Source: an optimization exercise on an open RTL-to-GDS flow (aim: small area, a short achievable clock period and few clock cycles per item). Production flows keep margins and buffers that such runs may drop. In this exercise RTL edits were held to simulation tests only and were not proved equivalent to the original. Some runs may be left out. An edit can pass the tests and still lose a function that they never use. No driver is modelled on the clock port, so clocking that relies on it looks cheaper here than on a real chip. With no activity given, the tool overestimates toggling in this design, so its power and IR-drop figures are unreliable.

--- flow/design.v ---
module Splitmix (
  input  wire [63 : 0] seed,
  output wire [63 : 0] next_state,
  output wire [63 : 0] value
);
parameter val1 = 64'h9e3779b97f4a7c15; 
parameter val2 = 64'hbf58476d1ce4e5b9;
parameter val3 = 64'h94d049bb133111eb; 
wire [63 : 0] a;
wire [63 : 0] b;
wire [63 : 0] c;
assign a   = seed + val1;
assign b   = (a ^ (a >> 30)) * val2;
assign c   = (b ^ (b >> 27)) * val3;
assign value = (c ^ (c >> 31));
assign next_state = a;
endmodule
module Xsr (
  input  wire        clk,
  input  wire        rst,
  input  wire [63:0] seed,
  input  wire        gen,
  output wire        ready,
  output wire        valid,
  output wire [63:0] out
);
reg [63:0] s0, s1, s2, s3, o;
reg        busy, valid_reg;
reg [5:0]  cnt;
reg [1:0]  wi;    
reg [1:0] wsel, gsh;
reg       ld_z, ld_w, nz, neg;
always @* begin
  wsel = 2'd0; gsh = 2'd0; ld_z = 1'b0; ld_w = 1'b0; nz = 1'b0; neg = 1'b0;
  case (cnt)
      6'd0: begin wsel = 2'd0; ld_z = 1'b1; end
      6'd1: begin gsh = 2'd3; nz = 1'b1; neg = 1'b1; end
      6'd2: begin gsh = 2'd2; nz = 1'b0; neg = 1'b0; end
      6'd3: begin gsh = 2'd1; nz = 1'b1; neg = 1'b1; end
      6'd4: begin gsh = 2'd0; nz = 1'b1; neg = 1'b1; end
      6'd5: begin gsh = 2'd0; nz = 1'b1; neg = 1'b1; end
      6'd6: begin gsh = 2'd1; nz = 1'b0; neg = 1'b0; end
      6'd7: begin gsh = 2'd0; nz = 1'b1; neg = 1'b0; end
      6'd8: begin gsh = 2'd1; nz = 1'b1; neg = 1'b0; end
      6'd9: begin gsh = 2'd2; nz = 1'b1; neg = 1'b1; end
      6'd10: begin gsh = 2'd1; nz = 1'b1; neg = 1'b1; end
      6'd11: begin gsh = 2'd0; nz = 1'b1; neg = 1'b1; end
      6'd12: begin gsh = 2'd0; nz = 1'b1; neg = 1'b0; end
      6'd13: begin gsh = 2'd1; nz = 1'b1; neg = 1'b0; end
      6'd14: begin gsh = 2'd1; nz = 1'b1; neg = 1'b1; end
      6'd15: begin gsh = 2'd0; nz = 1'b1; neg = 1'b0; end
      6'd16: begin gsh = 2'd1; nz = 1'b1; neg = 1'b1; end
      6'd17: begin gsh = 2'd1; nz = 1'b1; neg = 1'b0; end
      6'd18: begin gsh = 2'd0; nz = 1'b1; neg = 1'b0; end
      6'd19: begin gsh = 2'd1; nz = 1'b1; neg = 1'b1; end
      6'd20: begin gsh = 2'd0; nz = 1'b1; neg = 1'b0; end
      6'd21: begin gsh = 2'd0; nz = 1'b1; neg = 1'b1; end
      6'd22: begin gsh = 2'd1; nz = 1'b1; neg = 1'b1; end
      6'd23: begin gsh = 2'd1; nz = 1'b1; neg = 1'b1; end
      6'd24: begin gsh = 2'd1; nz = 1'b1; neg = 1'b0; end
      6'd25: begin wsel = 2'd1; ld_z = 1'b1; end
      6'd26: begin gsh = 2'd3; nz = 1'b1; neg = 1'b1; end
      6'd27: begin gsh = 2'd1; nz = 1'b1; neg = 1'b0; end
      6'd28: begin gsh = 2'd0; nz = 1'b1; neg = 1'b0; end
      6'd29: begin gsh = 2'd0; nz = 1'b1; neg = 1'b0; end
      6'd30: begin gsh = 2'd0; nz = 1'b1; neg = 1'b1; end
      6'd31: begin gsh = 2'd0; nz = 1'b1; neg = 1'b0; end
      6'd32: begin gsh = 2'd2; nz = 1'b0; neg = 1'b0; end
      6'd33: begin gsh = 2'd0; nz = 1'b1; neg = 1'b0; end
      6'd34: begin gsh = 2'd1; nz = 1'b1; neg = 1'b0; end
      6'd35: begin gsh = 2'd0; nz = 1'b1; neg = 1'b0; end
      6'd36: begin gsh = 2'd1; nz = 1'b1; neg = 1'b1; end
      6'd37: begin gsh = 2'd2; nz = 1'b1; neg = 1'b1; end
      6'd38: begin gsh = 2'd0; nz = 1'b1; neg = 1'b1; end
      6'd39: begin gsh = 2'd2; nz = 1'b1; neg = 1'b0; end
      6'd40: begin gsh = 2'd0; nz = 1'b1; neg = 1'b0; end
      6'd41: begin gsh = 2'd0; nz = 1'b1; neg = 1'b1; end
      6'd42: begin gsh = 2'd0; nz = 1'b1; neg = 1'b0; end
      6'd43: begin gsh = 2'd0; nz = 1'b1; neg = 1'b1; end
      6'd44: begin gsh = 2'd2; nz = 1'b1; neg = 1'b0; end
      6'd45: begin gsh = 2'd2; nz = 1'b1; neg = 1'b0; end
      6'd46: begin gsh = 2'd1; nz = 1'b1; neg = 1'b0; end
      6'd47: begin gsh = 2'd1; nz = 1'b0; neg = 1'b0; end
      6'd48: begin gsh = 2'd0; nz = 1'b1; neg = 1'b1; end
      6'd49: begin gsh = 2'd0; nz = 1'b1; neg = 1'b1; end
      6'd50: begin gsh = 2'd0; nz = 1'b1; neg = 1'b1; end
      6'd51: begin wsel = 2'd2; ld_w = 1'b1; end
    default: ;
  endcase
end
reg [63:0] kg;
always @* begin
  case (wi)
    2'd0: kg = 64'h9e3779b97f4a7c15;
    2'd1: kg = 64'hdaa66d2c7ddf743f;
    2'd2: kg = 64'h78dde6e5fd29f054;
    2'd3: kg = 64'h3c6ef372fe94f82a;
  endcase
end
wire [63:0] b1 = busy ? kg : {s1[61:0], 2'b0};
wire [63:0] x5 = s1 + b1;
wire [63:0] r  = {x5[56:0], x5[63:57]};
reg  [63:0] a2;
always @* begin
  if (!busy) a2 = r;
  else case (gsh)
    2'd0: a2 = {o[61:0], 1'b0, neg};
    2'd1: a2 = {o[60:0], 2'b0, neg};
    2'd2: a2 = {o[59:0], 3'b0, neg};
    default: a2 = {63'b0, neg};
  endcase
end
wire [63:0] b2 = busy ? ((s1 ^ {64{neg}}) & {64{nz}}) : {r[60:0], 3'b0};
wire [63:0] y  = a2 + b2;
reg [63:0] w;
always @* begin
  case (wsel)
    2'd0: w = x5 ^ (x5 >> 30);
    2'd1: w = o ^ (o >> 27);
    default: w = o ^ (o >> 31);
  endcase
end
wire en   = gen & ~busy;
wire last = (cnt == 6'd51);
wire ld0 = busy & ld_w & (wi == 2'd0);
wire ld2 = busy & ld_w & (wi == 2'd1);
wire ld3 = busy & ld_w & (wi == 2'd2);
wire ld1 = busy & ((ld_w & (wi == 2'd3)) | ld_z);
wire ldseed = rst | (busy & ld_w & (wi != 2'd3));
wire [63:0] t  = s1 << 17;
wire [63:0] n2 = s2 ^ s0;
wire [63:0] n3 = s3 ^ s1;
assign ready = ~busy;
assign valid = valid_reg;
assign out   = o;
always @(posedge clk) begin
  o <= y;
  if (rst) begin
    busy <= 1'b1;
    cnt <= 6'd0;
    wi <= 2'd0;
    valid_reg <= 1'b0;
  end else begin
    valid_reg <= en;
    if (busy) begin
      if (last) begin
        cnt <= 6'd0;
        wi <= wi + 2'd1;
        if (wi == 2'd3) busy <= 1'b0;
      end else begin
        cnt <= cnt + 6'd1;
      end
    end
  end
  if (ld0) s0 <= w; else if (en) s0 <= s0 ^ n3;
  if (ld2) s2 <= w; else if (en) s2 <= n2 ^ t;
  if (ld3) s3 <= w; else if (en) s3 <= {n3[18:0], n3[63:19]};
  if (ldseed) s1 <= seed; else if (ld1) s1 <= w; else if (en) s1 <= s1 ^ n2;
end
endmodule
--- flow/run.sh ---
#!/bin/bash
# synth_recipe.tcl (not shown) runs the flow's synth.tcl, then flattens the netlist and writes it again
# the make line also repeats each setting of config.mk as NAME=value (left out here)
make -C /OpenROAD-flow-scripts/flow DESIGN_CONFIG=/design/flow/config.mk WORK_HOME=/design/flow/orfs CLKGATE_MAP_FILE= SYNTH_SCRIPT=/design/flow/synth_recipe.tcl finish
--- flow/config.mk ---
export PLATFORM = sky130hd
export DESIGN_NAME = Xsr
export DESIGN_NICKNAME = Xsr
export VERILOG_FILES = /design/flow/design.v
export SDC_FILE = /design/flow/constraint.sdc
export NUM_CORES = 4
export LEC_CHECK = 0
export CAP_MARGIN = 20
export CORE_MARGIN = 2
export CORE_UTILIZATION = 40
export SLEW_MARGIN = 20
--- flow/constraint.sdc ---
create_clock -name core_clock -period 50.0 [get_ports {clk}]
set_input_delay 10.0000 -clock core_clock [delete_from_list [all_inputs] [get_ports {clk}]]
set_output_delay 10.0000 -clock core_clock [all_outputs]
set_load 0.01 [all_outputs]
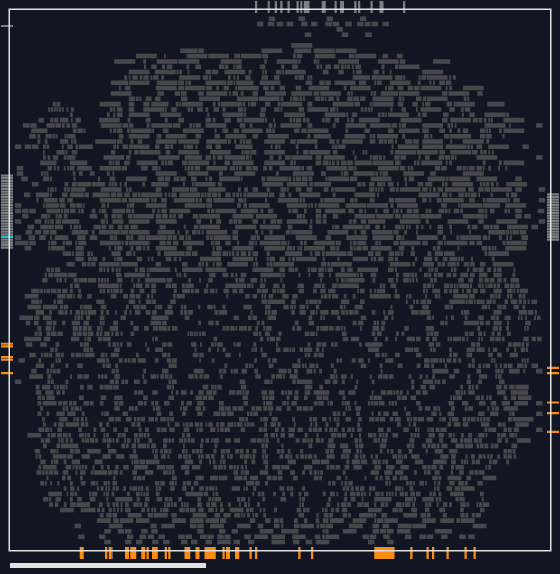
Figure 1: run 1, pin placement.
Bar = 100 um. Pins as bars across the die edge, other pins in grey.
Key: cyan = valid [pins 1, direction output, edge left]; orange = out [pins 64, direction output, edge 54 bottom, 5 left, 5 right]
All pins by edge: 55 bottom, 34 left, 23 right, 21 top.
vertical die dimension: 275 um
die width: 275 um
number of input and output port buffers inserted: 132

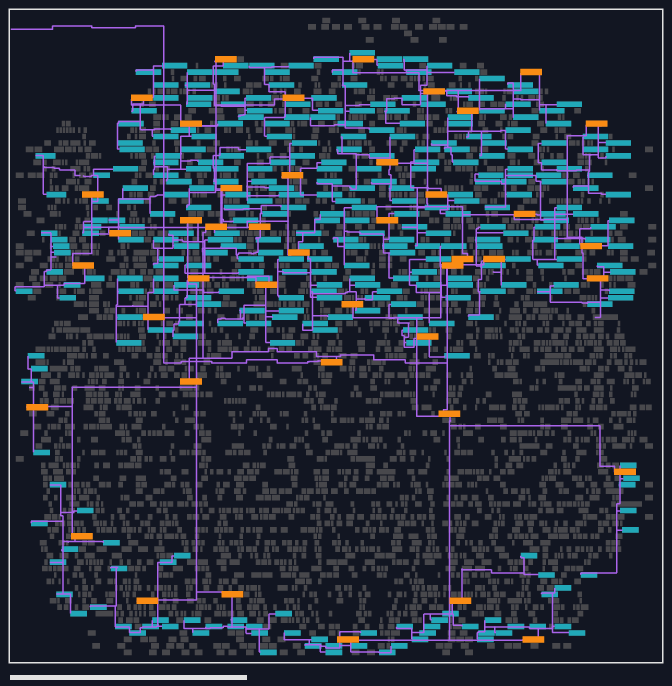
Figure 2: run 1, clock network drawn from the DEF.
Bar = 100 um.
Key: orange = clock-net drivers [count 43]; cyan = flip-flops [count 337]; purple = clock wires [length 5,350 um]
There are 44 routed clock nets.
Max Clock Skew: 0.0216 ns
insertion delay of the later-clocked pin in the worst-skew pair: 0.59 ns

==> run summary, run 1 <==
Cells and area:
- In the final design database the tool counted 3,683 nets.
- The layout has 7,300 filler cells.
- For this run, the share of the core covered by cells in the final layout is 44.7%.
- In the layout the commonest cells are a21oi_1 (364), xnor2_1 (353), nand2_1 (325).
- Leaving out fill and tap cells, the most frequent cell in the layout is a21oi_1.
- Of the cells placed in the final design, the portion with a size suffix greater than 1 is 5.11%.
- The layout-stage area growth over the synthesis result is 10.7%.

Critical path:
- The depth of the worst register-to-register path is 29.
- The kind of end point of the critical path is a flop.
- Across all register-to-register paths, the minimum setup slack is 40.13 ns.
- The endpoint of the worst-slack reg-to-reg timing path is o[42].
- The required time at the worst-slack endpoint is 50.11 ns.
- The critical path data arrival time is 12.65 ns.
- Of all nets on the critical path, the largest fanout is 64.
- The type of the worst setup path is in2reg.
- The startpoint identified for the worst register-to-register timing path is wi[0].
- The worst setup path is launched from a primary input.

STA:
- The max-slew violation total from the final report is 0.
- The time the worst path needs with I/O delays and setup is 12.55 ns.
- The worst pin sits at a relative slew slack of 11.2%.
- The accumulated negative setup slack is 0 ns.
- The final setup violation count is 0.
- The worst path uses 25.1% of the clock period.
- The timing-limited maximum frequency is 79.7 MHz.
- Setup repair after global routing left no endpoint under its margin.
- The final number of hold-violating endpoints was 0.
- The actual transition at the worst max-transition pin is 1.32 ns.

Clock tree:
- The number of gates resized after CTS is 0.
- The sink count of the clock tree is 337.
- The number of buffers created by CTS is 43.
- The post-cts hold buffer count is 0.
- The clock tree from TritonCTS is built.
- The deepest level of the CTS H-tree is 2.
- The root buffer cell chosen for the clock tree is clkbuf_16.
- The total setup buffers inserted after CTS is 0.
- The buffer levels on the longest clock path is 3.
- After clock tree synthesis, the clock-pin slew on the worst setup and hold paths is 0.06 ns.

Logic synthesis:
- The synthesized area per cell is 8.31 um2.
- Sequential cells were found to cover 31.7% of the synthesized design area.
- The count of warnings emitted by yosys is 1.
- In the synthesized netlist the async set-or-reset flop fraction comes to 0%.
- The net count after synthesis is 3,745.
- The post-synthesis instance area is 29,400 um2.
- Counting flops with a built-in enable in the synthesized netlist gives 256.
- The post-synthesis instance total is 3,537.
- The primary flip-flop cell chosen by synthesis mapping is edfxtp_1.
- The synthesized netlist contains 87 unique library cells.
- Synthesis inferred 337 register bits.

Routing:
- The number of nets with antenna violations after detailed routing is 0.
- The pre-antenna-repair detailed-routing pass consisted of 6 iterations.
- For this block, the initial DRC count from the detailed router was 3,584.
- For this run, design rule violations remaining after detail routing come to 0.
- The average wire length per cell after detail routing is 29.0 um.
- The per-cell via count in the routed design is 6.25.

Global routing:
- The via count of the first global-routing pass came to 25,200.
- The pin count of the biggest net entering global routing is 100.
- The global-route wire length before repair is 182,000 um.
- The initial antenna violation count is 9.
- The total overflow left after global routing is 0.
- Global routing consumed, over all layers together, 33.4% of the routing resources.

Die:
- The effective utilization at floorplan is 40.4%.
- The core outline area is 72,800 um2.
- The standard-cell row count is 99.
- The area enclosed by the die boundary is 75,700 um2.
- For this design the top-level I/O count stands at 133.

Placement:
- The congestion estimate from routability-driven global placement came to 1.04.
- The wire-length estimate of the detail-placed layout is 98,500 um.

Outcome:
- The run finished with no timing, DRC or antenna violations.

Min path:
- The tightest min-delay check is of the reg2reg type.
- The worst hold path begins at cnt[1].
- The path with the worst hold slack has its endpoint at cnt[1].
- The cell count of the worst hold path is 2.

Job:
- The tool flagged a number of max-cap violations equal to 0.
Testbench counts for the RTL of run 1, summed over its fixed seeds: cycles 9,864, items 8,192.
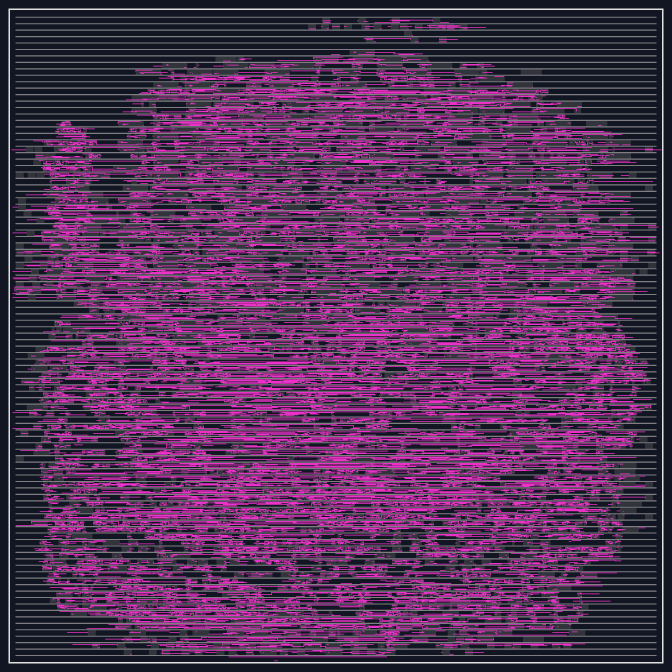
Figure 3: run 1, the metal 1 layer.
Supply wires on this layer in grey. Cells faint in the background.
3,516 nets have wire on it. The longest straight run is 91.5 um. The wires run mostly horizontal. The layer holds 40% of the routed length. The layer carries 52.4 mm of wire.
via count: 27,900
met1 capacity usage during global routing: 44.8%
Detailed Route WL: 130,000 um

-- run 1: critical path, stage by stage --
cell and delay [ns]:
clkdlybuf4s50_1 0.62, o21bai_4 0.28, buf_4 0.34, nor2_4 0.62, nand2_4 0.70
-- run 1: cell type report --
cell class | count | area, um2 | area share, %
Clock buffer | 59 | 1170 | 3.58
Antenna cell | 4 | 10.0 | 0.0308
Timing Repair Buffer | 173 | 1630 | 5.01
Tap cell | 959 | 1200 | 3.69
Inverter | 85 | 319 | 0.981
Clock inverter | 13 | 140 | 0.431
Multi-Input combinational cell | 2835 | 18700 | 57.6
Sequential cell | 337 | 9320 | 28.7
-- run 1: per-stage QoR --
stage	area [um2]	setup WS [ns]	hold slack, ns	cells
floorplan	29400	37.09	0.507	3537
global placement	31200	36.49	0.539	4389
detailed placement	31200	36.47	0.553	4389
CTS	32500	37.07	0.566	4461
global route	32500	37.33	0.624	4461
finish	32500	37.45	0.562	4465
-- run 1: cell families after synthesis --
family	count (synthesis)	synth area share, %
AO/OA/AOI/OAI	1198	25.2
XOR/XNOR	535	16.3
adder cells (fa/ha/maj)	141	6.03
buffers and inverters	365	4.87
flip-flops	337	31.7
multiplexers	53	1.84
AND/OR/NAND/NOR	908	14.1
-- run 1: layer usage --
metal | global-route usage, % | wire, um
met1 | 44.8 | 52400
met2 | 50.8 | 55600
met3 | 7.69 | 14000
met4 | 15.5 | 7660
met5 | 0 | 27
-- run 1: cells in the mapped netlist, types with 12 or more instances --
cell	n	area share (%)
or2_2	23	0.49
nand2b_1	24	0.51
nor2_1	273	3.5
nand2_1	330	4.2
a221o_1	15	0.51
a21o_1	89	2.3
edfxtp_1	256	26
dfxtp_1	81	5.5
a31oi_1	35	0.75
o211ai_1	48	1.2
nand3b_1	12	0.31
ha_1	140	6.0
o221ai_1	19	0.57
xor2_1	174	5.2
and2_1	14	0.30
a21oi_1	365	6.2
o21bai_1	35	0.89
o22ai_1	82	1.7
a211oi_1	26	0.66
nor3_1	33	0.56
inv_1	84	1.1
o21ai_1	12	0.20
nand3_1	42	0.72
clkbuf_1	229	2.9
o21ai_0	305	5.2
nor2b_1	62	1.3
nand4_1	41	0.87
buf_2	23	0.39
xnor2_1	354	11
buf_1	22	0.28
mux2i_1	44	1.5
and3_1	18	0.38
a22oi_1	40	1.0
o21a_1	37	0.95
-- run 1: how the worst max path moves through the flow --
stage / startpoint / end / slack (ns) / cells past startpoint
after floorplan: rst / s1[0] / 37.09 / 5
after global placement: rst / s1[48] / 36.49 / 5
after detailed placement: rst / s1[48] / 36.47 / 5
after CTS: rst / s1[40] / 37.07 / 5
after global routing: rst / s1[40] / 37.33 / 5
final: rst / s1[40] / 37.45 / 5
Figure 4. Routing congestion (run 1).
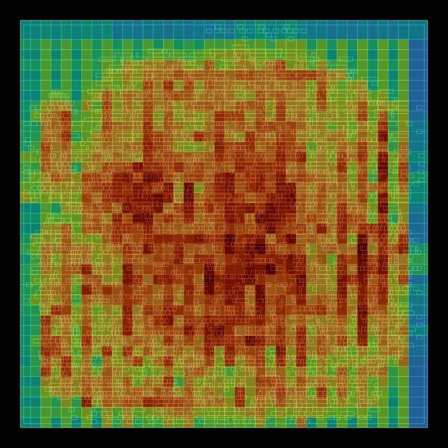

==> run 2: a larger rewrite; changed files in full <==
==> flow/design.v <==
module Splitmix (
  input  wire [63 : 0] seed,
  output wire [63 : 0] next_state,
  output wire [63 : 0] value
);
parameter val1 = 64'h9e3779b97f4a7c15; 
parameter val2 = 64'hbf58476d1ce4e5b9;
parameter val3 = 64'h94d049bb133111eb; 
wire [63 : 0] a;
wire [63 : 0] b;
wire [63 : 0] c;
assign a   = seed + val1;
assign b   = (a ^ (a >> 30)) * val2;
assign c   = (b ^ (b >> 27)) * val3;
assign value = (c ^ (c >> 31));
assign next_state = a;
endmodule
module Xsr (
  input  wire        clk,
  input  wire        rst,
  input  wire [63:0] seed,
  input  wire        gen,
  output wire        ready,
  output wire        valid,
  output wire [63:0] out
);
reg [63:0] s0, s1, s2, s3, o;
reg        busy, v;
reg [5:0]  cnt;
reg [1:0]  wi;    
wire [1:0] wsel, gsh;
wire       ldw, nz, neg, addk;
assign wsel[0] = (cnt == 6'd26);
assign wsel[1] = (cnt == 6'd52);
assign gsh[0] = (cnt == 6'd0) | (cnt == 6'd2) | (cnt == 6'd4) | (cnt == 6'd7) | (cnt == 6'd9) | (cnt == 6'd11) | (cnt == 6'd14) | (cnt == 6'd15) | (cnt == 6'd17) | (cnt == 6'd18) | (cnt == 6'd20) | (cnt == 6'd23) | (cnt == 6'd24) | (cnt == 6'd25) | (cnt == 6'd27) | (cnt == 6'd28) | (cnt == 6'd35) | (cnt == 6'd37) | (cnt == 6'd47) | (cnt == 6'd48);
assign gsh[1] = (cnt == 6'd0) | (cnt == 6'd2) | (cnt == 6'd3) | (cnt == 6'd10) | (cnt == 6'd27) | (cnt == 6'd33) | (cnt == 6'd38) | (cnt == 6'd40) | (cnt == 6'd45) | (cnt == 6'd46);
assign ldw = (cnt == 6'd1) | (cnt == 6'd26) | (cnt == 6'd52);
assign nz = (cnt == 6'd0) | (cnt == 6'd2) | (cnt == 6'd4) | (cnt == 6'd5) | (cnt == 6'd6) | (cnt == 6'd8) | (cnt == 6'd9) | (cnt == 6'd10) | (cnt == 6'd11) | (cnt == 6'd12) | (cnt == 6'd13) | (cnt == 6'd14) | (cnt == 6'd15) | (cnt == 6'd16) | (cnt == 6'd17) | (cnt == 6'd18) | (cnt == 6'd19) | (cnt == 6'd20) | (cnt == 6'd21) | (cnt == 6'd22) | (cnt == 6'd23) | (cnt == 6'd24) | (cnt == 6'd25) | (cnt == 6'd27) | (cnt == 6'd28) | (cnt == 6'd29) | (cnt == 6'd30) | (cnt == 6'd31) | (cnt == 6'd32) | (cnt == 6'd34) | (cnt == 6'd35) | (cnt == 6'd36) | (cnt == 6'd37) | (cnt == 6'd38) | (cnt == 6'd39) | (cnt == 6'd40) | (cnt == 6'd41) | (cnt == 6'd42) | (cnt == 6'd43) | (cnt == 6'd44) | (cnt == 6'd45) | (cnt == 6'd46) | (cnt == 6'd47) | (cnt == 6'd49) | (cnt == 6'd50) | (cnt == 6'd51);
assign neg = (cnt == 6'd2) | (cnt == 6'd4) | (cnt == 6'd5) | (cnt == 6'd6) | (cnt == 6'd10) | (cnt == 6'd11) | (cnt == 6'd12) | (cnt == 6'd15) | (cnt == 6'd17) | (cnt == 6'd20) | (cnt == 6'd22) | (cnt == 6'd23) | (cnt == 6'd24) | (cnt == 6'd27) | (cnt == 6'd31) | (cnt == 6'd37) | (cnt == 6'd38) | (cnt == 6'd39) | (cnt == 6'd42) | (cnt == 6'd44) | (cnt == 6'd49) | (cnt == 6'd50) | (cnt == 6'd51);
assign addk = (cnt == 6'd0);
reg [63:0] kg;
always @* begin
  case (wi)
    2'd0: kg = 64'h9e3779b97f4a7c15;
    2'd1: kg = 64'hdaa66d2c7ddf743f;
    2'd2: kg = 64'h78dde6e5fd29f054;
    2'd3: kg = 64'h3c6ef372fe94f82a;
  endcase
end
wire [63:0] n2  = s2 ^ s0;
wire [63:0] n3  = s3 ^ s1;
wire [63:0] s0n = s0 ^ ({64{v}} & n3);
wire [63:0] s1n = s1 ^ ({64{v}} & n2);
wire [63:0] s2n = s2 ^ ({64{v}} & (s0 ^ {s1[46:0], 17'b0}));
wire [63:0] s3n = v ? {n3[18:0], n3[63:19]} : s3;
wire [63:0] x5;
add_bk a1 (.a(s1n), .b({s1n[61:0], 2'b0}), .s(x5));
wire [63:0] r = {x5[56:0], x5[63:57]};
reg  [63:0] a2;
always @* begin
  if (!busy) a2 = r;
  else case (gsh)
    2'd0: a2 = {o[61:0], 1'b0, neg};
    2'd1: a2 = {o[60:0], 2'b0, neg};
    2'd2: a2 = {o[59:0], 3'b0, neg};
    default: a2 = addk ? kg : {63'b0, neg};
  endcase
end
wire [63:0] b2 = busy ? ((s1 ^ {64{neg}}) & {64{nz}}) : {r[60:0], 3'b0};
wire [63:0] y;
add_bk a2a (.a(a2), .b(b2), .s(y));
reg [63:0] w;
always @* begin
  case (wsel)
    2'd0: w = o ^ (o >> 30);
    2'd1: w = o ^ (o >> 27);
    default: w = o ^ (o >> 31);
  endcase
end
wire last   = (cnt == 6'd52);
wire ldp    = busy & ldw & (wsel == 2'd2);
wire ld0    = ldp & (wi == 2'd0);
wire ld2    = ldp & (wi == 2'd1);
wire ld3    = ldp & (wi == 2'd2);
wire ld1    = busy & ldw & ((wsel != 2'd2) | (wi == 2'd3));
wire ldseed = busy & ((cnt == 6'd63) | (ldp & (wi != 2'd3)));
assign ready = ~busy;
assign valid = v;
assign out   = o;
always @(posedge clk) begin
  o <= y;
  if (rst) begin
    busy <= 1'b1;
    cnt <= 6'd63;
    wi <= 2'd0;
    v <= 1'b0;
  end else begin
    v <= gen & ~busy;
    if (busy) begin
      if (last) begin
        cnt <= 6'd0;
        wi <= wi + 2'd1;
        if (wi == 2'd3) busy <= 1'b0;
      end else begin
        cnt <= cnt + 6'd1;
      end
    end
  end
  s0 <= ld0 ? w : s0n;
  s2 <= ld2 ? w : s2n;
  s3 <= ld3 ? w : s3n;
  s1 <= ldseed ? seed : ld1 ? w : s1n;
end
endmodule
module add_bk #(parameter N = 64) (input [N-1:0] a, input [N-1:0] b, output [N-1:0] s);
  wire [N-1:0] p0 = a ^ b;
  wire [N-1:0] g0 = a & b;
  reg  [N-1:0] G, P;
  integer i, d;
  always @* begin
    G = g0; P = p0;
    for (d = 1; d < N; d = d * 2)
      for (i = 2*d-1; i < N; i = i + 2*d) begin
        G[i] = G[i] | (P[i] & G[i-d]);
        P[i] = P[i] & P[i-d];
      end
    for (d = N/4; d >= 1; d = d / 2)
      for (i = 3*d-1; i < N; i = i + 2*d) begin
        G[i] = G[i] | (P[i] & G[i-d]);
        P[i] = P[i] & P[i-d];
      end
  end
  assign s = p0 ^ {G[N-2:0], 1'b0};
endmodule
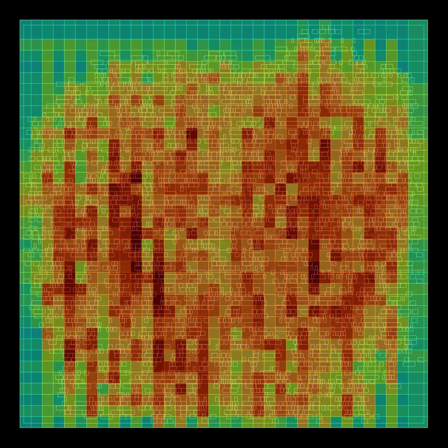
Figure 5: run 2, routing congestion.
global routing usage on met3: 5.81%
global route hottest layer: met2
GR Util met2: 53.0%
Avg WL per Cell: 28.1 um

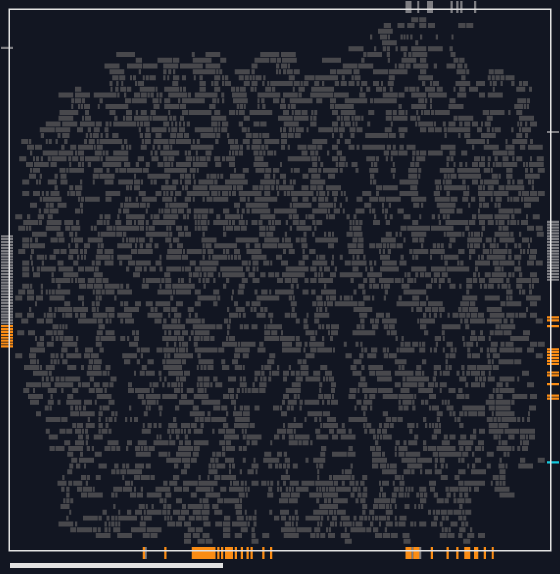
Figure 6: run 2, pin placement.
Bar = 100 um. Pins as bars across the die edge, other pins in grey.
Key: orange = out [pins 64, direction output, edge 42 bottom, 14 right, 8 left]; cyan = valid [pins 1, direction output, edge right]
die width: 253 um
vertical die dimension: 253 um

==> run summary, run 2 <==
Critical path:
- The highest net fanout along the worst path was 11 (-83%).
- Traced cell by cell, the critical path runs through clkdlybuf4s50_1.
- The slowest stage of the critical path is the dfxtp_1 cell.
- The worst setup path is launched from a flop.
- The category of cells accounting for the largest share of critical-path delay is flip-flops.
- The critical path's largest stage delay is 0.77 ns (+0.07 ns).
- The critical path is of the reg2out type.
- The required time at the worst-slack endpoint is 40.00 ns (-10.11 ns).
- The critical path data arrival time is 2.04 ns (-10.61 ns).

Die:
- The area enclosed by the die boundary was 64,200 um2 (-15%).
- The effective utilization at floorplan is 40.4% (+0.049 points).
- The count of boundary I/O pins is 133 (unchanged).

Clock tree:
- The sink count of the clock tree came to 330 (-2.1%).
- The clock input transition at the sequential cells of the worst setup and hold paths is 0.06 ns (about the same).
- The total setup buffers inserted after CTS came to 0 (unchanged).
- The deepest level of the CTS H-tree is 2 (unchanged).
- The buffer levels on the longest clock path was 3 (unchanged).
- The number of buffers created by CTS is 42 (-2.3%).

Logic synthesis:
- The number of unique standard cell types used by synthesis is 73 (-16%).
- The multiplexer share of the synthesized area came to 5.66% (+3.8 points).
- Of all cell types, the one taking the most synthesized area is dfxtp_1.
- The adder-cell area share of the yosys netlist is 11.7% (+5.6 points).
- The proportion of synthesized flip-flops having asynchronous set or reset is 0% (unchanged).
- The post-synthesis instance total came to 2,981 (-16%).
- The simple-gate share of the synthesized area is 14.1% (about the same).
- The compound-cell area share of the yosys netlist was 16.5% (-8.7 points).
- The fraction of synthesized cell area in xor and xnor cells is 18.8% (+2.5 points).
- Among all flip-flop cells after synthesis, the most frequent one is dfxtp_1.
- By area the synthesized netlist is led by dfxtp_1 (21%), xor2_1 (10%), xnor2_1 (8.7%), edfxtp_1 (7.7%), a21oi_1 (7.2%).
- The sequential cell area fraction in the yosys report was 29.1% (-2.6 points).
- The top cell type's share of synthesized area came to 21.4% (-4.8 points).
- By area, the combinational part of the netlist is dominated by XOR/XNOR gates.
- The number of enable flip-flop cells after synthesis is 64 (-75%).
- The post-synthesis instance area is 24,900 um2 (-15%).
- The net count after synthesis is 3,242 (-13%).
- The cell with the most instances after synthesis is nor2_1.

Routing:
- The number of iterations in the first detailed-routing pass is 5 (-1).
- The post-route DRC violation count is 0 (unchanged).
- The per-cell via count in the routed design came to 5.80 (-7.1%).
- The violation count after the first detailed-routing iteration is 2,538 (-29%).
- The number of nets with antenna violations after detailed routing was 0 (unchanged).

STA:
- The max-slew violation total from the final report was 0 (unchanged).
- The timing-limited maximum frequency is 83.1 MHz (+4.2%).
- The share of the cycle needed by the critical path after routing is 24.1% (-1.0 points).
- The accumulated negative setup slack came to 0 ns (unchanged).
- The final number of hold-violating endpoints is 0 (unchanged).
- The actual transition at the worst max-transition pin is 1.25 ns (-0.0702 ns).

Placement:
- The HPWL reported at the end of detailed placement was 83,500 um (-15%).

Global routing:
- The total grt overflow is 0 (unchanged).
- The total routing usage reported by global routing is 33.5% (+0.16 points).
- The global-route wire length before repair was 154,000 um (-16%).
- The pin count of the biggest net entering global routing is 83 (-17%).

Cells and area:
- The count of nets after finishing was 3,267 (-11%).
- In the layout the commonest cells are nor2_1 (359), a21oi_1 (357), xor2_1 (285).
- The layout-stage area growth over the synthesis result is 13.0%.

Outcome:
- The flow ran to the end and the layout has no timing, DRC or antenna violations.
Testbench counts for the RTL of run 2, summed over its fixed seeds: cycles 9,904, items 8,192.
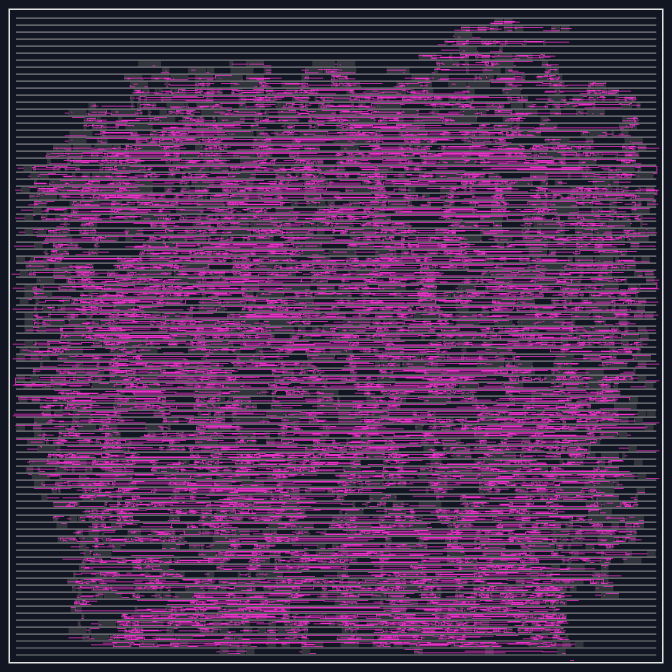
Figure 7: run 2, the metal 1 layer.
Supply wires on this layer in grey. Cells faint in the background.
The wires run mostly horizontal. The longest straight run is 108 um. The layer holds 40% of the routed length. 3,097 nets have wire on it.
Detailed Route WL: 109,000 um
met1 capacity usage during global routing: 43.3%
via count: 22,500

==> run 2: cell types whose count changed after synthesis, moves of 95 or more <==
cell,change
xnor2_1,-106
xor2_1,+111
o21ai_0,-181
clkbuf_1,-95
dfxtp_1,+185
edfxtp_1,-192
==> run 2: area by class of cell <==
cell class / instances / area (um2) / share of cell area, %
multi-input cells: 2391 / 16700 / 59.3
flip-flops and latches: 330 / 7250 / 25.8
repair buffers: 167 / 1580 / 5.63
clock buffers: 65 / 1210 / 4.30
well taps: 837 / 1050 / 3.72
inverters: 74 / 278 / 0.987
clock inverters: 13 / 82.6 / 0.294
==> run 2: worst paths after layout <==
path	startpoint	endpoint	slack, ns	cells past startpoint
setup reg to reg	v	o[63]	39.06	32
hold reg to reg	wi[1]	wi[1]	0.57	2
hold / removal	wi[1]	wi[1]	0.57	2
setup / recovery	o[47]	out[47]	37.96	1
==> run 2: stage by stage <==
| stage | instances | util [%] | worst slack, ns | area [um2] |
|---|---|---|---|---|
| finish | 3877 | 45.7 | 37.96 | 28100 |
| detailed placement | 3799 | 43.6 | 38.57 | 26800 |
| floorplan | 2981 | - | 39.11 | 24900 |
| global route | 3877 | 45.7 | 37.95 | 28100 |
| global placement | 3799 | 43.6 | 38.61 | 26800 |
| CTS | 3877 | 45.7 | 37.95 | 28100 |
==> run 2: worst min-delay path: stages, from the launching register on <==
cell	delay [ns]
dfxtp_1	0.37
nand2_1	0.08
a21oi_1	0.06
==> run 2: logic make-up after synthesis <==
group           count (synthesis)
simple gates                  822
fa+ha+maj                     194
xor+xnor                      533
flops                         330
mux                           136
compound gates                706
buf+inv                       260
==> run 2: layer usage <==
layer	global-route usage [%]	vias to the layer above	wire (um)
li1	-	10200	-
met4	18.6	4	6810
met5	0	-	23
met2	53.0	1067	49000
met1	43.3	11000	43700
met3	5.81	249	9340
Figure 8. Selected gate families (run 2).
Bar = 100 um.
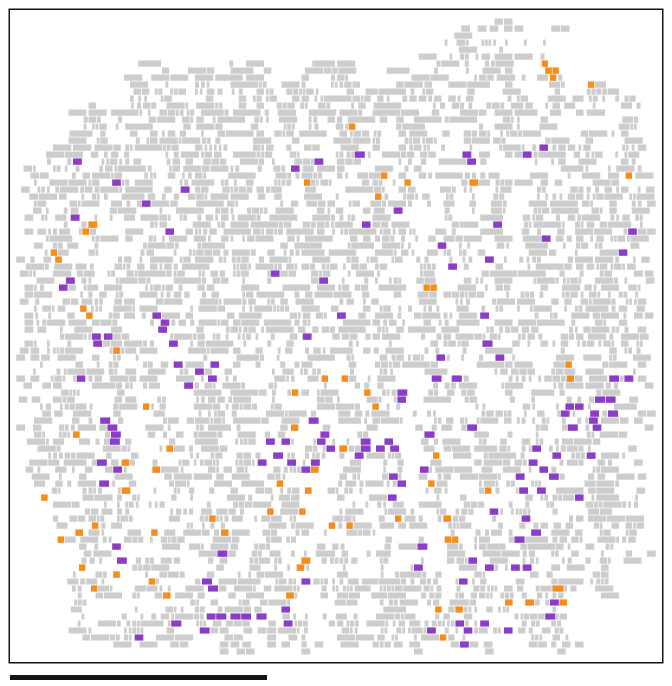

--- run 3 (changed files replaced; the others as in run 2) ---
removed: flow/run.sh
==> flow/design.v <==
module Splitmix (
  input  wire [63 : 0] seed,
  output wire [63 : 0] next_state,
  output wire [63 : 0] value
);
parameter val1 = 64'h9e3779b97f4a7c15; 
parameter val2 = 64'hbf58476d1ce4e5b9;
parameter val3 = 64'h94d049bb133111eb; 
wire [63 : 0] a;
wire [63 : 0] b;
wire [63 : 0] c;
assign a   = seed + val1;
assign b   = (a ^ (a >> 30)) * val2;
assign c   = (b ^ (b >> 27)) * val3;
assign value = (c ^ (c >> 31));
assign next_state = a;
endmodule
module Xsr (
  input  wire        clk,
  input  wire        rst,
  input  wire [63:0] seed,
  input  wire        gen,
  output wire        ready,
  output wire        valid,
  output wire [63:0] out
);
reg [63:0] s0, s1, s2, s3, o;
reg        busy, rdy, v;
reg [5:0]  cnt;   
reg [1:0]  wi;    
wire h_gsh0 = (cnt == 6'd0) | (cnt == 6'd1) | (cnt == 6'd2) | (cnt == 6'd4) | (cnt == 6'd7) | (cnt == 6'd9) | (cnt == 6'd11) | (cnt == 6'd14) | (cnt == 6'd15) | (cnt == 6'd17) | (cnt == 6'd18) | (cnt == 6'd20) | (cnt == 6'd23) | (cnt == 6'd24) | (cnt == 6'd25) | (cnt == 6'd26) | (cnt == 6'd27) | (cnt == 6'd28) | (cnt == 6'd35) | (cnt == 6'd37) | (cnt == 6'd47) | (cnt == 6'd48);
wire h_gsh1 = (cnt == 6'd0) | (cnt == 6'd1) | (cnt == 6'd2) | (cnt == 6'd3) | (cnt == 6'd10) | (cnt == 6'd26) | (cnt == 6'd27) | (cnt == 6'd33) | (cnt == 6'd38) | (cnt == 6'd40) | (cnt == 6'd45) | (cnt == 6'd46);
wire h_nz = (cnt == 6'd2) | (cnt == 6'd4) | (cnt == 6'd5) | (cnt == 6'd6) | (cnt == 6'd8) | (cnt == 6'd9) | (cnt == 6'd10) | (cnt == 6'd11) | (cnt == 6'd12) | (cnt == 6'd13) | (cnt == 6'd14) | (cnt == 6'd15) | (cnt == 6'd16) | (cnt == 6'd17) | (cnt == 6'd18) | (cnt == 6'd19) | (cnt == 6'd20) | (cnt == 6'd21) | (cnt == 6'd22) | (cnt == 6'd23) | (cnt == 6'd24) | (cnt == 6'd25) | (cnt == 6'd27) | (cnt == 6'd28) | (cnt == 6'd29) | (cnt == 6'd30) | (cnt == 6'd31) | (cnt == 6'd32) | (cnt == 6'd34) | (cnt == 6'd35) | (cnt == 6'd36) | (cnt == 6'd37) | (cnt == 6'd38) | (cnt == 6'd39) | (cnt == 6'd40) | (cnt == 6'd41) | (cnt == 6'd42) | (cnt == 6'd43) | (cnt == 6'd44) | (cnt == 6'd45) | (cnt == 6'd46) | (cnt == 6'd47) | (cnt == 6'd49) | (cnt == 6'd50) | (cnt == 6'd51);
wire h_neg = (cnt == 6'd2) | (cnt == 6'd4) | (cnt == 6'd5) | (cnt == 6'd6) | (cnt == 6'd10) | (cnt == 6'd11) | (cnt == 6'd12) | (cnt == 6'd15) | (cnt == 6'd17) | (cnt == 6'd20) | (cnt == 6'd22) | (cnt == 6'd23) | (cnt == 6'd24) | (cnt == 6'd27) | (cnt == 6'd31) | (cnt == 6'd37) | (cnt == 6'd38) | (cnt == 6'd39) | (cnt == 6'd42) | (cnt == 6'd44) | (cnt == 6'd49) | (cnt == 6'd50) | (cnt == 6'd51);
reg [63:0] kg;
always @* begin
  case (wi)
    2'd0: kg = 64'hdaa66d2c7ddf743f;
    2'd1: kg = 64'h9e3779b97f4a7c15;
    2'd2: kg = 64'h78dde6e5fd29f054;
    2'd3: kg = 64'h3c6ef372fe94f82a;
  endcase
end
wire c_init  = busy & (cnt == 6'd63);           
wire c_add   = busy & (cnt == 6'd0);            
wire c_xs30  = busy & (cnt == 6'd1);            
wire c_mid   = busy & (cnt == 6'd26);           
wire c_end   = busy & (cnt == 6'd52);           
wire c_x1    = busy & (cnt == 6'd53);           
wire c_x2    = busy & (cnt == 6'd54);           
wire c_zero  = c_init | c_end | c_x1 | c_x2;    
wire horner  = busy & ~c_add & ~c_zero;
wire [1:0] gsh = (c_zero | c_add) ? 2'd3 : {h_gsh1, h_gsh0};
wire nz  = horner & h_nz | c_add;
wire neg = horner & h_neg;
wire last = (c_end & wi[1]) | (c_x1 & (wi == 2'd1)) | (c_x2 & (wi == 2'd0));
wire e0 = v | c_x1;
wire e2 = v | c_x2;
wire c0 = c_init | c_x2;
wire c2 = c_init;
wire [63:0] n2  = s2 ^ s0;
wire [63:0] n3  = s3 ^ s1;
wire [63:0] s0n = (s0 & {64{~c0}}) ^ ({64{e0}} & n3);
wire [63:0] s1n = s1 ^ ({64{v}} & n2);
wire [63:0] s2n = (s2 & {64{~c2}}) ^ ({64{e2}} & (s0 ^ {s1[46:0], 17'b0}));
wire [63:0] s3n = v ? {n3[18:0], n3[63:19]} : s3;
wire [63:0] x5;
add_bk a1 (.a(s1n), .b({s1n[61:0], 2'b0}), .s(x5));
wire [63:0] r = {x5[56:0], x5[63:57]};
reg  [63:0] a2;
always @* begin
  if (!busy) a2 = r;
  else case (gsh)
    2'd0: a2 = {o[61:0], 1'b0, neg};
    2'd1: a2 = {o[60:0], 2'b0, neg};
    2'd2: a2 = {o[59:0], 3'b0, neg};
    default: a2 = c_add ? kg : {63'b0, neg};
  endcase
end
wire [63:0] b2 = busy ? ((s1 ^ {64{neg}}) & {64{nz}}) : {r[60:0], 3'b0};
wire [63:0] y;
add_bk a2a (.a(a2), .b(b2), .s(y));
wire [63:0] w = o ^ (c_xs30 ? (o >> 30) : c_mid ? (o >> 27) : (o >> 31));
wire ld3    = (c_add & (wi == 2'd0)) | (c_end & (wi == 2'd2));
wire ld1    = c_xs30 | c_mid | c_x1 | (c_end & (wi != 2'd2));
wire ldseed = c_init | c_x2 | (c_end & (wi == 2'd2)) | (c_x1 & (wi == 2'd1));
assign ready = rdy;
assign valid = v;
assign out   = o;
always @(posedge clk) begin
  o <= y;
  if (rst) begin
    busy <= 1'b1;
    rdy <= 1'b0;
    cnt <= 6'd63;
    wi <= 2'd0;
    v <= 1'b0;
  end else begin
    v <= gen & rdy;
    if (busy) begin
      if (last) begin
        cnt <= 6'd0;
        wi <= wi + 2'd1;
        if (wi == 2'd3) begin
          busy <= 1'b0;
          rdy <= 1'b1;
        end
      end else begin
        cnt <= cnt + 6'd1;
      end
    end
  end
  s0 <= s0n;
  s2 <= s2n;
  s3 <= ld3 ? w : s3n;
  s1 <= ldseed ? seed : ld1 ? w : s1n;
end
endmodule
module add_bk #(parameter N = 64) (input [N-1:0] a, input [N-1:0] b, output [N-1:0] s);
  wire [N-1:0] p0 = a ^ b;
  wire [N-1:0] g0 = a & b;
  reg  [N-1:0] G, P;
  integer i, d;
  always @* begin
    G = g0; P = p0;
    for (d = 1; d < N; d = d * 2)
      for (i = 2*d-1; i < N; i = i + 2*d) begin
        G[i] = G[i] | (P[i] & G[i-d]);
        P[i] = P[i] & P[i-d];
      end
    for (d = N/4; d >= 1; d = d / 2)
      for (i = 3*d-1; i < N; i = i + 2*d) begin
        G[i] = G[i] | (P[i] & G[i-d]);
        P[i] = P[i] & P[i-d];
      end
  end
  assign s = p0 ^ {G[N-2:0], 1'b0};
endmodule
==> flow/flow/run.sh <==
#!/bin/bash
# Standard synthesis and layout; the only change is the port buffer cell
# (buf_2 instead of the default clkdlybuf4s50_1). Each step's output goes to
# its own log here.
set -euo pipefail
bash standard.sh synth > synth.log 2>&1
bash standard.sh "BUFFER_PORTS_ARGS=-buffer_cell sky130_fd_sc_hd__buf_2" finish > layout.log 2>&1
==> flow/standard.sh <==
#!/bin/bash
# synth_recipe.tcl (not shown) runs the flow's synth.tcl, then flattens the netlist and writes it again
# the make line also repeats each setting of config.mk as NAME=value (left out here)
make -C /OpenROAD-flow-scripts/flow DESIGN_CONFIG=/design/flow/config.mk WORK_HOME=/design/flow/orfs CLKGATE_MAP_FILE= SYNTH_SCRIPT=/design/flow/synth_recipe.tcl "${@:-finish}"
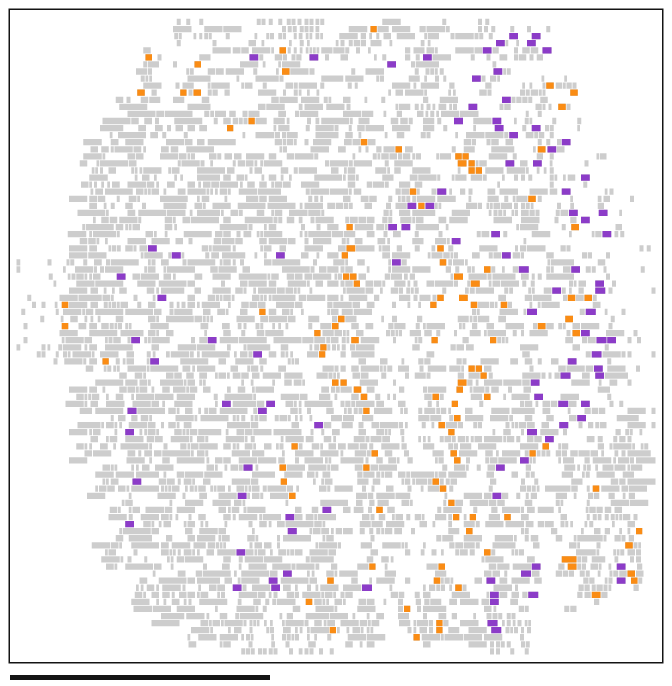
Figure 9: run 3, selected gate families.
Bar = 100 um.
Key: purple = mux cells [cells 102, most used mux2i_1]; orange = non-inverting ao/oa cells [cells 113, most used a21o_1]
most common cell after layout, fill and taps aside: nand2_1
multi-input combinational area share: 59.6%
number of standard cells in the layout, taps in and fillers out: 3,709

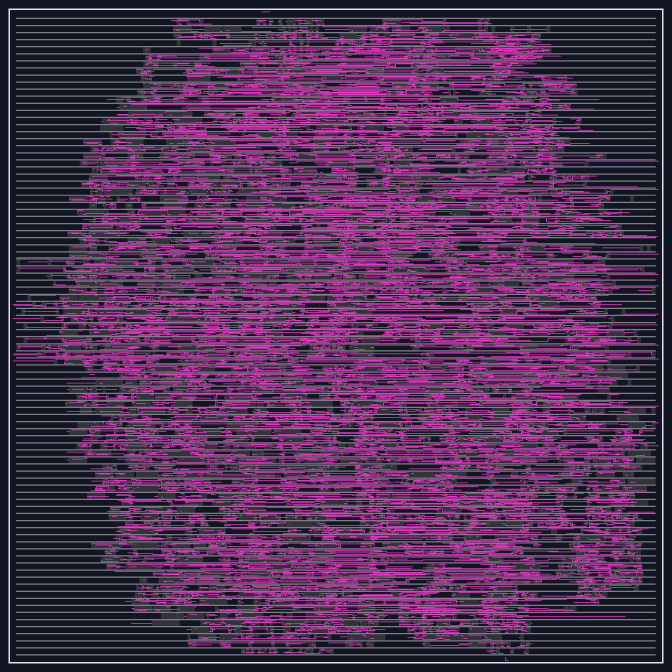
Figure 10: run 3, the metal 1 layer.
Supply wires on this layer in grey. Cells faint in the background.
The longest straight run is 87.9 um. The wires run mostly horizontal.
via count: 21,600
met1 capacity usage during global routing: 43.4%
Detailed Route WL: 98,500 um

==> run summary, run 3 <==
Logic synthesis:
- The net count after synthesis is 3,155 (-2.7%).
- The post-synthesis sequential element count is 331.
- By instance count, the leading cell after synthesis is nand2_1.
- The largest area contributor in the netlist is dfxtp_1.
- The proportion of synthesized flip-flops having asynchronous set or reset is 0% (unchanged).
- Among all flip-flop cells after synthesis, the most frequent one is dfxtp_1.
- Ranked by total cell area, the synthesized netlist is headed by dfxtp_1 (22%), xnor2_1 (14%), edfxtp_1 (7.9%), ha_1 (6.7%), nand2_1 (6.4%).
- By count the netlist is led by nand2_1 (417), xnor2_1 (399), dfxtp_1 (267).
- The post-synthesis instance total was 2,895 (-2.9%).
- The sequential cell area fraction in the yosys report came to 29.8% (+0.71 points).
- The number of enable flip-flop cells after synthesis is 64 (unchanged).
- The post-synthesis instance area is 24,400 um2 (-2.1%).
- The top cell type's share of synthesized area is 21.9% (+0.54 points).
- The synthesized area per cell is 8.41 um2.
- The number of unique standard cell types used by synthesis is 71 (-2.7%).
- During synthesis, Yosys emitted a total of 2 warnings.

STA:
- The timing-limited maximum frequency is 87.3 MHz (+5.1%).
- The final number of hold-violating endpoints is 0 (unchanged).
- Setup violations remaining at the end of the flow were counted as 0.
- Setup repair after global routing left no endpoint under its margin.
- The actual transition at the worst max-transition pin is 1.07 ns (-0.185 ns).
- The accumulated negative setup slack is 0 ns (unchanged).
- Headroom to the max-slew limit came out at 28.8%.
- The share of the cycle needed by the critical path after routing is 22.9% (-1.2 points).
- Subtracting the final worst setup slack from the clock period gives 11.45 ns.
- The max-slew violation total from the final report came to 0 (unchanged).

Cells and area:
- In the final layout, the share of cells above drive strength 1 is 9.29%.
- Compared with the post-synthesis result, the final layout area differs by 10.6%.
- The number of antenna diodes in the final layout is 0.
- The count of nets after finishing came to 3,154 (-3.5%).
- The library cells used most frequently in the layout, excluding fill and tap cells, are nand2_1 (416), xnor2_1 (399), dfxtp_1 (265).
- The post-route cell area was 26,900 um2 (-4.3%).

Job:
- The number of max-cap violations is 0.

Clock tree:
- In this run, post-CTS hold repair placed 0 buffers.
- The cell sitting at the root of the clock tree is a clkbuf_16.
- The number of gates resized after CTS is 0.
- The number of buffers created by CTS is 41 (-2.4%).
- TritonCTS built the clock tree.
- The clock input transition at the sequential cells of the worst setup and hold paths was 0.06 ns (about the same).
- The total setup buffers inserted after CTS came to 0 (unchanged).
- The sink count of the clock tree is 331 (+0.30%).
- The buffer levels on the longest clock path is 3 (unchanged).
- The deepest level of the CTS H-tree is 2 (unchanged).

Placement:
- The number of port buffers is 132.
- The total placed instance area is 25,500 um2 (-5.1%).
- The congestion estimate from routability-driven global placement came to 0.997.
- The HPWL reported at the end of detailed placement came to 77,000 um (-7.8%).
- The cell count after placement came to 3,633 (-4.4%).

Global routing:
- The global-route wire length before repair was 142,000 um (-7.9%).
- The initial antenna violation count came to 2.
- The total routing usage reported by global routing is 30.7% (-2.8 points).
- The pin count of the biggest net entering global routing is 99 (+19%).
- The total grt overflow was 0 (unchanged).
- The via count of the first global-routing pass was 20,800.

Critical path:
- The type of the worst setup path is reg2out.
- The highest net fanout along the worst path is 6 (-5).
- The category of cells accounting for the largest share of critical-path delay is flip-flops.
- The slowest stage of the critical path belongs to the cell dfxtp_1.
- STA classifies the critical path startpoint as a flop.
- STA classifies the critical path endpoint as an output pin.
- The critical path data arrival time is 1.45 ns (-0.59 ns).
- The number of buffer and inverter stages on the critical path is 1.
- The critical path's largest stage delay is 0.65 ns (-0.12 ns).
- The critical path goes through buf_2.
- The required time at the worst-slack endpoint was 40.00 ns (about the same).

Routing:
- The violation count after the first detailed-routing iteration is 2,486 (-2.0%).
- The number of iterations in the first detailed-routing pass is 5 (unchanged).
- The average wire length per cell after detail routing was 26.6 um (-5.4%).
- The per-cell via count in the routed design is 5.83 (+0.50%).
- The number of nets with antenna violations after detailed routing was 0 (unchanged).
- The post-route DRC violation count is 0 (unchanged).

Die:
- The effective utilization at floorplan is 40.4% (about the same).
- The standard-cell row count is 90.
- The count of boundary I/O pins is 133 (unchanged).
- The width of the die was 251 um (-1.0%).
- The core outline area is 60,200 um2.
- The die height is 251 um (-1.0%).
- The area enclosed by the die boundary is 62,900 um2 (-2.1%).

Min path:
- The worst hold path class is reg2reg.

Outcome:
- The run finished with no timing, DRC or antenna violations.
Testbench counts for the RTL of run 3, summed over its fixed seeds: cycles 9,928, items 8,192.
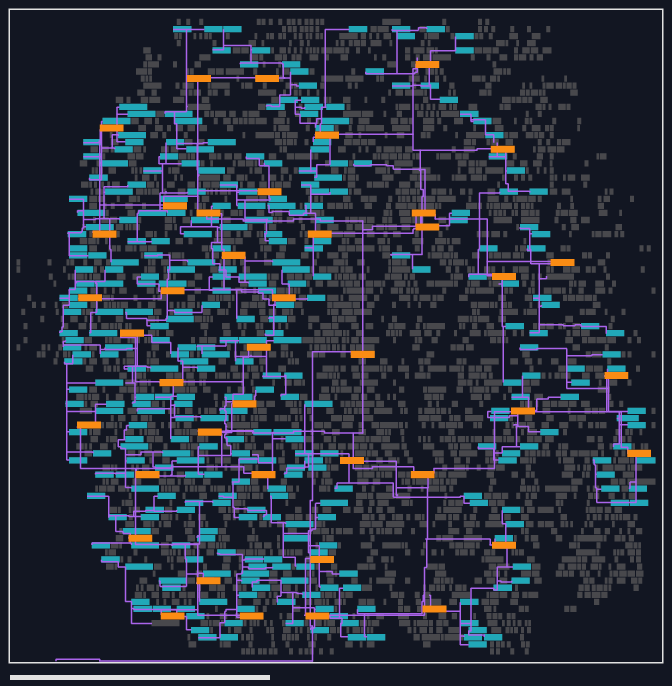
Figure 11: run 3, clock network drawn from the DEF.
Bar = 100 um.
Key: orange = clock-net drivers [count 41]; purple = clock wires [length 5,140 um]; cyan = flip-flops [count 331]
There are 42 routed clock nets. Position of the flops: spread over the die.
Max Clock Skew: 0.0156 ns
insertion delay of the later-clocked pin in the worst-skew pair: 0.58 ns

run 3: changes by cell type in the layout (fill, tap and decap cells not counted), moves of 68 or more:
cell             before  now
nor2b_1              74    6
xnor2_1             248  399
clkdlybuf4s50_1     132    0
nor2_1              359  251
xor2_1              285  135
a21oi_1             357  196
nand2_1             284  416
buf_2                 0  132
run 3: metal layers:
metal  routed length (um)  track usage [%]
met4                 4900             13.9
met5                   25                0
met2                40900             44.8
met3                 9330             6.38
met1                43400             43.4
run 3: path summary, 6_finish.rpt:
path / cells past startpoint / slack (ns) / from / to
setup / recovery: 1 / 38.55 / o[63] / out[63]
setup reg to reg: 27 / 40.40 / v / o[39]
hold / removal: 2 / 0.45 / rdy / v
hold reg to reg: 2 / 0.45 / rdy / v
run 3: cell families after synthesis:
kind of cell | after synthesis | share of synthesized area (%)
DFF | 331 | 29.8
muxes | 102 | 4.26
xor gates and xnor gates | 535 | 19.3
and+or+nand+nor | 786 | 13.3
adders and majority gates | 193 | 11.9
buffers and inverters | 280 | 4.61
AOI/OAI and AO/OA | 668 | 16.9
run 3: final cells by class:
cell class                 instances  area, um2
fill                            5879      33300
multi-input combinational       2284      16100
sequential                       331       7270
clock buffer                      63       1270
tap                              782        978
timing repair buffer             165        908
inverter                          71        267
clock inverter                    13        180
run 3: tightest hold or removal path: cells and delay by family (launching register included):
kind / cells / cell delay [ns]
DFF: 1 / 0.32
and+or+nand+nor: 2 / 0.09
run 3: through the flow:
stage	util [%]	setup slack (ns)	hold WS [ns]
CTS	44.7	38.58	0.455
finish	44.7	38.55	0.451
global placement	42.3	39.19	0.455
detailed placement	42.3	39.19	0.439
floorplan	-	39.52	0.463
global route	44.7	38.55	0.483
Figure 12. Pin placement (run 3).
Bar = 100 um. Pins as bars across the die edge, other pins in grey.
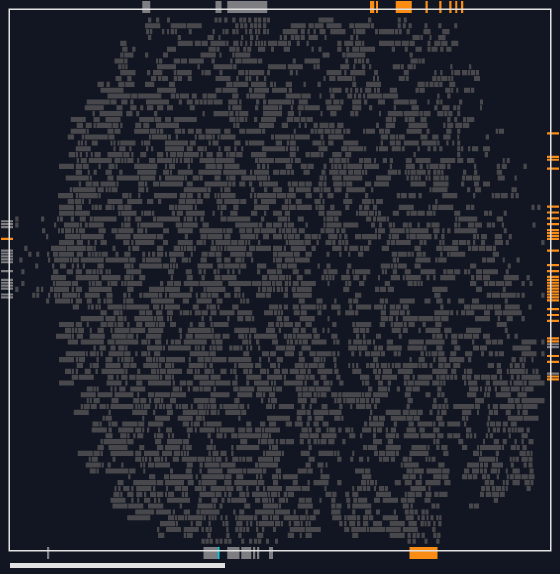

==> run 3 -> run 4 <==
--- a/flow/design.v
+++ b/flow/design.v
@@ -28,2 +28,3 @@
 reg        busy, rdy, v;
+reg        nv;    
 reg [5:0]  cnt;   
@@ -56,4 +57,5 @@
 wire last = (c_end & wi[1]) | (c_x1 & (wi == 2'd1)) | (c_x2 & (wi == 2'd0));
-wire e0 = v | c_x1;
-wire e2 = v | c_x2;
+wire step = ~nv;
+wire e0 = step | c_x1;
+wire e2 = step | c_x2;
 wire c0 = c_init | c_x2;
@@ -63,5 +65,5 @@
 wire [63:0] s0n = (s0 & {64{~c0}}) ^ ({64{e0}} & n3);
-wire [63:0] s1n = s1 ^ ({64{v}} & n2);
+wire [63:0] s1n = s1 ^ ({64{step}} & n2);
 wire [63:0] s2n = (s2 & {64{~c2}}) ^ ({64{e2}} & (s0 ^ {s1[46:0], 17'b0}));
-wire [63:0] s3n = v ? {n3[18:0], n3[63:19]} : s3;
+wire [63:0] s3n = step ? {n3[18:0], n3[63:19]} : s3;
 wire [63:0] x5;
@@ -97,4 +99,6 @@
     v <= 1'b0;
+    nv <= 1'b1;
   end else begin
     v <= gen & rdy;
+    nv <= ~(gen & rdy);
     if (busy) begin
--- a/flow/config.mk
+++ b/flow/config.mk
@@ -10,2 +10,5 @@
 export CORE_UTILIZATION = 40
+export CTS_BUF_LIST = sky130_fd_sc_hd__clkbuf_16
+export CTS_CLUSTER_DIAMETER = 200
+export CTS_CLUSTER_SIZE = 16
 export SLEW_MARGIN = 20
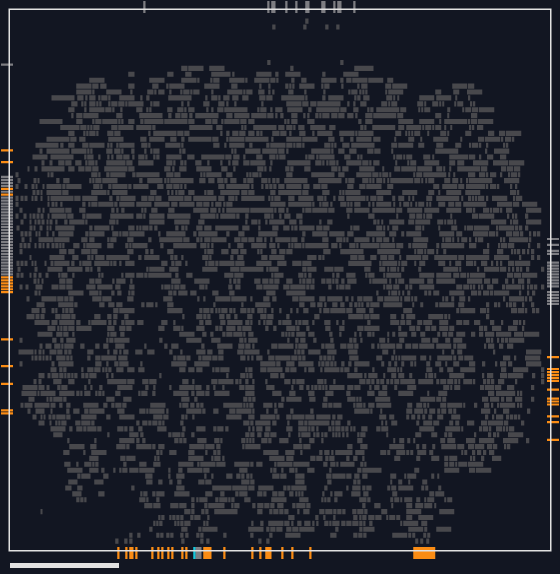
Figure 13: run 4, pin placement.
Bar = 50 um. Pins as bars across the die edge, other pins in grey.
Key: orange = out [pins 64, direction output, edge 36 bottom, 15 left, 13 right]; cyan = valid [pins 1, direction output, edge bottom]
vertical die dimension: 249 um
die width: 249 um

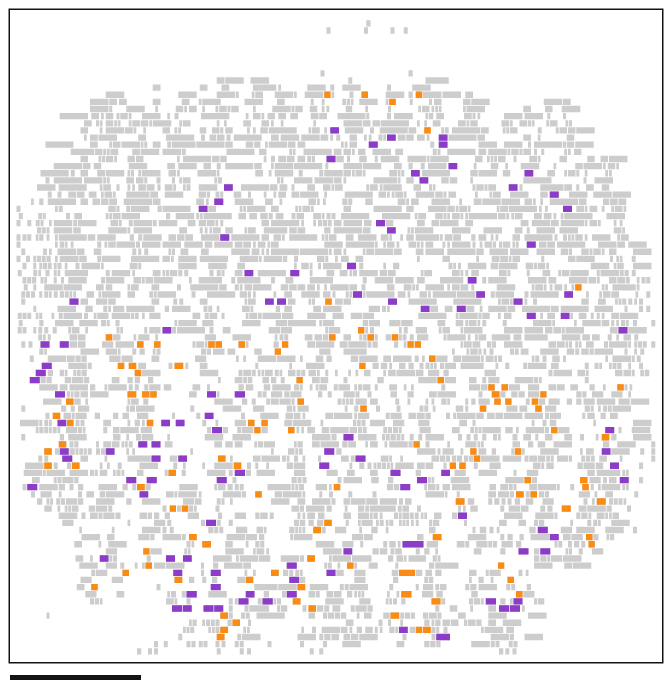
Figure 14: run 4, selected gate families.
Bar = 50 um.
Key: purple = mux cells [cells 108, most used mux2i_1, where spread over the die]; orange = non-inverting ao/oa cells [cells 112, most used a21o_1]
multi-input combinational area share: 60.8%
number of standard cells in the layout, taps in and fillers out: 3,640

==> run summary, run 4 <==
STA:
- The final number of hold-violating endpoints was 0 (unchanged).
- The accumulated negative setup slack is 0 ns (unchanged).
- The worst hold slack is 0.481 ns (+0.0293 ns).
- The worst clock skew on the final layout was 0.0265 ns (+0.0109 ns).
- The timing-limited maximum frequency was 87.2 MHz (about the same).
- The time the worst path needs with I/O delays and setup is 11.46 ns (+0.00950 ns).
- The share of the cycle needed by the critical path after routing is 22.9% (about the same).
- The final setup violation count is 0 (unchanged).
- Setup repair after global routing left no endpoint under its margin.
- The max-slew violation total from the final report is 0 (unchanged).
- The remaining max-slew budget at the tightest pin is 24.4% (-4.4 points).
- The actual transition at the worst max-transition pin came to 1.13 ns (+0.0576 ns).

Routing:
- The number of nets with antenna violations after detailed routing is 0 (unchanged).
- The per-cell via count in the routed design is 5.85 (+0.31%).
- The post-route DRC violation count is 0 (unchanged).
- The number of iterations in the first detailed-routing pass came to 5 (unchanged).
- The average wire length per cell after detail routing came to 27.0 um (+1.7%).
- The violation count after the first detailed-routing iteration is 2,366 (-4.8%).

Clock tree:
- The number of gates resized after CTS came to 0 (unchanged).
- The clock latency at the later pin of the worst-skew pair came to 0.59 ns (about the same).
- The buffer levels on the longest clock path is 3 (unchanged).
- The sink count of the clock tree is 332 (+0.30%).
- The number of buffers created by CTS is 24 (-41%).
- The clock input transition at the sequential cells of the worst setup and hold paths is 0.09 ns (+0.03 ns).
- The total setup buffers inserted after CTS is 0 (unchanged).
- The post-cts hold buffer count is 0 (unchanged).
- The clock tree from TritonCTS is built.
- The deepest level of the CTS H-tree is 1 (-1).
- The buffer cell driving the clock tree root is clkbuf_16.

Global routing:
- The total grt overflow is 0 (unchanged).
- The total routing usage reported by global routing is 30.8% (+0.091 points).
- The pin count of the biggest net entering global routing is 91 (-8.1%).
- The global-route wire length before repair is 142,000 um (+0.20%).
- The initial antenna violation count is 3 (+1).
- The via count of the first global-routing pass was 20,600 (-0.89%).

Logic synthesis:
- The post-synthesis sequential element count is 332 (+0.30%).
- The synthesized area per cell was 8.50 um2 (+1.1%).
- The proportion of synthesized flip-flops having asynchronous set or reset is 0% (unchanged).
- The simple-gate share of the synthesized area came to 13.2% (-0.072 points).
- The primary flip-flop cell chosen by synthesis mapping is dfxtp_1.
- The biggest area contributor in the post-synthesis netlist is dfxtp_1.
- After synthesis, the most frequently instantiated cells are nand2_1 (358), xnor2_1 (341), nor2_1 (319).
- The sequential cell area fraction in the yosys report came to 30.5% (+0.63 points).
- By area, the combinational part of the netlist is dominated by XOR/XNOR gates.
- The multiplexer share of the synthesized area is 4.78% (+0.52 points).
- The top cell type's share of synthesized area is 22.4% (+0.48 points).
- Sorting the synthesized cells by area gives the leading types as dfxtp_1 (22%), xnor2_1 (12%), edfxtp_1 (8.0%), xor2_1 (7.1%), ha_1 (6.8%).
- The number of unique standard cell types used by synthesis is 72 (+1.4%).
- The net count after synthesis is 3,073 (-2.6%).
- The post-synthesis instance area was 23,900 um2 (-1.8%).
- The cell with the most instances after synthesis is nand2_1.
- The compound-cell area share of the yosys netlist came to 15.9% (-0.92 points).
- The number of enable flip-flop cells after synthesis is 64 (unchanged).
- The fraction of synthesized cell area in xor and xnor cells was 19.6% (+0.33 points).
- The count of warnings emitted by yosys was 2 (unchanged).
- The post-synthesis instance total is 2,813 (-2.8%).
- The adder-cell area share of the yosys netlist came to 12.1% (+0.22 points).

Placement:
- The final estimated routing congestion in global placement is 1.00 (+0.27%).
- The HPWL reported at the end of detailed placement is 76,000 um (-1.3%).
- The number of port buffers came to 132 (unchanged).

Cells and area:
- The core utilization of the finished layout is 44.0% (-0.69 points).
- The count of nets after finishing is 3,109 (-1.4%).
- The number of inserted filler cells in the final layout is 5,971 (+1.6%).
- Leaving out fill and tap cells, the most frequent cells in the layout are nand2_1 (357), xnor2_1 (341), nor2_1 (319).
- The layout-stage area growth over the synthesis result is 8.59%.
- The most common cell after layout, fill and taps aside is nand2_1.
- The fraction of layout cells with a size suffix above 1 is 8.52% (-0.78 points).

Die:
- The core outline area is 59,000 um2 (-2.0%).
- The standard-cell row count came to 89 (-1.1%).
- The area enclosed by the die boundary is 61,800 um2 (-1.8%).
- The effective utilization at floorplan came to 40.5% (+0.10 points).
- The count of boundary I/O pins was 133 (unchanged).

Critical path:
- The critical path's largest stage delay is 0.62 ns (-0.03 ns).
- The cell with the largest stage delay on the worst path is dfxtp_1.
- The required time at the worst-slack endpoint is 40.00 ns (about the same).
- Walking the worst path, the cells encountered are buf_2.
- The critical path data arrival time is 1.46 ns (about the same).
- The highest net fanout along the worst path is 9 (+3).
- The kind of end point of the critical path is an output pin.
- The number of buffer and inverter stages on the critical path came to 1 (unchanged).
- The critical path is of the reg2out type.
- The nature of the critical path startpoint is a flop.
- The category of cells accounting for the largest share of critical-path delay is flip-flops.

Min path:
- The worst hold path class is reg2reg.

Outcome:
- The flow ran to the end and the layout has no timing, DRC or antenna violations.

Job:
- The number of max-cap violations is 0 (unchanged).
Testbench counts for the RTL of run 4, summed over its fixed seeds: cycles 9,928, items 8,192.
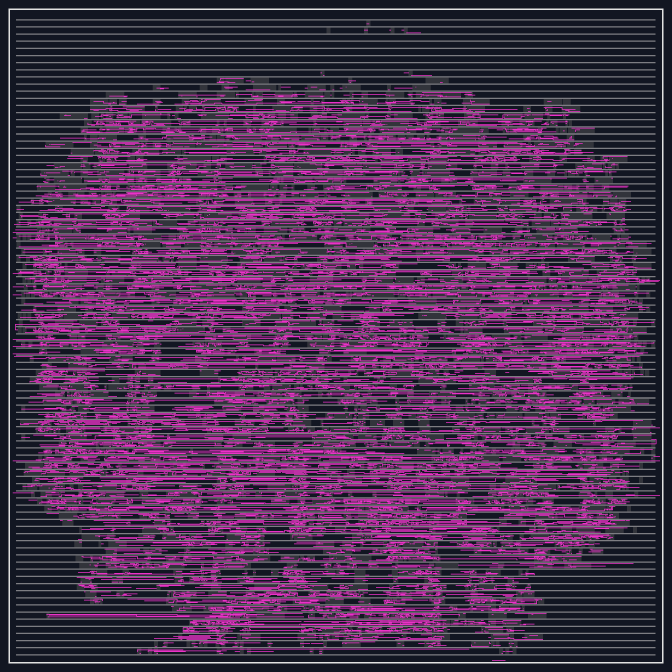
Figure 15: run 4, the metal 1 layer.
Supply wires on this layer in grey. Cells faint in the background.
The wires run mostly horizontal. The layer carries 39.6 mm of wire.
met1 capacity usage during global routing: 39.8%
Detailed Route WL: 98,300 um
via count: 21,300

run 4: cell types whose count changed after synthesis, sizes merged, moves of 12 or more:
cell	previous run	this run
a21o	74	61
a21oi	198	169
a2bb2oi	36	1
clkbuf	160	111
mux2	14	37
mux2i	88	70
nand2	417	358
nor2	253	319
o21ai	188	210
o22a	7	19
xnor2	399	341
xor2	135	195
run 4: worst paths after layout:
| path | from | to | slack, ns | cells after the start |
|---|---|---|---|---|
| worst max-delay path | o[39] | out[39] | 38.54 | 1 |
| worst min-delay path | rdy | v | 0.48 | 2 |
| worst max register to register | nv | o[63] | 39.47 | 29 |
| worst min register to register | rdy | v | 0.48 | 2 |
run 4: cell families after synthesis:
family,after synthesis
AO/OA/AOI/OAI,633
XOR/XNOR,536
adder cells (fa/ha/maj),193
buffers and inverters,232
flip-flops,332
multiplexers,108
AND/OR/NAND/NOR,779
run 4: through the flow:
stage,worst slack (ns),cell area (um2),cells
2_1_floorplan,39.52,23900,2813
3_3_place_gp,39.21,25300,3596
3_5_place_dp,39.17,25300,3596
5_1_grt,38.52,26000,3638
4_1_cts,38.54,26000,3638
6_report,38.54,26000,3640
run 4: final cells by class:
class / count / area [um2] / area share (%)
Tap cell: 773 / 967 / 3.72
Sequential cell: 332 / 7290 / 28.1
Clock buffer: 25 / 626 / 2.41
Multi-Input combinational cell: 2249 / 15800 / 60.8
Timing Repair Buffer: 167 / 923 / 3.55
Antenna cell: 2 / 5.00 / 0.0193
Clock inverter: 17 / 90.1 / 0.347
Inverter: 75 / 282 / 1.08
run 4: per-layer routing:
metal | vias to the layer above | global-route usage [%] | share of wire, %
li1 | 9583 | - | -
met1 | 10400 | 39.8 | 40
met5 | - | 0 | 0.023
met3 | 239 | 5.65 | 8.6
met2 | 1060 | 48.5 | 44
met4 | 4 | 17.0 | 6.7
Figure 16. Routing congestion (run 4).
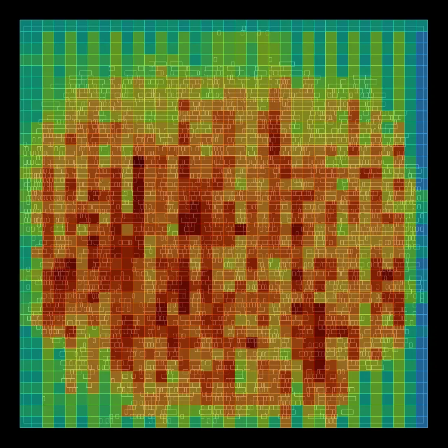

==> run 5: a larger rewrite; changed files in full <==
==> flow/design.v <==
module Splitmix (
  input  wire [63 : 0] seed,
  output wire [63 : 0] next_state,
  output wire [63 : 0] value
);
parameter val1 = 64'h9e3779b97f4a7c15; 
parameter val2 = 64'hbf58476d1ce4e5b9;
parameter val3 = 64'h94d049bb133111eb; 
wire [63 : 0] a;
wire [63 : 0] b;
wire [63 : 0] c;
assign a   = seed + val1;
assign b   = (a ^ (a >> 30)) * val2;
assign c   = (b ^ (b >> 27)) * val3;
assign value = (c ^ (c >> 31));
assign next_state = a;
endmodule
module Xsr (
  input  wire        clk,
  input  wire        rst,
  input  wire [63:0] seed,
  input  wire        gen,
  output wire        ready,
  output wire        valid,
  output wire [63:0] out
);
reg [63:0] s0, s1, s2, s3, o;
reg        busy, rdy, v;
reg        nv;    
reg [5:0]  cnt;   
reg [1:0]  wi;    
wire h_gsh0 = (cnt == 6'd0) | (cnt == 6'd1) | (cnt == 6'd3) | (cnt == 6'd6) | (cnt == 6'd8) | (cnt == 6'd10) | (cnt == 6'd13) | (cnt == 6'd14) | (cnt == 6'd16) | (cnt == 6'd17) | (cnt == 6'd19) | (cnt == 6'd22) | (cnt == 6'd23) | (cnt == 6'd24) | (cnt == 6'd25) | (cnt == 6'd26) | (cnt == 6'd33) | (cnt == 6'd35) | (cnt == 6'd45) | (cnt == 6'd46);
wire h_gsh1 = (cnt == 6'd0) | (cnt == 6'd1) | (cnt == 6'd2) | (cnt == 6'd9) | (cnt == 6'd25) | (cnt == 6'd31) | (cnt == 6'd36) | (cnt == 6'd38) | (cnt == 6'd43) | (cnt == 6'd44);
wire h_nz = (cnt == 6'd1) | (cnt == 6'd3) | (cnt == 6'd4) | (cnt == 6'd5) | (cnt == 6'd7) | (cnt == 6'd8) | (cnt == 6'd9) | (cnt == 6'd10) | (cnt == 6'd11) | (cnt == 6'd12) | (cnt == 6'd13) | (cnt == 6'd14) | (cnt == 6'd15) | (cnt == 6'd16) | (cnt == 6'd17) | (cnt == 6'd18) | (cnt == 6'd19) | (cnt == 6'd20) | (cnt == 6'd21) | (cnt == 6'd22) | (cnt == 6'd23) | (cnt == 6'd24) | (cnt == 6'd25) | (cnt == 6'd26) | (cnt == 6'd27) | (cnt == 6'd28) | (cnt == 6'd29) | (cnt == 6'd30) | (cnt == 6'd32) | (cnt == 6'd33) | (cnt == 6'd34) | (cnt == 6'd35) | (cnt == 6'd36) | (cnt == 6'd37) | (cnt == 6'd38) | (cnt == 6'd39) | (cnt == 6'd40) | (cnt == 6'd41) | (cnt == 6'd42) | (cnt == 6'd43) | (cnt == 6'd44) | (cnt == 6'd45) | (cnt == 6'd47) | (cnt == 6'd48) | (cnt == 6'd49);
wire h_neg = (cnt == 6'd1) | (cnt == 6'd3) | (cnt == 6'd4) | (cnt == 6'd5) | (cnt == 6'd9) | (cnt == 6'd10) | (cnt == 6'd11) | (cnt == 6'd14) | (cnt == 6'd16) | (cnt == 6'd19) | (cnt == 6'd21) | (cnt == 6'd22) | (cnt == 6'd23) | (cnt == 6'd25) | (cnt == 6'd29) | (cnt == 6'd35) | (cnt == 6'd36) | (cnt == 6'd37) | (cnt == 6'd40) | (cnt == 6'd42) | (cnt == 6'd47) | (cnt == 6'd48) | (cnt == 6'd49);
reg [63:0] kg;
always @* begin
  case (wi)
    2'd0: kg = 64'hdaa66d2c7ddf743f;
    2'd1: kg = 64'h9e3779b97f4a7c15;
    2'd2: kg = 64'h78dde6e5fd29f054;
    2'd3: kg = 64'h3c6ef372fe94f82a;
  endcase
end
wire c_init  = busy & (cnt == 6'd63);           
wire c_add   = busy & (cnt == 6'd0);            
wire c_mid   = busy & (cnt == 6'd24);           
wire c_end   = busy & (cnt == 6'd49);           
wire c_x1    = busy & (cnt == 6'd50);           
wire c_x2    = busy & (cnt == 6'd51);           
wire c_zero  = c_init | c_x1 | c_x2;            
wire horner  = busy & ~c_add & ~c_zero;
wire [1:0] gsh = (c_zero | c_add) ? 2'd3 : {h_gsh1, h_gsh0};
wire nz  = horner & h_nz | c_add;
wire neg = horner & h_neg;
wire last = (c_end & wi[1]) | (c_x1 & (wi == 2'd1)) | (c_x2 & (wi == 2'd0));
wire step = ~nv;
wire e0 = step | c_x1;
wire e2 = step | c_x2;
wire c0 = c_init | c_x2;
wire c2 = c_init;
wire [63:0] n2  = s2 ^ s0;
wire [63:0] n3  = s3 ^ s1;
wire [63:0] s0n = (s0 & {64{~c0}}) ^ ({64{e0}} & n3);
wire [63:0] s1n = s1 ^ ({64{step}} & n2);
wire [63:0] s2n = (s2 & {64{~c2}}) ^ ({64{e2}} & (s0 ^ {s1[46:0], 17'b0}));
wire [63:0] s3n = step ? {n3[18:0], n3[63:19]} : s3;
wire [63:0] x5;
add_bk a1 (.a(s1n), .b({s1n[61:0], 2'b0}), .s(x5));
wire [63:0] r = {x5[56:0], x5[63:57]};
reg  [63:0] a2;
always @* begin
  if (!busy) a2 = r;
  else case (gsh)
    2'd0: a2 = {o[61:0], 1'b0, neg};
    2'd1: a2 = {o[60:0], 2'b0, neg};
    2'd2: a2 = {o[59:0], 3'b0, neg};
    default: a2 = c_add ? kg : {63'b0, neg};
  endcase
end
wire [63:0] b2 = busy ? ((s1 ^ {64{neg}}) & {64{nz}}) : {r[60:0], 3'b0};
wire [63:0] y;
add_bk a2a (.a(a2), .b(b2), .s(y));
wire [63:0] w = y ^ (c_add ? (y >> 30) : c_mid ? (y >> 27) : (y >> 31));
wire ld3    = c_init | (c_end & (wi == 2'd2));
wire ld1    = c_add | c_mid | c_x1 | (c_end & (wi != 2'd2));
wire ldseed = c_init | c_x2 | (c_end & (wi == 2'd2)) | (c_x1 & (wi == 2'd1));
assign ready = rdy;
assign valid = v;
assign out   = o;
always @(posedge clk) begin
  o <= y;
  if (rst) begin
    busy <= 1'b1;
    rdy <= 1'b0;
    cnt <= 6'd63;
    wi <= 2'd0;
    v <= 1'b0;
    nv <= 1'b1;
  end else begin
    v <= gen & rdy;
    nv <= ~(gen & rdy);
    if (busy) begin
      if (last) begin
        cnt <= 6'd0;
        wi <= wi + 2'd1;
        if (wi == 2'd3) begin
          busy <= 1'b0;
          rdy <= 1'b1;
        end
      end else begin
        cnt <= cnt + 6'd1;
      end
    end
  end
  s0 <= s0n;
  s2 <= s2n;
  s3 <= ld3 ? w : s3n;
  s1 <= ldseed ? seed : ld1 ? w : s1n;
end
endmodule
module add_bk #(parameter N = 64) (input [N-1:0] a, input [N-1:0] b, output [N-1:0] s);
  wire [N-1:0] p0 = a ^ b;
  wire [N-1:0] g0 = a & b;
  reg  [N-1:0] G, P;
  integer i, d;
  always @* begin
    G = g0; P = p0;
    for (d = 1; d < N; d = d * 2)
      for (i = 2*d-1; i < N; i = i + 2*d) begin
        G[i] = G[i] | (P[i] & G[i-d]);
        P[i] = P[i] & P[i-d];
      end
    for (d = N/4; d >= 1; d = d / 2)
      for (i = 3*d-1; i < N; i = i + 2*d) begin
        G[i] = G[i] | (P[i] & G[i-d]);
        P[i] = P[i] & P[i-d];
      end
  end
  assign s = p0 ^ {G[N-2:0], 1'b0};
endmodule
==> flow/flow/run.sh <==
#!/bin/bash
# Standard synthesis and layout with two changes: port buffers use buf_2
# instead of the default clkdlybuf4s50_1, and after clock tree synthesis the
# output paths get one extra repair_timing pass (flow/tune.tcl) that sizes
# them towards the other paths' delay. Each step logs to its own file here.
set -euo pipefail
BP="BUFFER_PORTS_ARGS=-buffer_cell sky130_fd_sc_hd__buf_2"
bash standard.sh synth > synth.log 2>&1
bash standard.sh "$BP" cts > place_cts.log 2>&1
TUNE_MARGIN=38.8 openroad -no_init -exit flow/tune.tcl > tune.log 2>&1
bash standard.sh "$BP" finish > route_finish.log 2>&1
==> flow/flow/tune.tcl <==
# Extra setup repair after CTS, aimed at the register-to-output paths.
set res orfs/results/$::env(FLOW_PLATFORM)/Xsr/base
set plat $::env(FLOW_HOME)/platforms/$::env(FLOW_PLATFORM)
read_liberty $plat/lib/sky130_fd_sc_hd__tt_025C_1v80.lib
read_db $res/4_cts.odb
read_sdc $res/4_cts.sdc
source $plat/setRC.tcl
set_propagated_clock [all_clocks]
estimate_parasitics -placement
report_checks -to [all_outputs] -format end
report_worst_slack
repair_timing -setup -setup_margin $::env(TUNE_MARGIN) -skip_last_gasp -verbose
detailed_placement
check_placement -verbose
estimate_parasitics -placement
report_checks -to [all_outputs] -format end
report_worst_slack
write_db $res/4_cts.odb
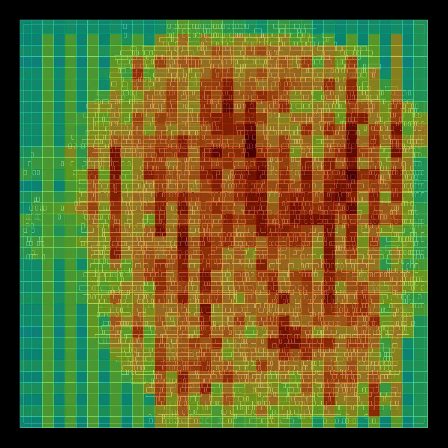
Figure 17: run 5, routing congestion.
met1 capacity usage during global routing: 44.3%
GR Util met2: 43.6%
GRT Util Overall: 30.3%

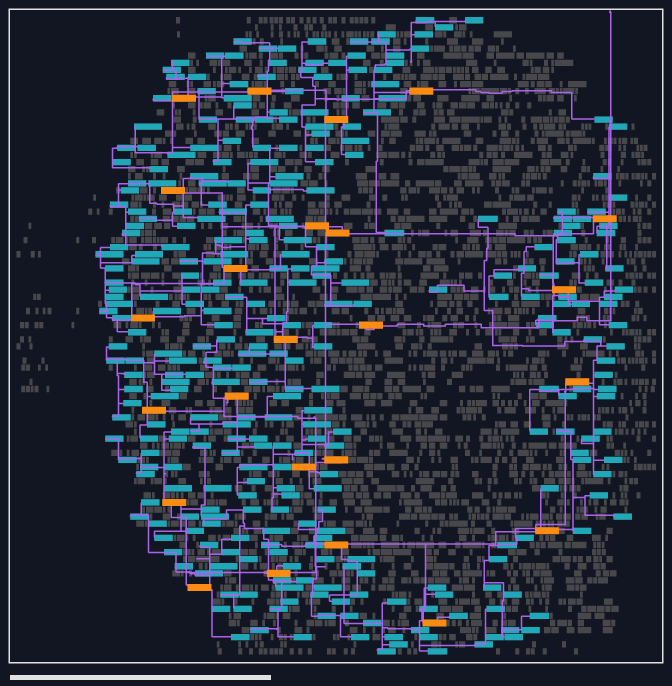
Figure 18: run 5, clock network drawn from the DEF.
Bar = 100 um.
Key: cyan = flip-flops [count 332]; purple = clock wires [length 4,640 um]; orange = clock-net drivers [count 24]
Position of the flops: spread over the die. There are 25 routed clock nets.
insertion delay of the later-clocked pin in the worst-skew pair: 0.59 ns

==> run summary, run 5 <==
Logic synthesis:
- The sequential cell area fraction in the yosys report is 30.1% (-0.38 points).
- The count of warnings emitted by yosys was 2 (unchanged).
- Ranked by total cell area, the synthesized netlist is headed by dfxtp_1 (22%), xnor2_1 (15%), edfxtp_1 (7.9%), nand2_1 (7.1%), ha_1 (6.7%).
- The net count after synthesis came to 3,234 (+5.2%).
- The post-synthesis instance area is 24,200 um2 (+1.3%).
- The primary flip-flop cell chosen by synthesis mapping is dfxtp_1.
- The post-synthesis sequential element count was 332 (unchanged).
- The top cell type's share of synthesized area came to 22.1% (-0.28 points).
- The number of enable flip-flop cells after synthesis was 64 (unchanged).
- The number of unique standard cell types used by synthesis is 77 (+6.9%).
- The cell with the most instances after synthesis is nand2_1.
- The proportion of synthesized flip-flops having asynchronous set or reset is 0% (unchanged).
- Of all cell types, the one taking the most synthesized area is dfxtp_1.
- The synthesized area per cell is 8.14 um2 (-4.2%).
- The post-synthesis instance total came to 2,975 (+5.8%).
- Counting instances in the post-synthesis netlist gives the leading cell types as nand2_1 (461), xnor2_1 (413), nor2_1 (360).

Cells and area:
- Relative to the synthesized area, the layout overhead comes to 8.88%.
- The count of nets after finishing came to 3,277 (+5.4%).
- The core utilization of the finished layout came to 43.9% (-0.15 points).
- The library cells used most frequently in the layout, excluding fill and tap cells, are nand2_1 (460), xnor2_1 (412), nor2_1 (359).
- The most common cell after layout, fill and taps aside is nand2_1.
- The fraction of layout cells with a size suffix above 1 was 8.28% (-0.24 points).
- The post-route cell area came to 26,400 um2 (+1.5%).
- The number of antenna diodes is 0 (-2).

Global routing:
- The via count of the first global-routing pass was 20,600 (-0.32%).
- The global-route wire length before repair is 141,000 um (-0.51%).
- The pin count of the biggest net entering global routing came to 87 (-4.4%).
- The initial antenna violation count is 4 (+1).
- The total grt overflow was 0 (unchanged).

Clock tree:
- The clock input transition at the sequential cells of the worst setup and hold paths is 0.08 ns (about the same).
- The tree is rooted in a clkbuf_16.
- The post-cts hold buffer count came to 0 (unchanged).
- The sink count of the clock tree was 332 (unchanged).
- The number of buffers created by CTS is 24 (unchanged).
- TritonCTS built the clock tree.
- The total setup buffers inserted after CTS is 0 (unchanged).
- The buffer levels on the longest clock path is 3 (unchanged).
- The number of gates resized after CTS came to 0 (unchanged).
- The deepest level of the CTS H-tree was 1 (unchanged).

STA:
- The worst hold slack is 0.477 ns (-0.00362 ns).
- The time the worst path needs with I/O delays and setup is 11.20 ns (-0.260 ns).
- The final number of hold-violating endpoints came to 0 (unchanged).
- The share of the cycle needed by the critical path after routing is 22.4% (-0.52 points).
- Setup repair after global routing left no endpoint under its margin.
- The final setup violation count is 0 (unchanged).
- The max-slew violation total from the final report is 0 (unchanged).
- The accumulated negative setup slack came to 0 ns (unchanged).
- The remaining max-slew budget at the tightest pin is 24.9% (+0.51 points).
- The actual transition at the worst max-transition pin came to 1.12 ns (-0.00765 ns).
- The timing-limited maximum frequency was 89.3 MHz (+2.3%).
- The worst clock skew on the final layout is 0.0380 ns (+0.0115 ns).

Critical path:
- The nature of the critical path startpoint is a flop.
- In this run the critical register-to-register path is launched from nv.
- The required time at the worst-slack endpoint is 40.00 ns (about the same).
- The type of the worst setup path is reg2out.
- The kind of end point of the critical path is an output pin.
- The endpoint of the worst-slack reg-to-reg timing path is s3[32].
- On the critical path the largest part of the delay comes from flip-flops.
- The cell count along the critical path is 1 (unchanged).
- The depth of the worst register-to-register path is 38 (+31%).
- The highest net fanout along the worst path is 4 (-5).
- Traced cell by cell, the critical path runs through buf_2.
- The setup slack of the most critical reg-to-reg path is 39.35 ns (-0.12 ns).
- The number of buffer and inverter stages on the critical path came to 1 (unchanged).
- The largest individual stage delay along the critical path comes from the cell dfxtp_1.
- The critical path's largest stage delay is 0.44 ns (-0.18 ns).
- The critical path data arrival time is 1.20 ns (-0.26 ns).

Routing:
- The average wire length per cell after detail routing came to 25.5 um (-5.5%).
- The number of iterations in the first detailed-routing pass is 7 (+2).
- The violation count after the first detailed-routing iteration was 2,839 (+20%).
- The post-route DRC violation count is 0 (unchanged).
- The per-cell via count in the routed design is 5.79 (-0.98%).
- The number of nets with antenna violations after detailed routing came to 0 (unchanged).

Job:
- The number of max-cap violations was 0 (unchanged).

Outcome:
- The run finished with no timing, DRC or antenna violations.

Min path:
- The worst hold path class is reg2reg.
- The cell count of the worst hold path is 2 (unchanged).
- In this run the most critical hold path is launched from rdy.
- For hold timing, the worst endpoint is v.

Die:
- The width of the die was 250 um (+0.62%).
- The count of boundary I/O pins is 133 (unchanged).
- The core outline area is 60,100 um2 (+1.9%).
- The area enclosed by the die boundary is 62,500 um2 (+1.2%).
- The die height is 250 um (+0.62%).
- The standard-cell row count is 90 (+1.1%).
- The effective utilization at floorplan is 40.3% (-0.25 points).

Placement:
- The HPWL reported at the end of detailed placement is 74,900 um (-1.5%).
- The total placed instance area was 25,700 um2 (+1.6%).
- The final estimated routing congestion in global placement was 1.02 (+2.0%).
- The number of port buffers is 132 (unchanged).

Power and ir drop:
Testbench counts for the RTL of run 5, summed over its fixed seeds: cycles 9,832, items 8,192.
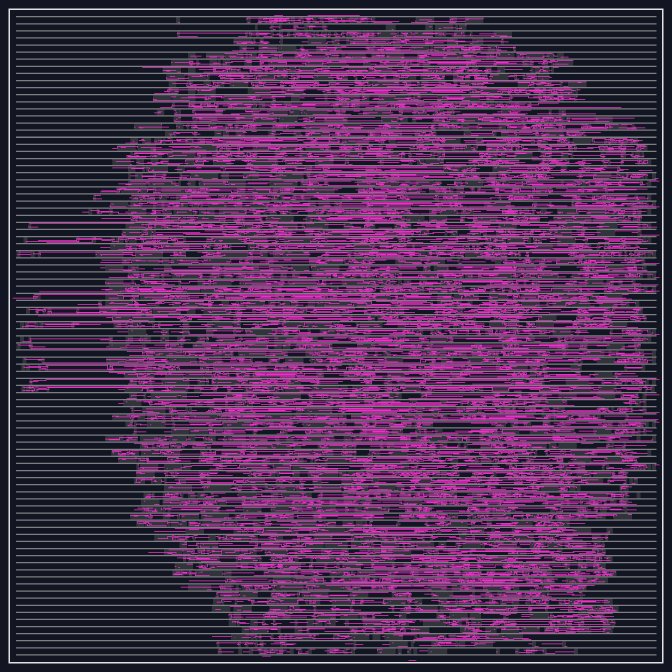
Figure 19: run 5, the metal 1 layer.
Supply wires on this layer in grey. Cells faint in the background.
The wires run mostly horizontal. 3,045 nets have wire on it.
Detailed Route WL: 97,400 um
via count: 22,100

run 5: per-stage QoR:
step | std cells | worst slack (ns)
3_3_place_gp | 3771 | 39.38
3_5_place_dp | 3774 | 39.35
6_report | 3814 | 38.80
4_1_cts | 3814 | 38.72
5_1_grt | 3814 | 38.61
2_1_floorplan | 2975 | 39.51
run 5: metal layers:
layer | GRT usage (%) | wire length (um)
met1 | 44.3 | 42400
met2 | 43.6 | 40100
met3 | 4.93 | 9910
met4 | 13.7 | 4980
met5 | 0 | 13
run 5: cell type report:
| type | instances | area [um2] |
|---|---|---|
| Fill cell | 6117 | 33800 |
| Multi-Input combinational cell | 2350 | 15900 |
| Sequential cell | 332 | 7300 |
| Timing Repair Buffer | 178 | 1010 |
| Tap cell | 782 | 978 |
| Clock buffer | 26 | 651 |
| Inverter | 132 | 495 |
| Clock inverter | 14 | 52.6 |
run 5: worst max path at each step:
stage          slack [ns]  startpoint       to
2_1_floorplan       39.51         rst   cnt[0]
4_1_cts             38.72       o[30]  out[30]
3_3_place_gp        39.38       o[30]  out[30]
3_5_place_dp        39.35       o[30]  out[30]
6_report            38.80       o[41]  out[41]
5_1_grt             38.61          nv   s3[32]
run 5: cells by family (layout without fill, tap and decap cells):
family                   after synthesis  in the layout  synth area share, %
AO/OA/AOI/OAI                        607            607                 15.2
AND/OR/NAND/NOR                      954            954                 16.2
flip-flops                           332            332                 30.1
XOR/XNOR                             533            533                 19.3
adder cells (fa/ha/maj)              192            192                 11.9
multiplexers                          64             64                 2.66
buffers and inverters                293            350                 4.66
Figure 20. Pin placement (run 5).
Bar = 100 um. Pins as bars across the die edge, other pins in grey.
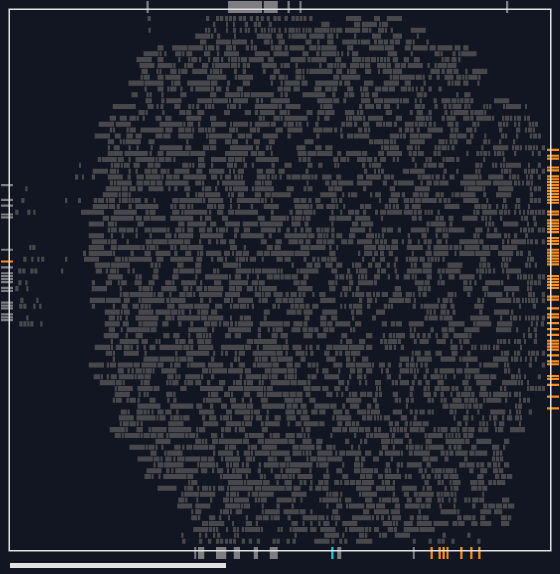

==> run 5 -> run 6 <==
==> flow/flow/run.sh (replaced) <==
#!/bin/bash
# Standard synthesis and layout with two changes: port buffers use buf_2
# instead of the default clkdlybuf4s50_1, and after clock tree synthesis one
# extra repair_timing pass (flow/tune.tcl) resizes the few paths, mostly
# register-to-output, whose delay stands out above the rest. Each step logs
# to its own file here.
set -euo pipefail
BP="BUFFER_PORTS_ARGS=-buffer_cell sky130_fd_sc_hd__buf_2"
bash standard.sh synth > synth.log 2>&1
bash standard.sh "$BP" cts > place_cts.log 2>&1
TUNE_MARGIN=38.8 openroad -no_init -exit flow/tune.tcl > tune.log 2>&1
bash standard.sh "$BP" finish > route_finish.log 2>&1
--- a/flow/config.mk
+++ b/flow/config.mk
@@ -7,2 +7,3 @@
 export LEC_CHECK = 0
+export ABC_AREA = 1
 export CAP_MARGIN = 20
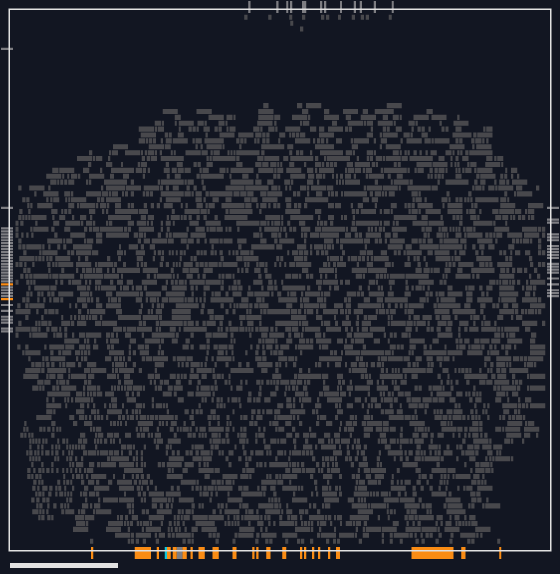
Figure 21: run 6, pin placement.
Bar = 50 um. Pins as bars across the die edge, other pins in grey.
Key: orange = out [pins 64, direction output, edge 62 bottom, 2 left]; cyan = valid [pins 1, direction output, edge bottom]
All pins by edge: 66 bottom, 34 left, 20 right, 13 top.
die width: 250 um
vertical die dimension: 250 um

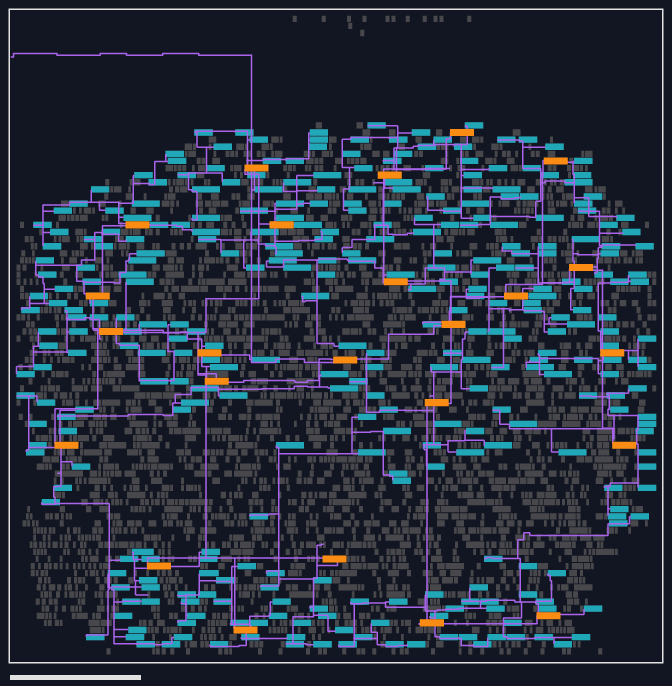
Figure 22: run 6, clock network drawn from the DEF.
Bar = 50 um.
Key: orange = clock-net drivers [count 24]; cyan = flip-flops [count 332]; purple = clock wires [length 4,920 um]
There are 25 routed clock nets.
Max Clock Skew: 0.0241 ns

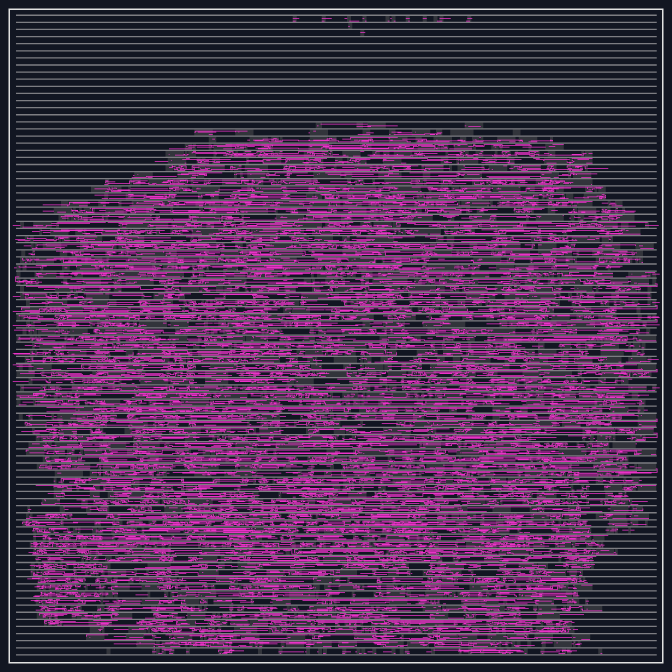
Figure 23: run 6, the metal 1 layer.
Supply wires on this layer in grey. Cells faint in the background.
The layer holds 42% of the routed length. The wires run mostly horizontal. The longest straight run is 96.1 um. The layer carries 39.9 mm of wire.
met1 capacity usage during global routing: 40.5%
via count: 22,600
Detailed Route WL: 96,100 um

==> run summary, run 6 <==
STA:
- The timing-limited maximum frequency is 89.7 MHz (+0.50%).
- Setup repair after global routing left no endpoint under its margin.
- The final setup violation count is 0 (unchanged).
- The max-slew violation total from the final report was 0 (unchanged).
- The share of the cycle needed by the critical path after routing is 22.3% (-0.11 points).
- The actual transition at the worst max-transition pin is 1.10 ns (-0.0198 ns).
- The accumulated negative setup slack is 0 ns (unchanged).
- The worst hold slack is 0.465 ns (-0.0121 ns).
- The time the worst path needs with I/O delays and setup is 11.15 ns (-0.0559 ns).
- The remaining max-slew budget at the tightest pin is 26.8% (+1.9 points).
- The final number of hold-violating endpoints was 0 (unchanged).

Clock tree:
- The deepest level of the CTS H-tree came to 1 (unchanged).
- The number of buffers created by CTS was 24 (unchanged).
- The clock latency at the later pin of the worst-skew pair came to 0.59 ns (about the same).
- Clock tree synthesis selected as its root buffer the cell clkbuf_16.
- The post-cts hold buffer count was 0 (unchanged).
- The number of gates resized after CTS came to 0 (unchanged).
- The sink count of the clock tree came to 332 (unchanged).
- TritonCTS built the clock tree.
- The clock input transition at the sequential cells of the worst setup and hold paths is 0.09 ns (about the same).
- The total setup buffers inserted after CTS is 0 (unchanged).
- The buffer levels on the longest clock path is 3 (unchanged).

Logic synthesis:
- The number of unique standard cell types used by synthesis is 47 (-39%).
- The synthesized area per cell is 7.62 um2 (-6.5%).
- The post-synthesis instance total is 3,166 (+6.4%).
- The primary flip-flop cell chosen by synthesis mapping is dfxtp_1.
- The sequential cell area fraction in the yosys report was 30.2% (+0.14 points).
- The post-synthesis instance area is 24,100 um2 (-0.45%).
- The count of warnings emitted by yosys was 2 (unchanged).
- The proportion of synthesized flip-flops having asynchronous set or reset was 0% (unchanged).
- The net count after synthesis came to 3,425 (+5.9%).
- The cell with the most instances after synthesis is nand2_1.
- The commonest cells after synthesis are nand2_1 (705), xor2_1 (387), o21ai_0 (341).
- The largest area contributor in the netlist is dfxtp_1.
- The number of enable flip-flop cells after synthesis came to 64 (unchanged).
- In the post-synthesis netlist, the biggest area contributors are dfxtp_1 (22%), xor2_1 (14%), nand2_1 (11%), edfxtp_1 (8.0%), o21ai_0 (7.1%).
- The top cell type's share of synthesized area was 22.2% (+0.10 points).
- The post-synthesis sequential element count is 332 (unchanged).

Routing:
- The number of nets with antenna violations after detailed routing is 0 (unchanged).
- The post-route DRC violation count is 0 (unchanged).
- The average wire length per cell after detail routing came to 23.9 um (-6.3%).
- The violation count after the first detailed-routing iteration is 2,676 (-5.7%).
- The per-cell via count in the routed design was 5.64 (-2.7%).
- The number of iterations in the first detailed-routing pass is 6 (-1).

Global routing:
- The total routing usage reported by global routing is 30.0% (-0.37 points).
- The pin count of the biggest net entering global routing is 85 (-2.3%).
- The initial antenna violation count is 2 (-2).
- The via count of the first global-routing pass was 20,700 (+0.73%).
- The total grt overflow is 0 (unchanged).
- The global-route wire length before repair is 139,000 um (-1.9%).

Die:
- The area enclosed by the die boundary was 62,300 um2 (-0.45%).
- The core outline area is 60,000 um2 (-0.19%).
- The count of boundary I/O pins was 133 (unchanged).
- The effective utilization at floorplan came to 40.2% (-0.11 points).
- The standard-cell row count is 90 (unchanged).

Cells and area:
- The fraction of layout cells with a size suffix above 1 is 7.21% (-1.1 points).
- The top cell types in the final layout, fill and taps aside, are nand2_1 (700), xor2_1 (387), o21ai_0 (341).
- The core utilization of the finished layout is 43.6% (-0.28 points).
- The count of nets after finishing is 3,472 (+6.0%).
- The area growth from synthesis to layout is 8.48%.
- The number of non-filler instances in the completed layout came to 4,013 (+5.2%).
- The number of inserted filler cells in the final layout is 6,212 (+1.6%).
- Leaving out fill and tap cells, the most frequent cell in the layout is nand2_1.

Critical path:
- The largest individual stage delay along the critical path comes from the cell dfxtp_1.
- Walking the worst path, the cells encountered are buf_2.
- The launching point of the worst reg2reg path is nv.
- The setup slack of the most critical reg-to-reg path came to 39.47 ns (+0.12 ns).
- The required time at the worst-slack endpoint was 40.00 ns (about the same).
- The category of cells accounting for the largest share of critical-path delay is flip-flops.
- The highest net fanout along the worst path is 4 (unchanged).
- The kind of end point of the critical path is an output pin.
- The depth of the worst register-to-register path was 48 (+26%).
- The worst setup path is launched from a flop.
- The critical path data arrival time is 1.15 ns (-0.05 ns).
- The endpoint identified for the worst register-to-register timing path is s1[28].
- The type of the worst setup path is reg2out.
- The number of buffer and inverter stages on the critical path came to 1 (unchanged).
- The critical path's largest stage delay is 0.40 ns (-0.04 ns).

Placement:
- The final estimated routing congestion in global placement is 1.04 (+1.5%).
- The HPWL reported at the end of detailed placement is 73,400 um (-2.0%).
- The number of port buffers was 132 (unchanged).
- The cell count after placement is 3,968 (+5.1%).

Min path:
- The source of the worst hold timing path is rdy.
- The cell count of the worst hold path is 1 (-1).
- The worst min-delay path endpoint is nv.
- The worst hold path class is reg2reg.

Job:
- The number of max-cap violations is 0 (unchanged).

Outcome:
- The run finished with no timing, DRC or antenna violations.
==> run 6: cell type report <==
| class | instances | area [um2] | share of cell area, % |
|---|---|---|---|
| clock inverter | 18 | 93.8 | 0.359 |
| inverter | 334 | 1260 | 4.80 |
| antenna | 1 | 2.50 | 0.00957 |
| sequential | 332 | 7290 | 27.9 |
| clock buffer | 25 | 626 | 2.39 |
| multi-input combinational | 2367 | 15100 | 57.6 |
| timing repair buffer | 154 | 833 | 3.19 |
| tap | 782 | 978 | 3.74 |
==> run 6: layer usage <==
layer | vias to the layer above | global-route usage (%) | part of all wire [%]
li1 | 10500 | - | -
met1 | 10800 | 40.5 | 42
met2 | 1139 | 46.4 | 44
met3 | 225 | 5.26 | 9.0
met4 | 4 | 14.3 | 5.6
met5 | - | 0 | 0.024
==> run 6: cell families (layout without fill, tap and decap cells) <==
kind of cell,Yosys count,after routing,synth area share [%]
xor+xnor,454,454,16.5
simple gates,967,967,16.1
other cells,0,1,0
compound gates,754,754,17.8
fa+ha+maj,192,192,11.9
buf+inv,467,531,7.42
flops,332,332,30.2
==> run 6: stage by stage <==
stage               setup slack (ns)  cell area [um2]
finish                         38.85            26200
global route                   38.83            26200
CTS                            38.84            26100
detailed placement             39.34            25400
global placement               39.33            25400
floorplan                      39.61            24100
==> run 6: worst max path at each step <==
| stage | slack, ns | start | cells after the start | to |
|---|---|---|---|---|
| final | 38.85 | o[12] | 1 | out[12] |
| after global routing | 38.83 | o[38] | 1 | out[38] |
| after CTS | 38.84 | o[12] | 1 | out[12] |
| after detailed placement | 39.34 | rst | 4 | wi[1] |
| after global placement | 39.33 | rst | 4 | wi[1] |
| after floorplan | 39.61 | rst | 3 | wi[0] |

==> notes/layouts.md <==
Pictures saved along the way, in no particular order.

Selected gate families.
(a)
Bar = 100 um.
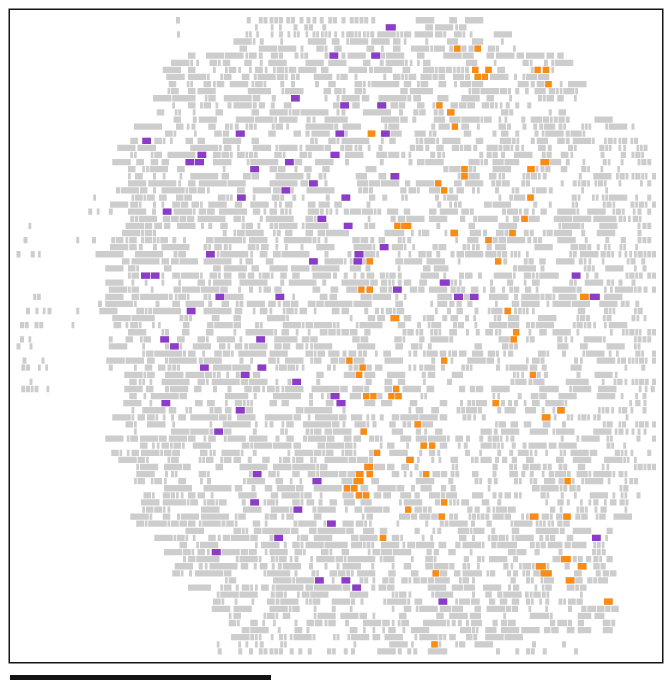
(b)
Bar = 100 um.
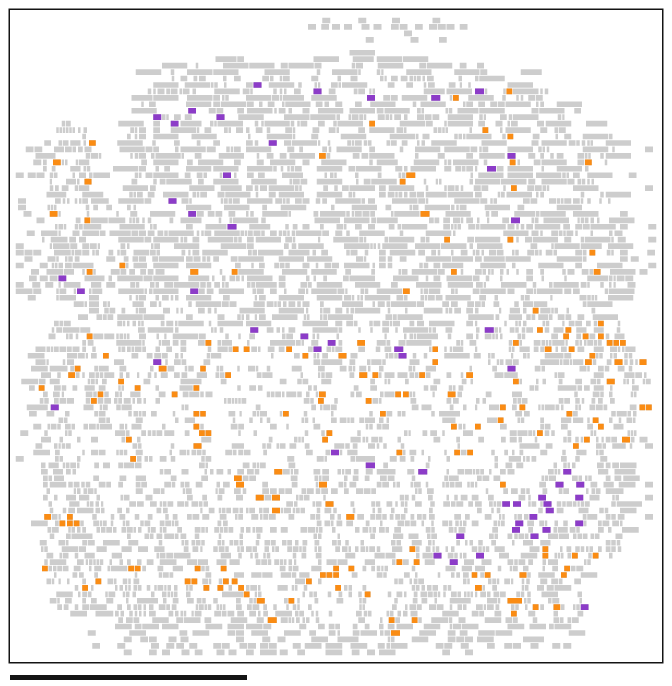
(c)
Bar = 50 um.
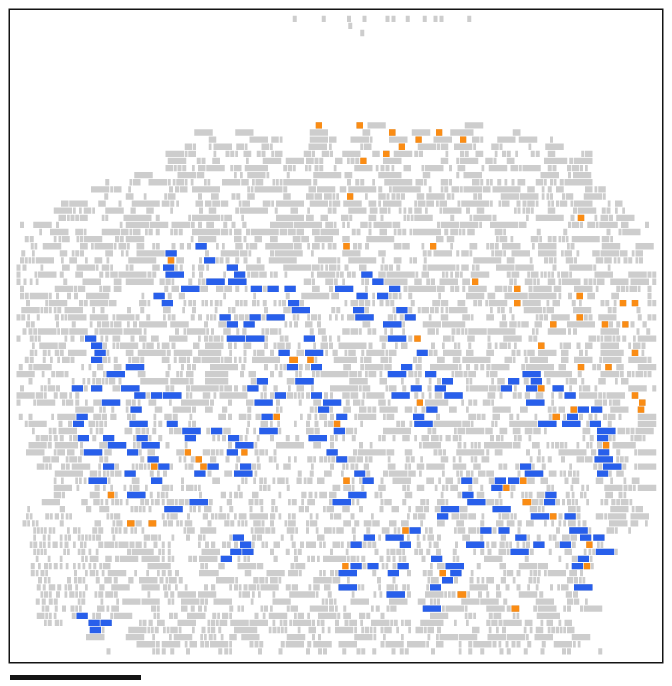
Of these, largest die: (b)
run 1 -> (b)
run 6 -> (c)
run 5 -> (a)

Key to (c):
Key: blue = fa/ha/maj cells [cells 192, most used ha_1]; orange = non-inverting ao/oa cells [cells 61, most used o21a_1]

static timing again, ports no longer ideal:
In the flow no input, the clock included, has a driving cell. The finished layouts below were timed again as built, in two steps.
Step 1 assumes that a clkbuf_16 drives the clock port and a buf_2 every other input.
Step 2, shift: input delay + t, output delay - t, t = (earliest + latest rising clock arrival at the registers) / 2. This alone moves slack from input paths to output paths.
Slacks: ideal ports / drivers / drivers and shift; pairs: ideal ports / drivers.
run | t, ns | setup WS [ns] | hold WS [ns] | worst setup path after step 2 | cell pins on the clock port's net
run 1 | 0.651 | 37.452 / 37.495 / 36.844 | 0.562 / 0.562 / 0.562 | input to register | 1
run 2 | 0.639 | 37.963 / 37.903 / 38.542 | 0.566 / 0.566 / 0.566 | register to output | 1
run 3 | 0.632 | 38.548 / 38.489 / 39.121 | 0.451 / 0.451 / 0.451 | register to output | 1
run 4 | 0.633 | 38.539 / 38.479 / 39.113 | 0.481 / 0.481 / 0.481 | register to output | 1
run 5 | 0.637 | 38.799 / 38.735 / 39.351 | 0.477 / 0.477 / 0.477 | register to register | 1
run 6 | 0.639 | 38.855 / 38.792 / 39.300 | 0.465 / 0.465 / 0.465 | input to register | 1
After both steps setup and hold are still met in every run listed. The setup slack of run 1, which loses most, moves by +0.043 ns with the drivers and by -0.608 ns with both steps.
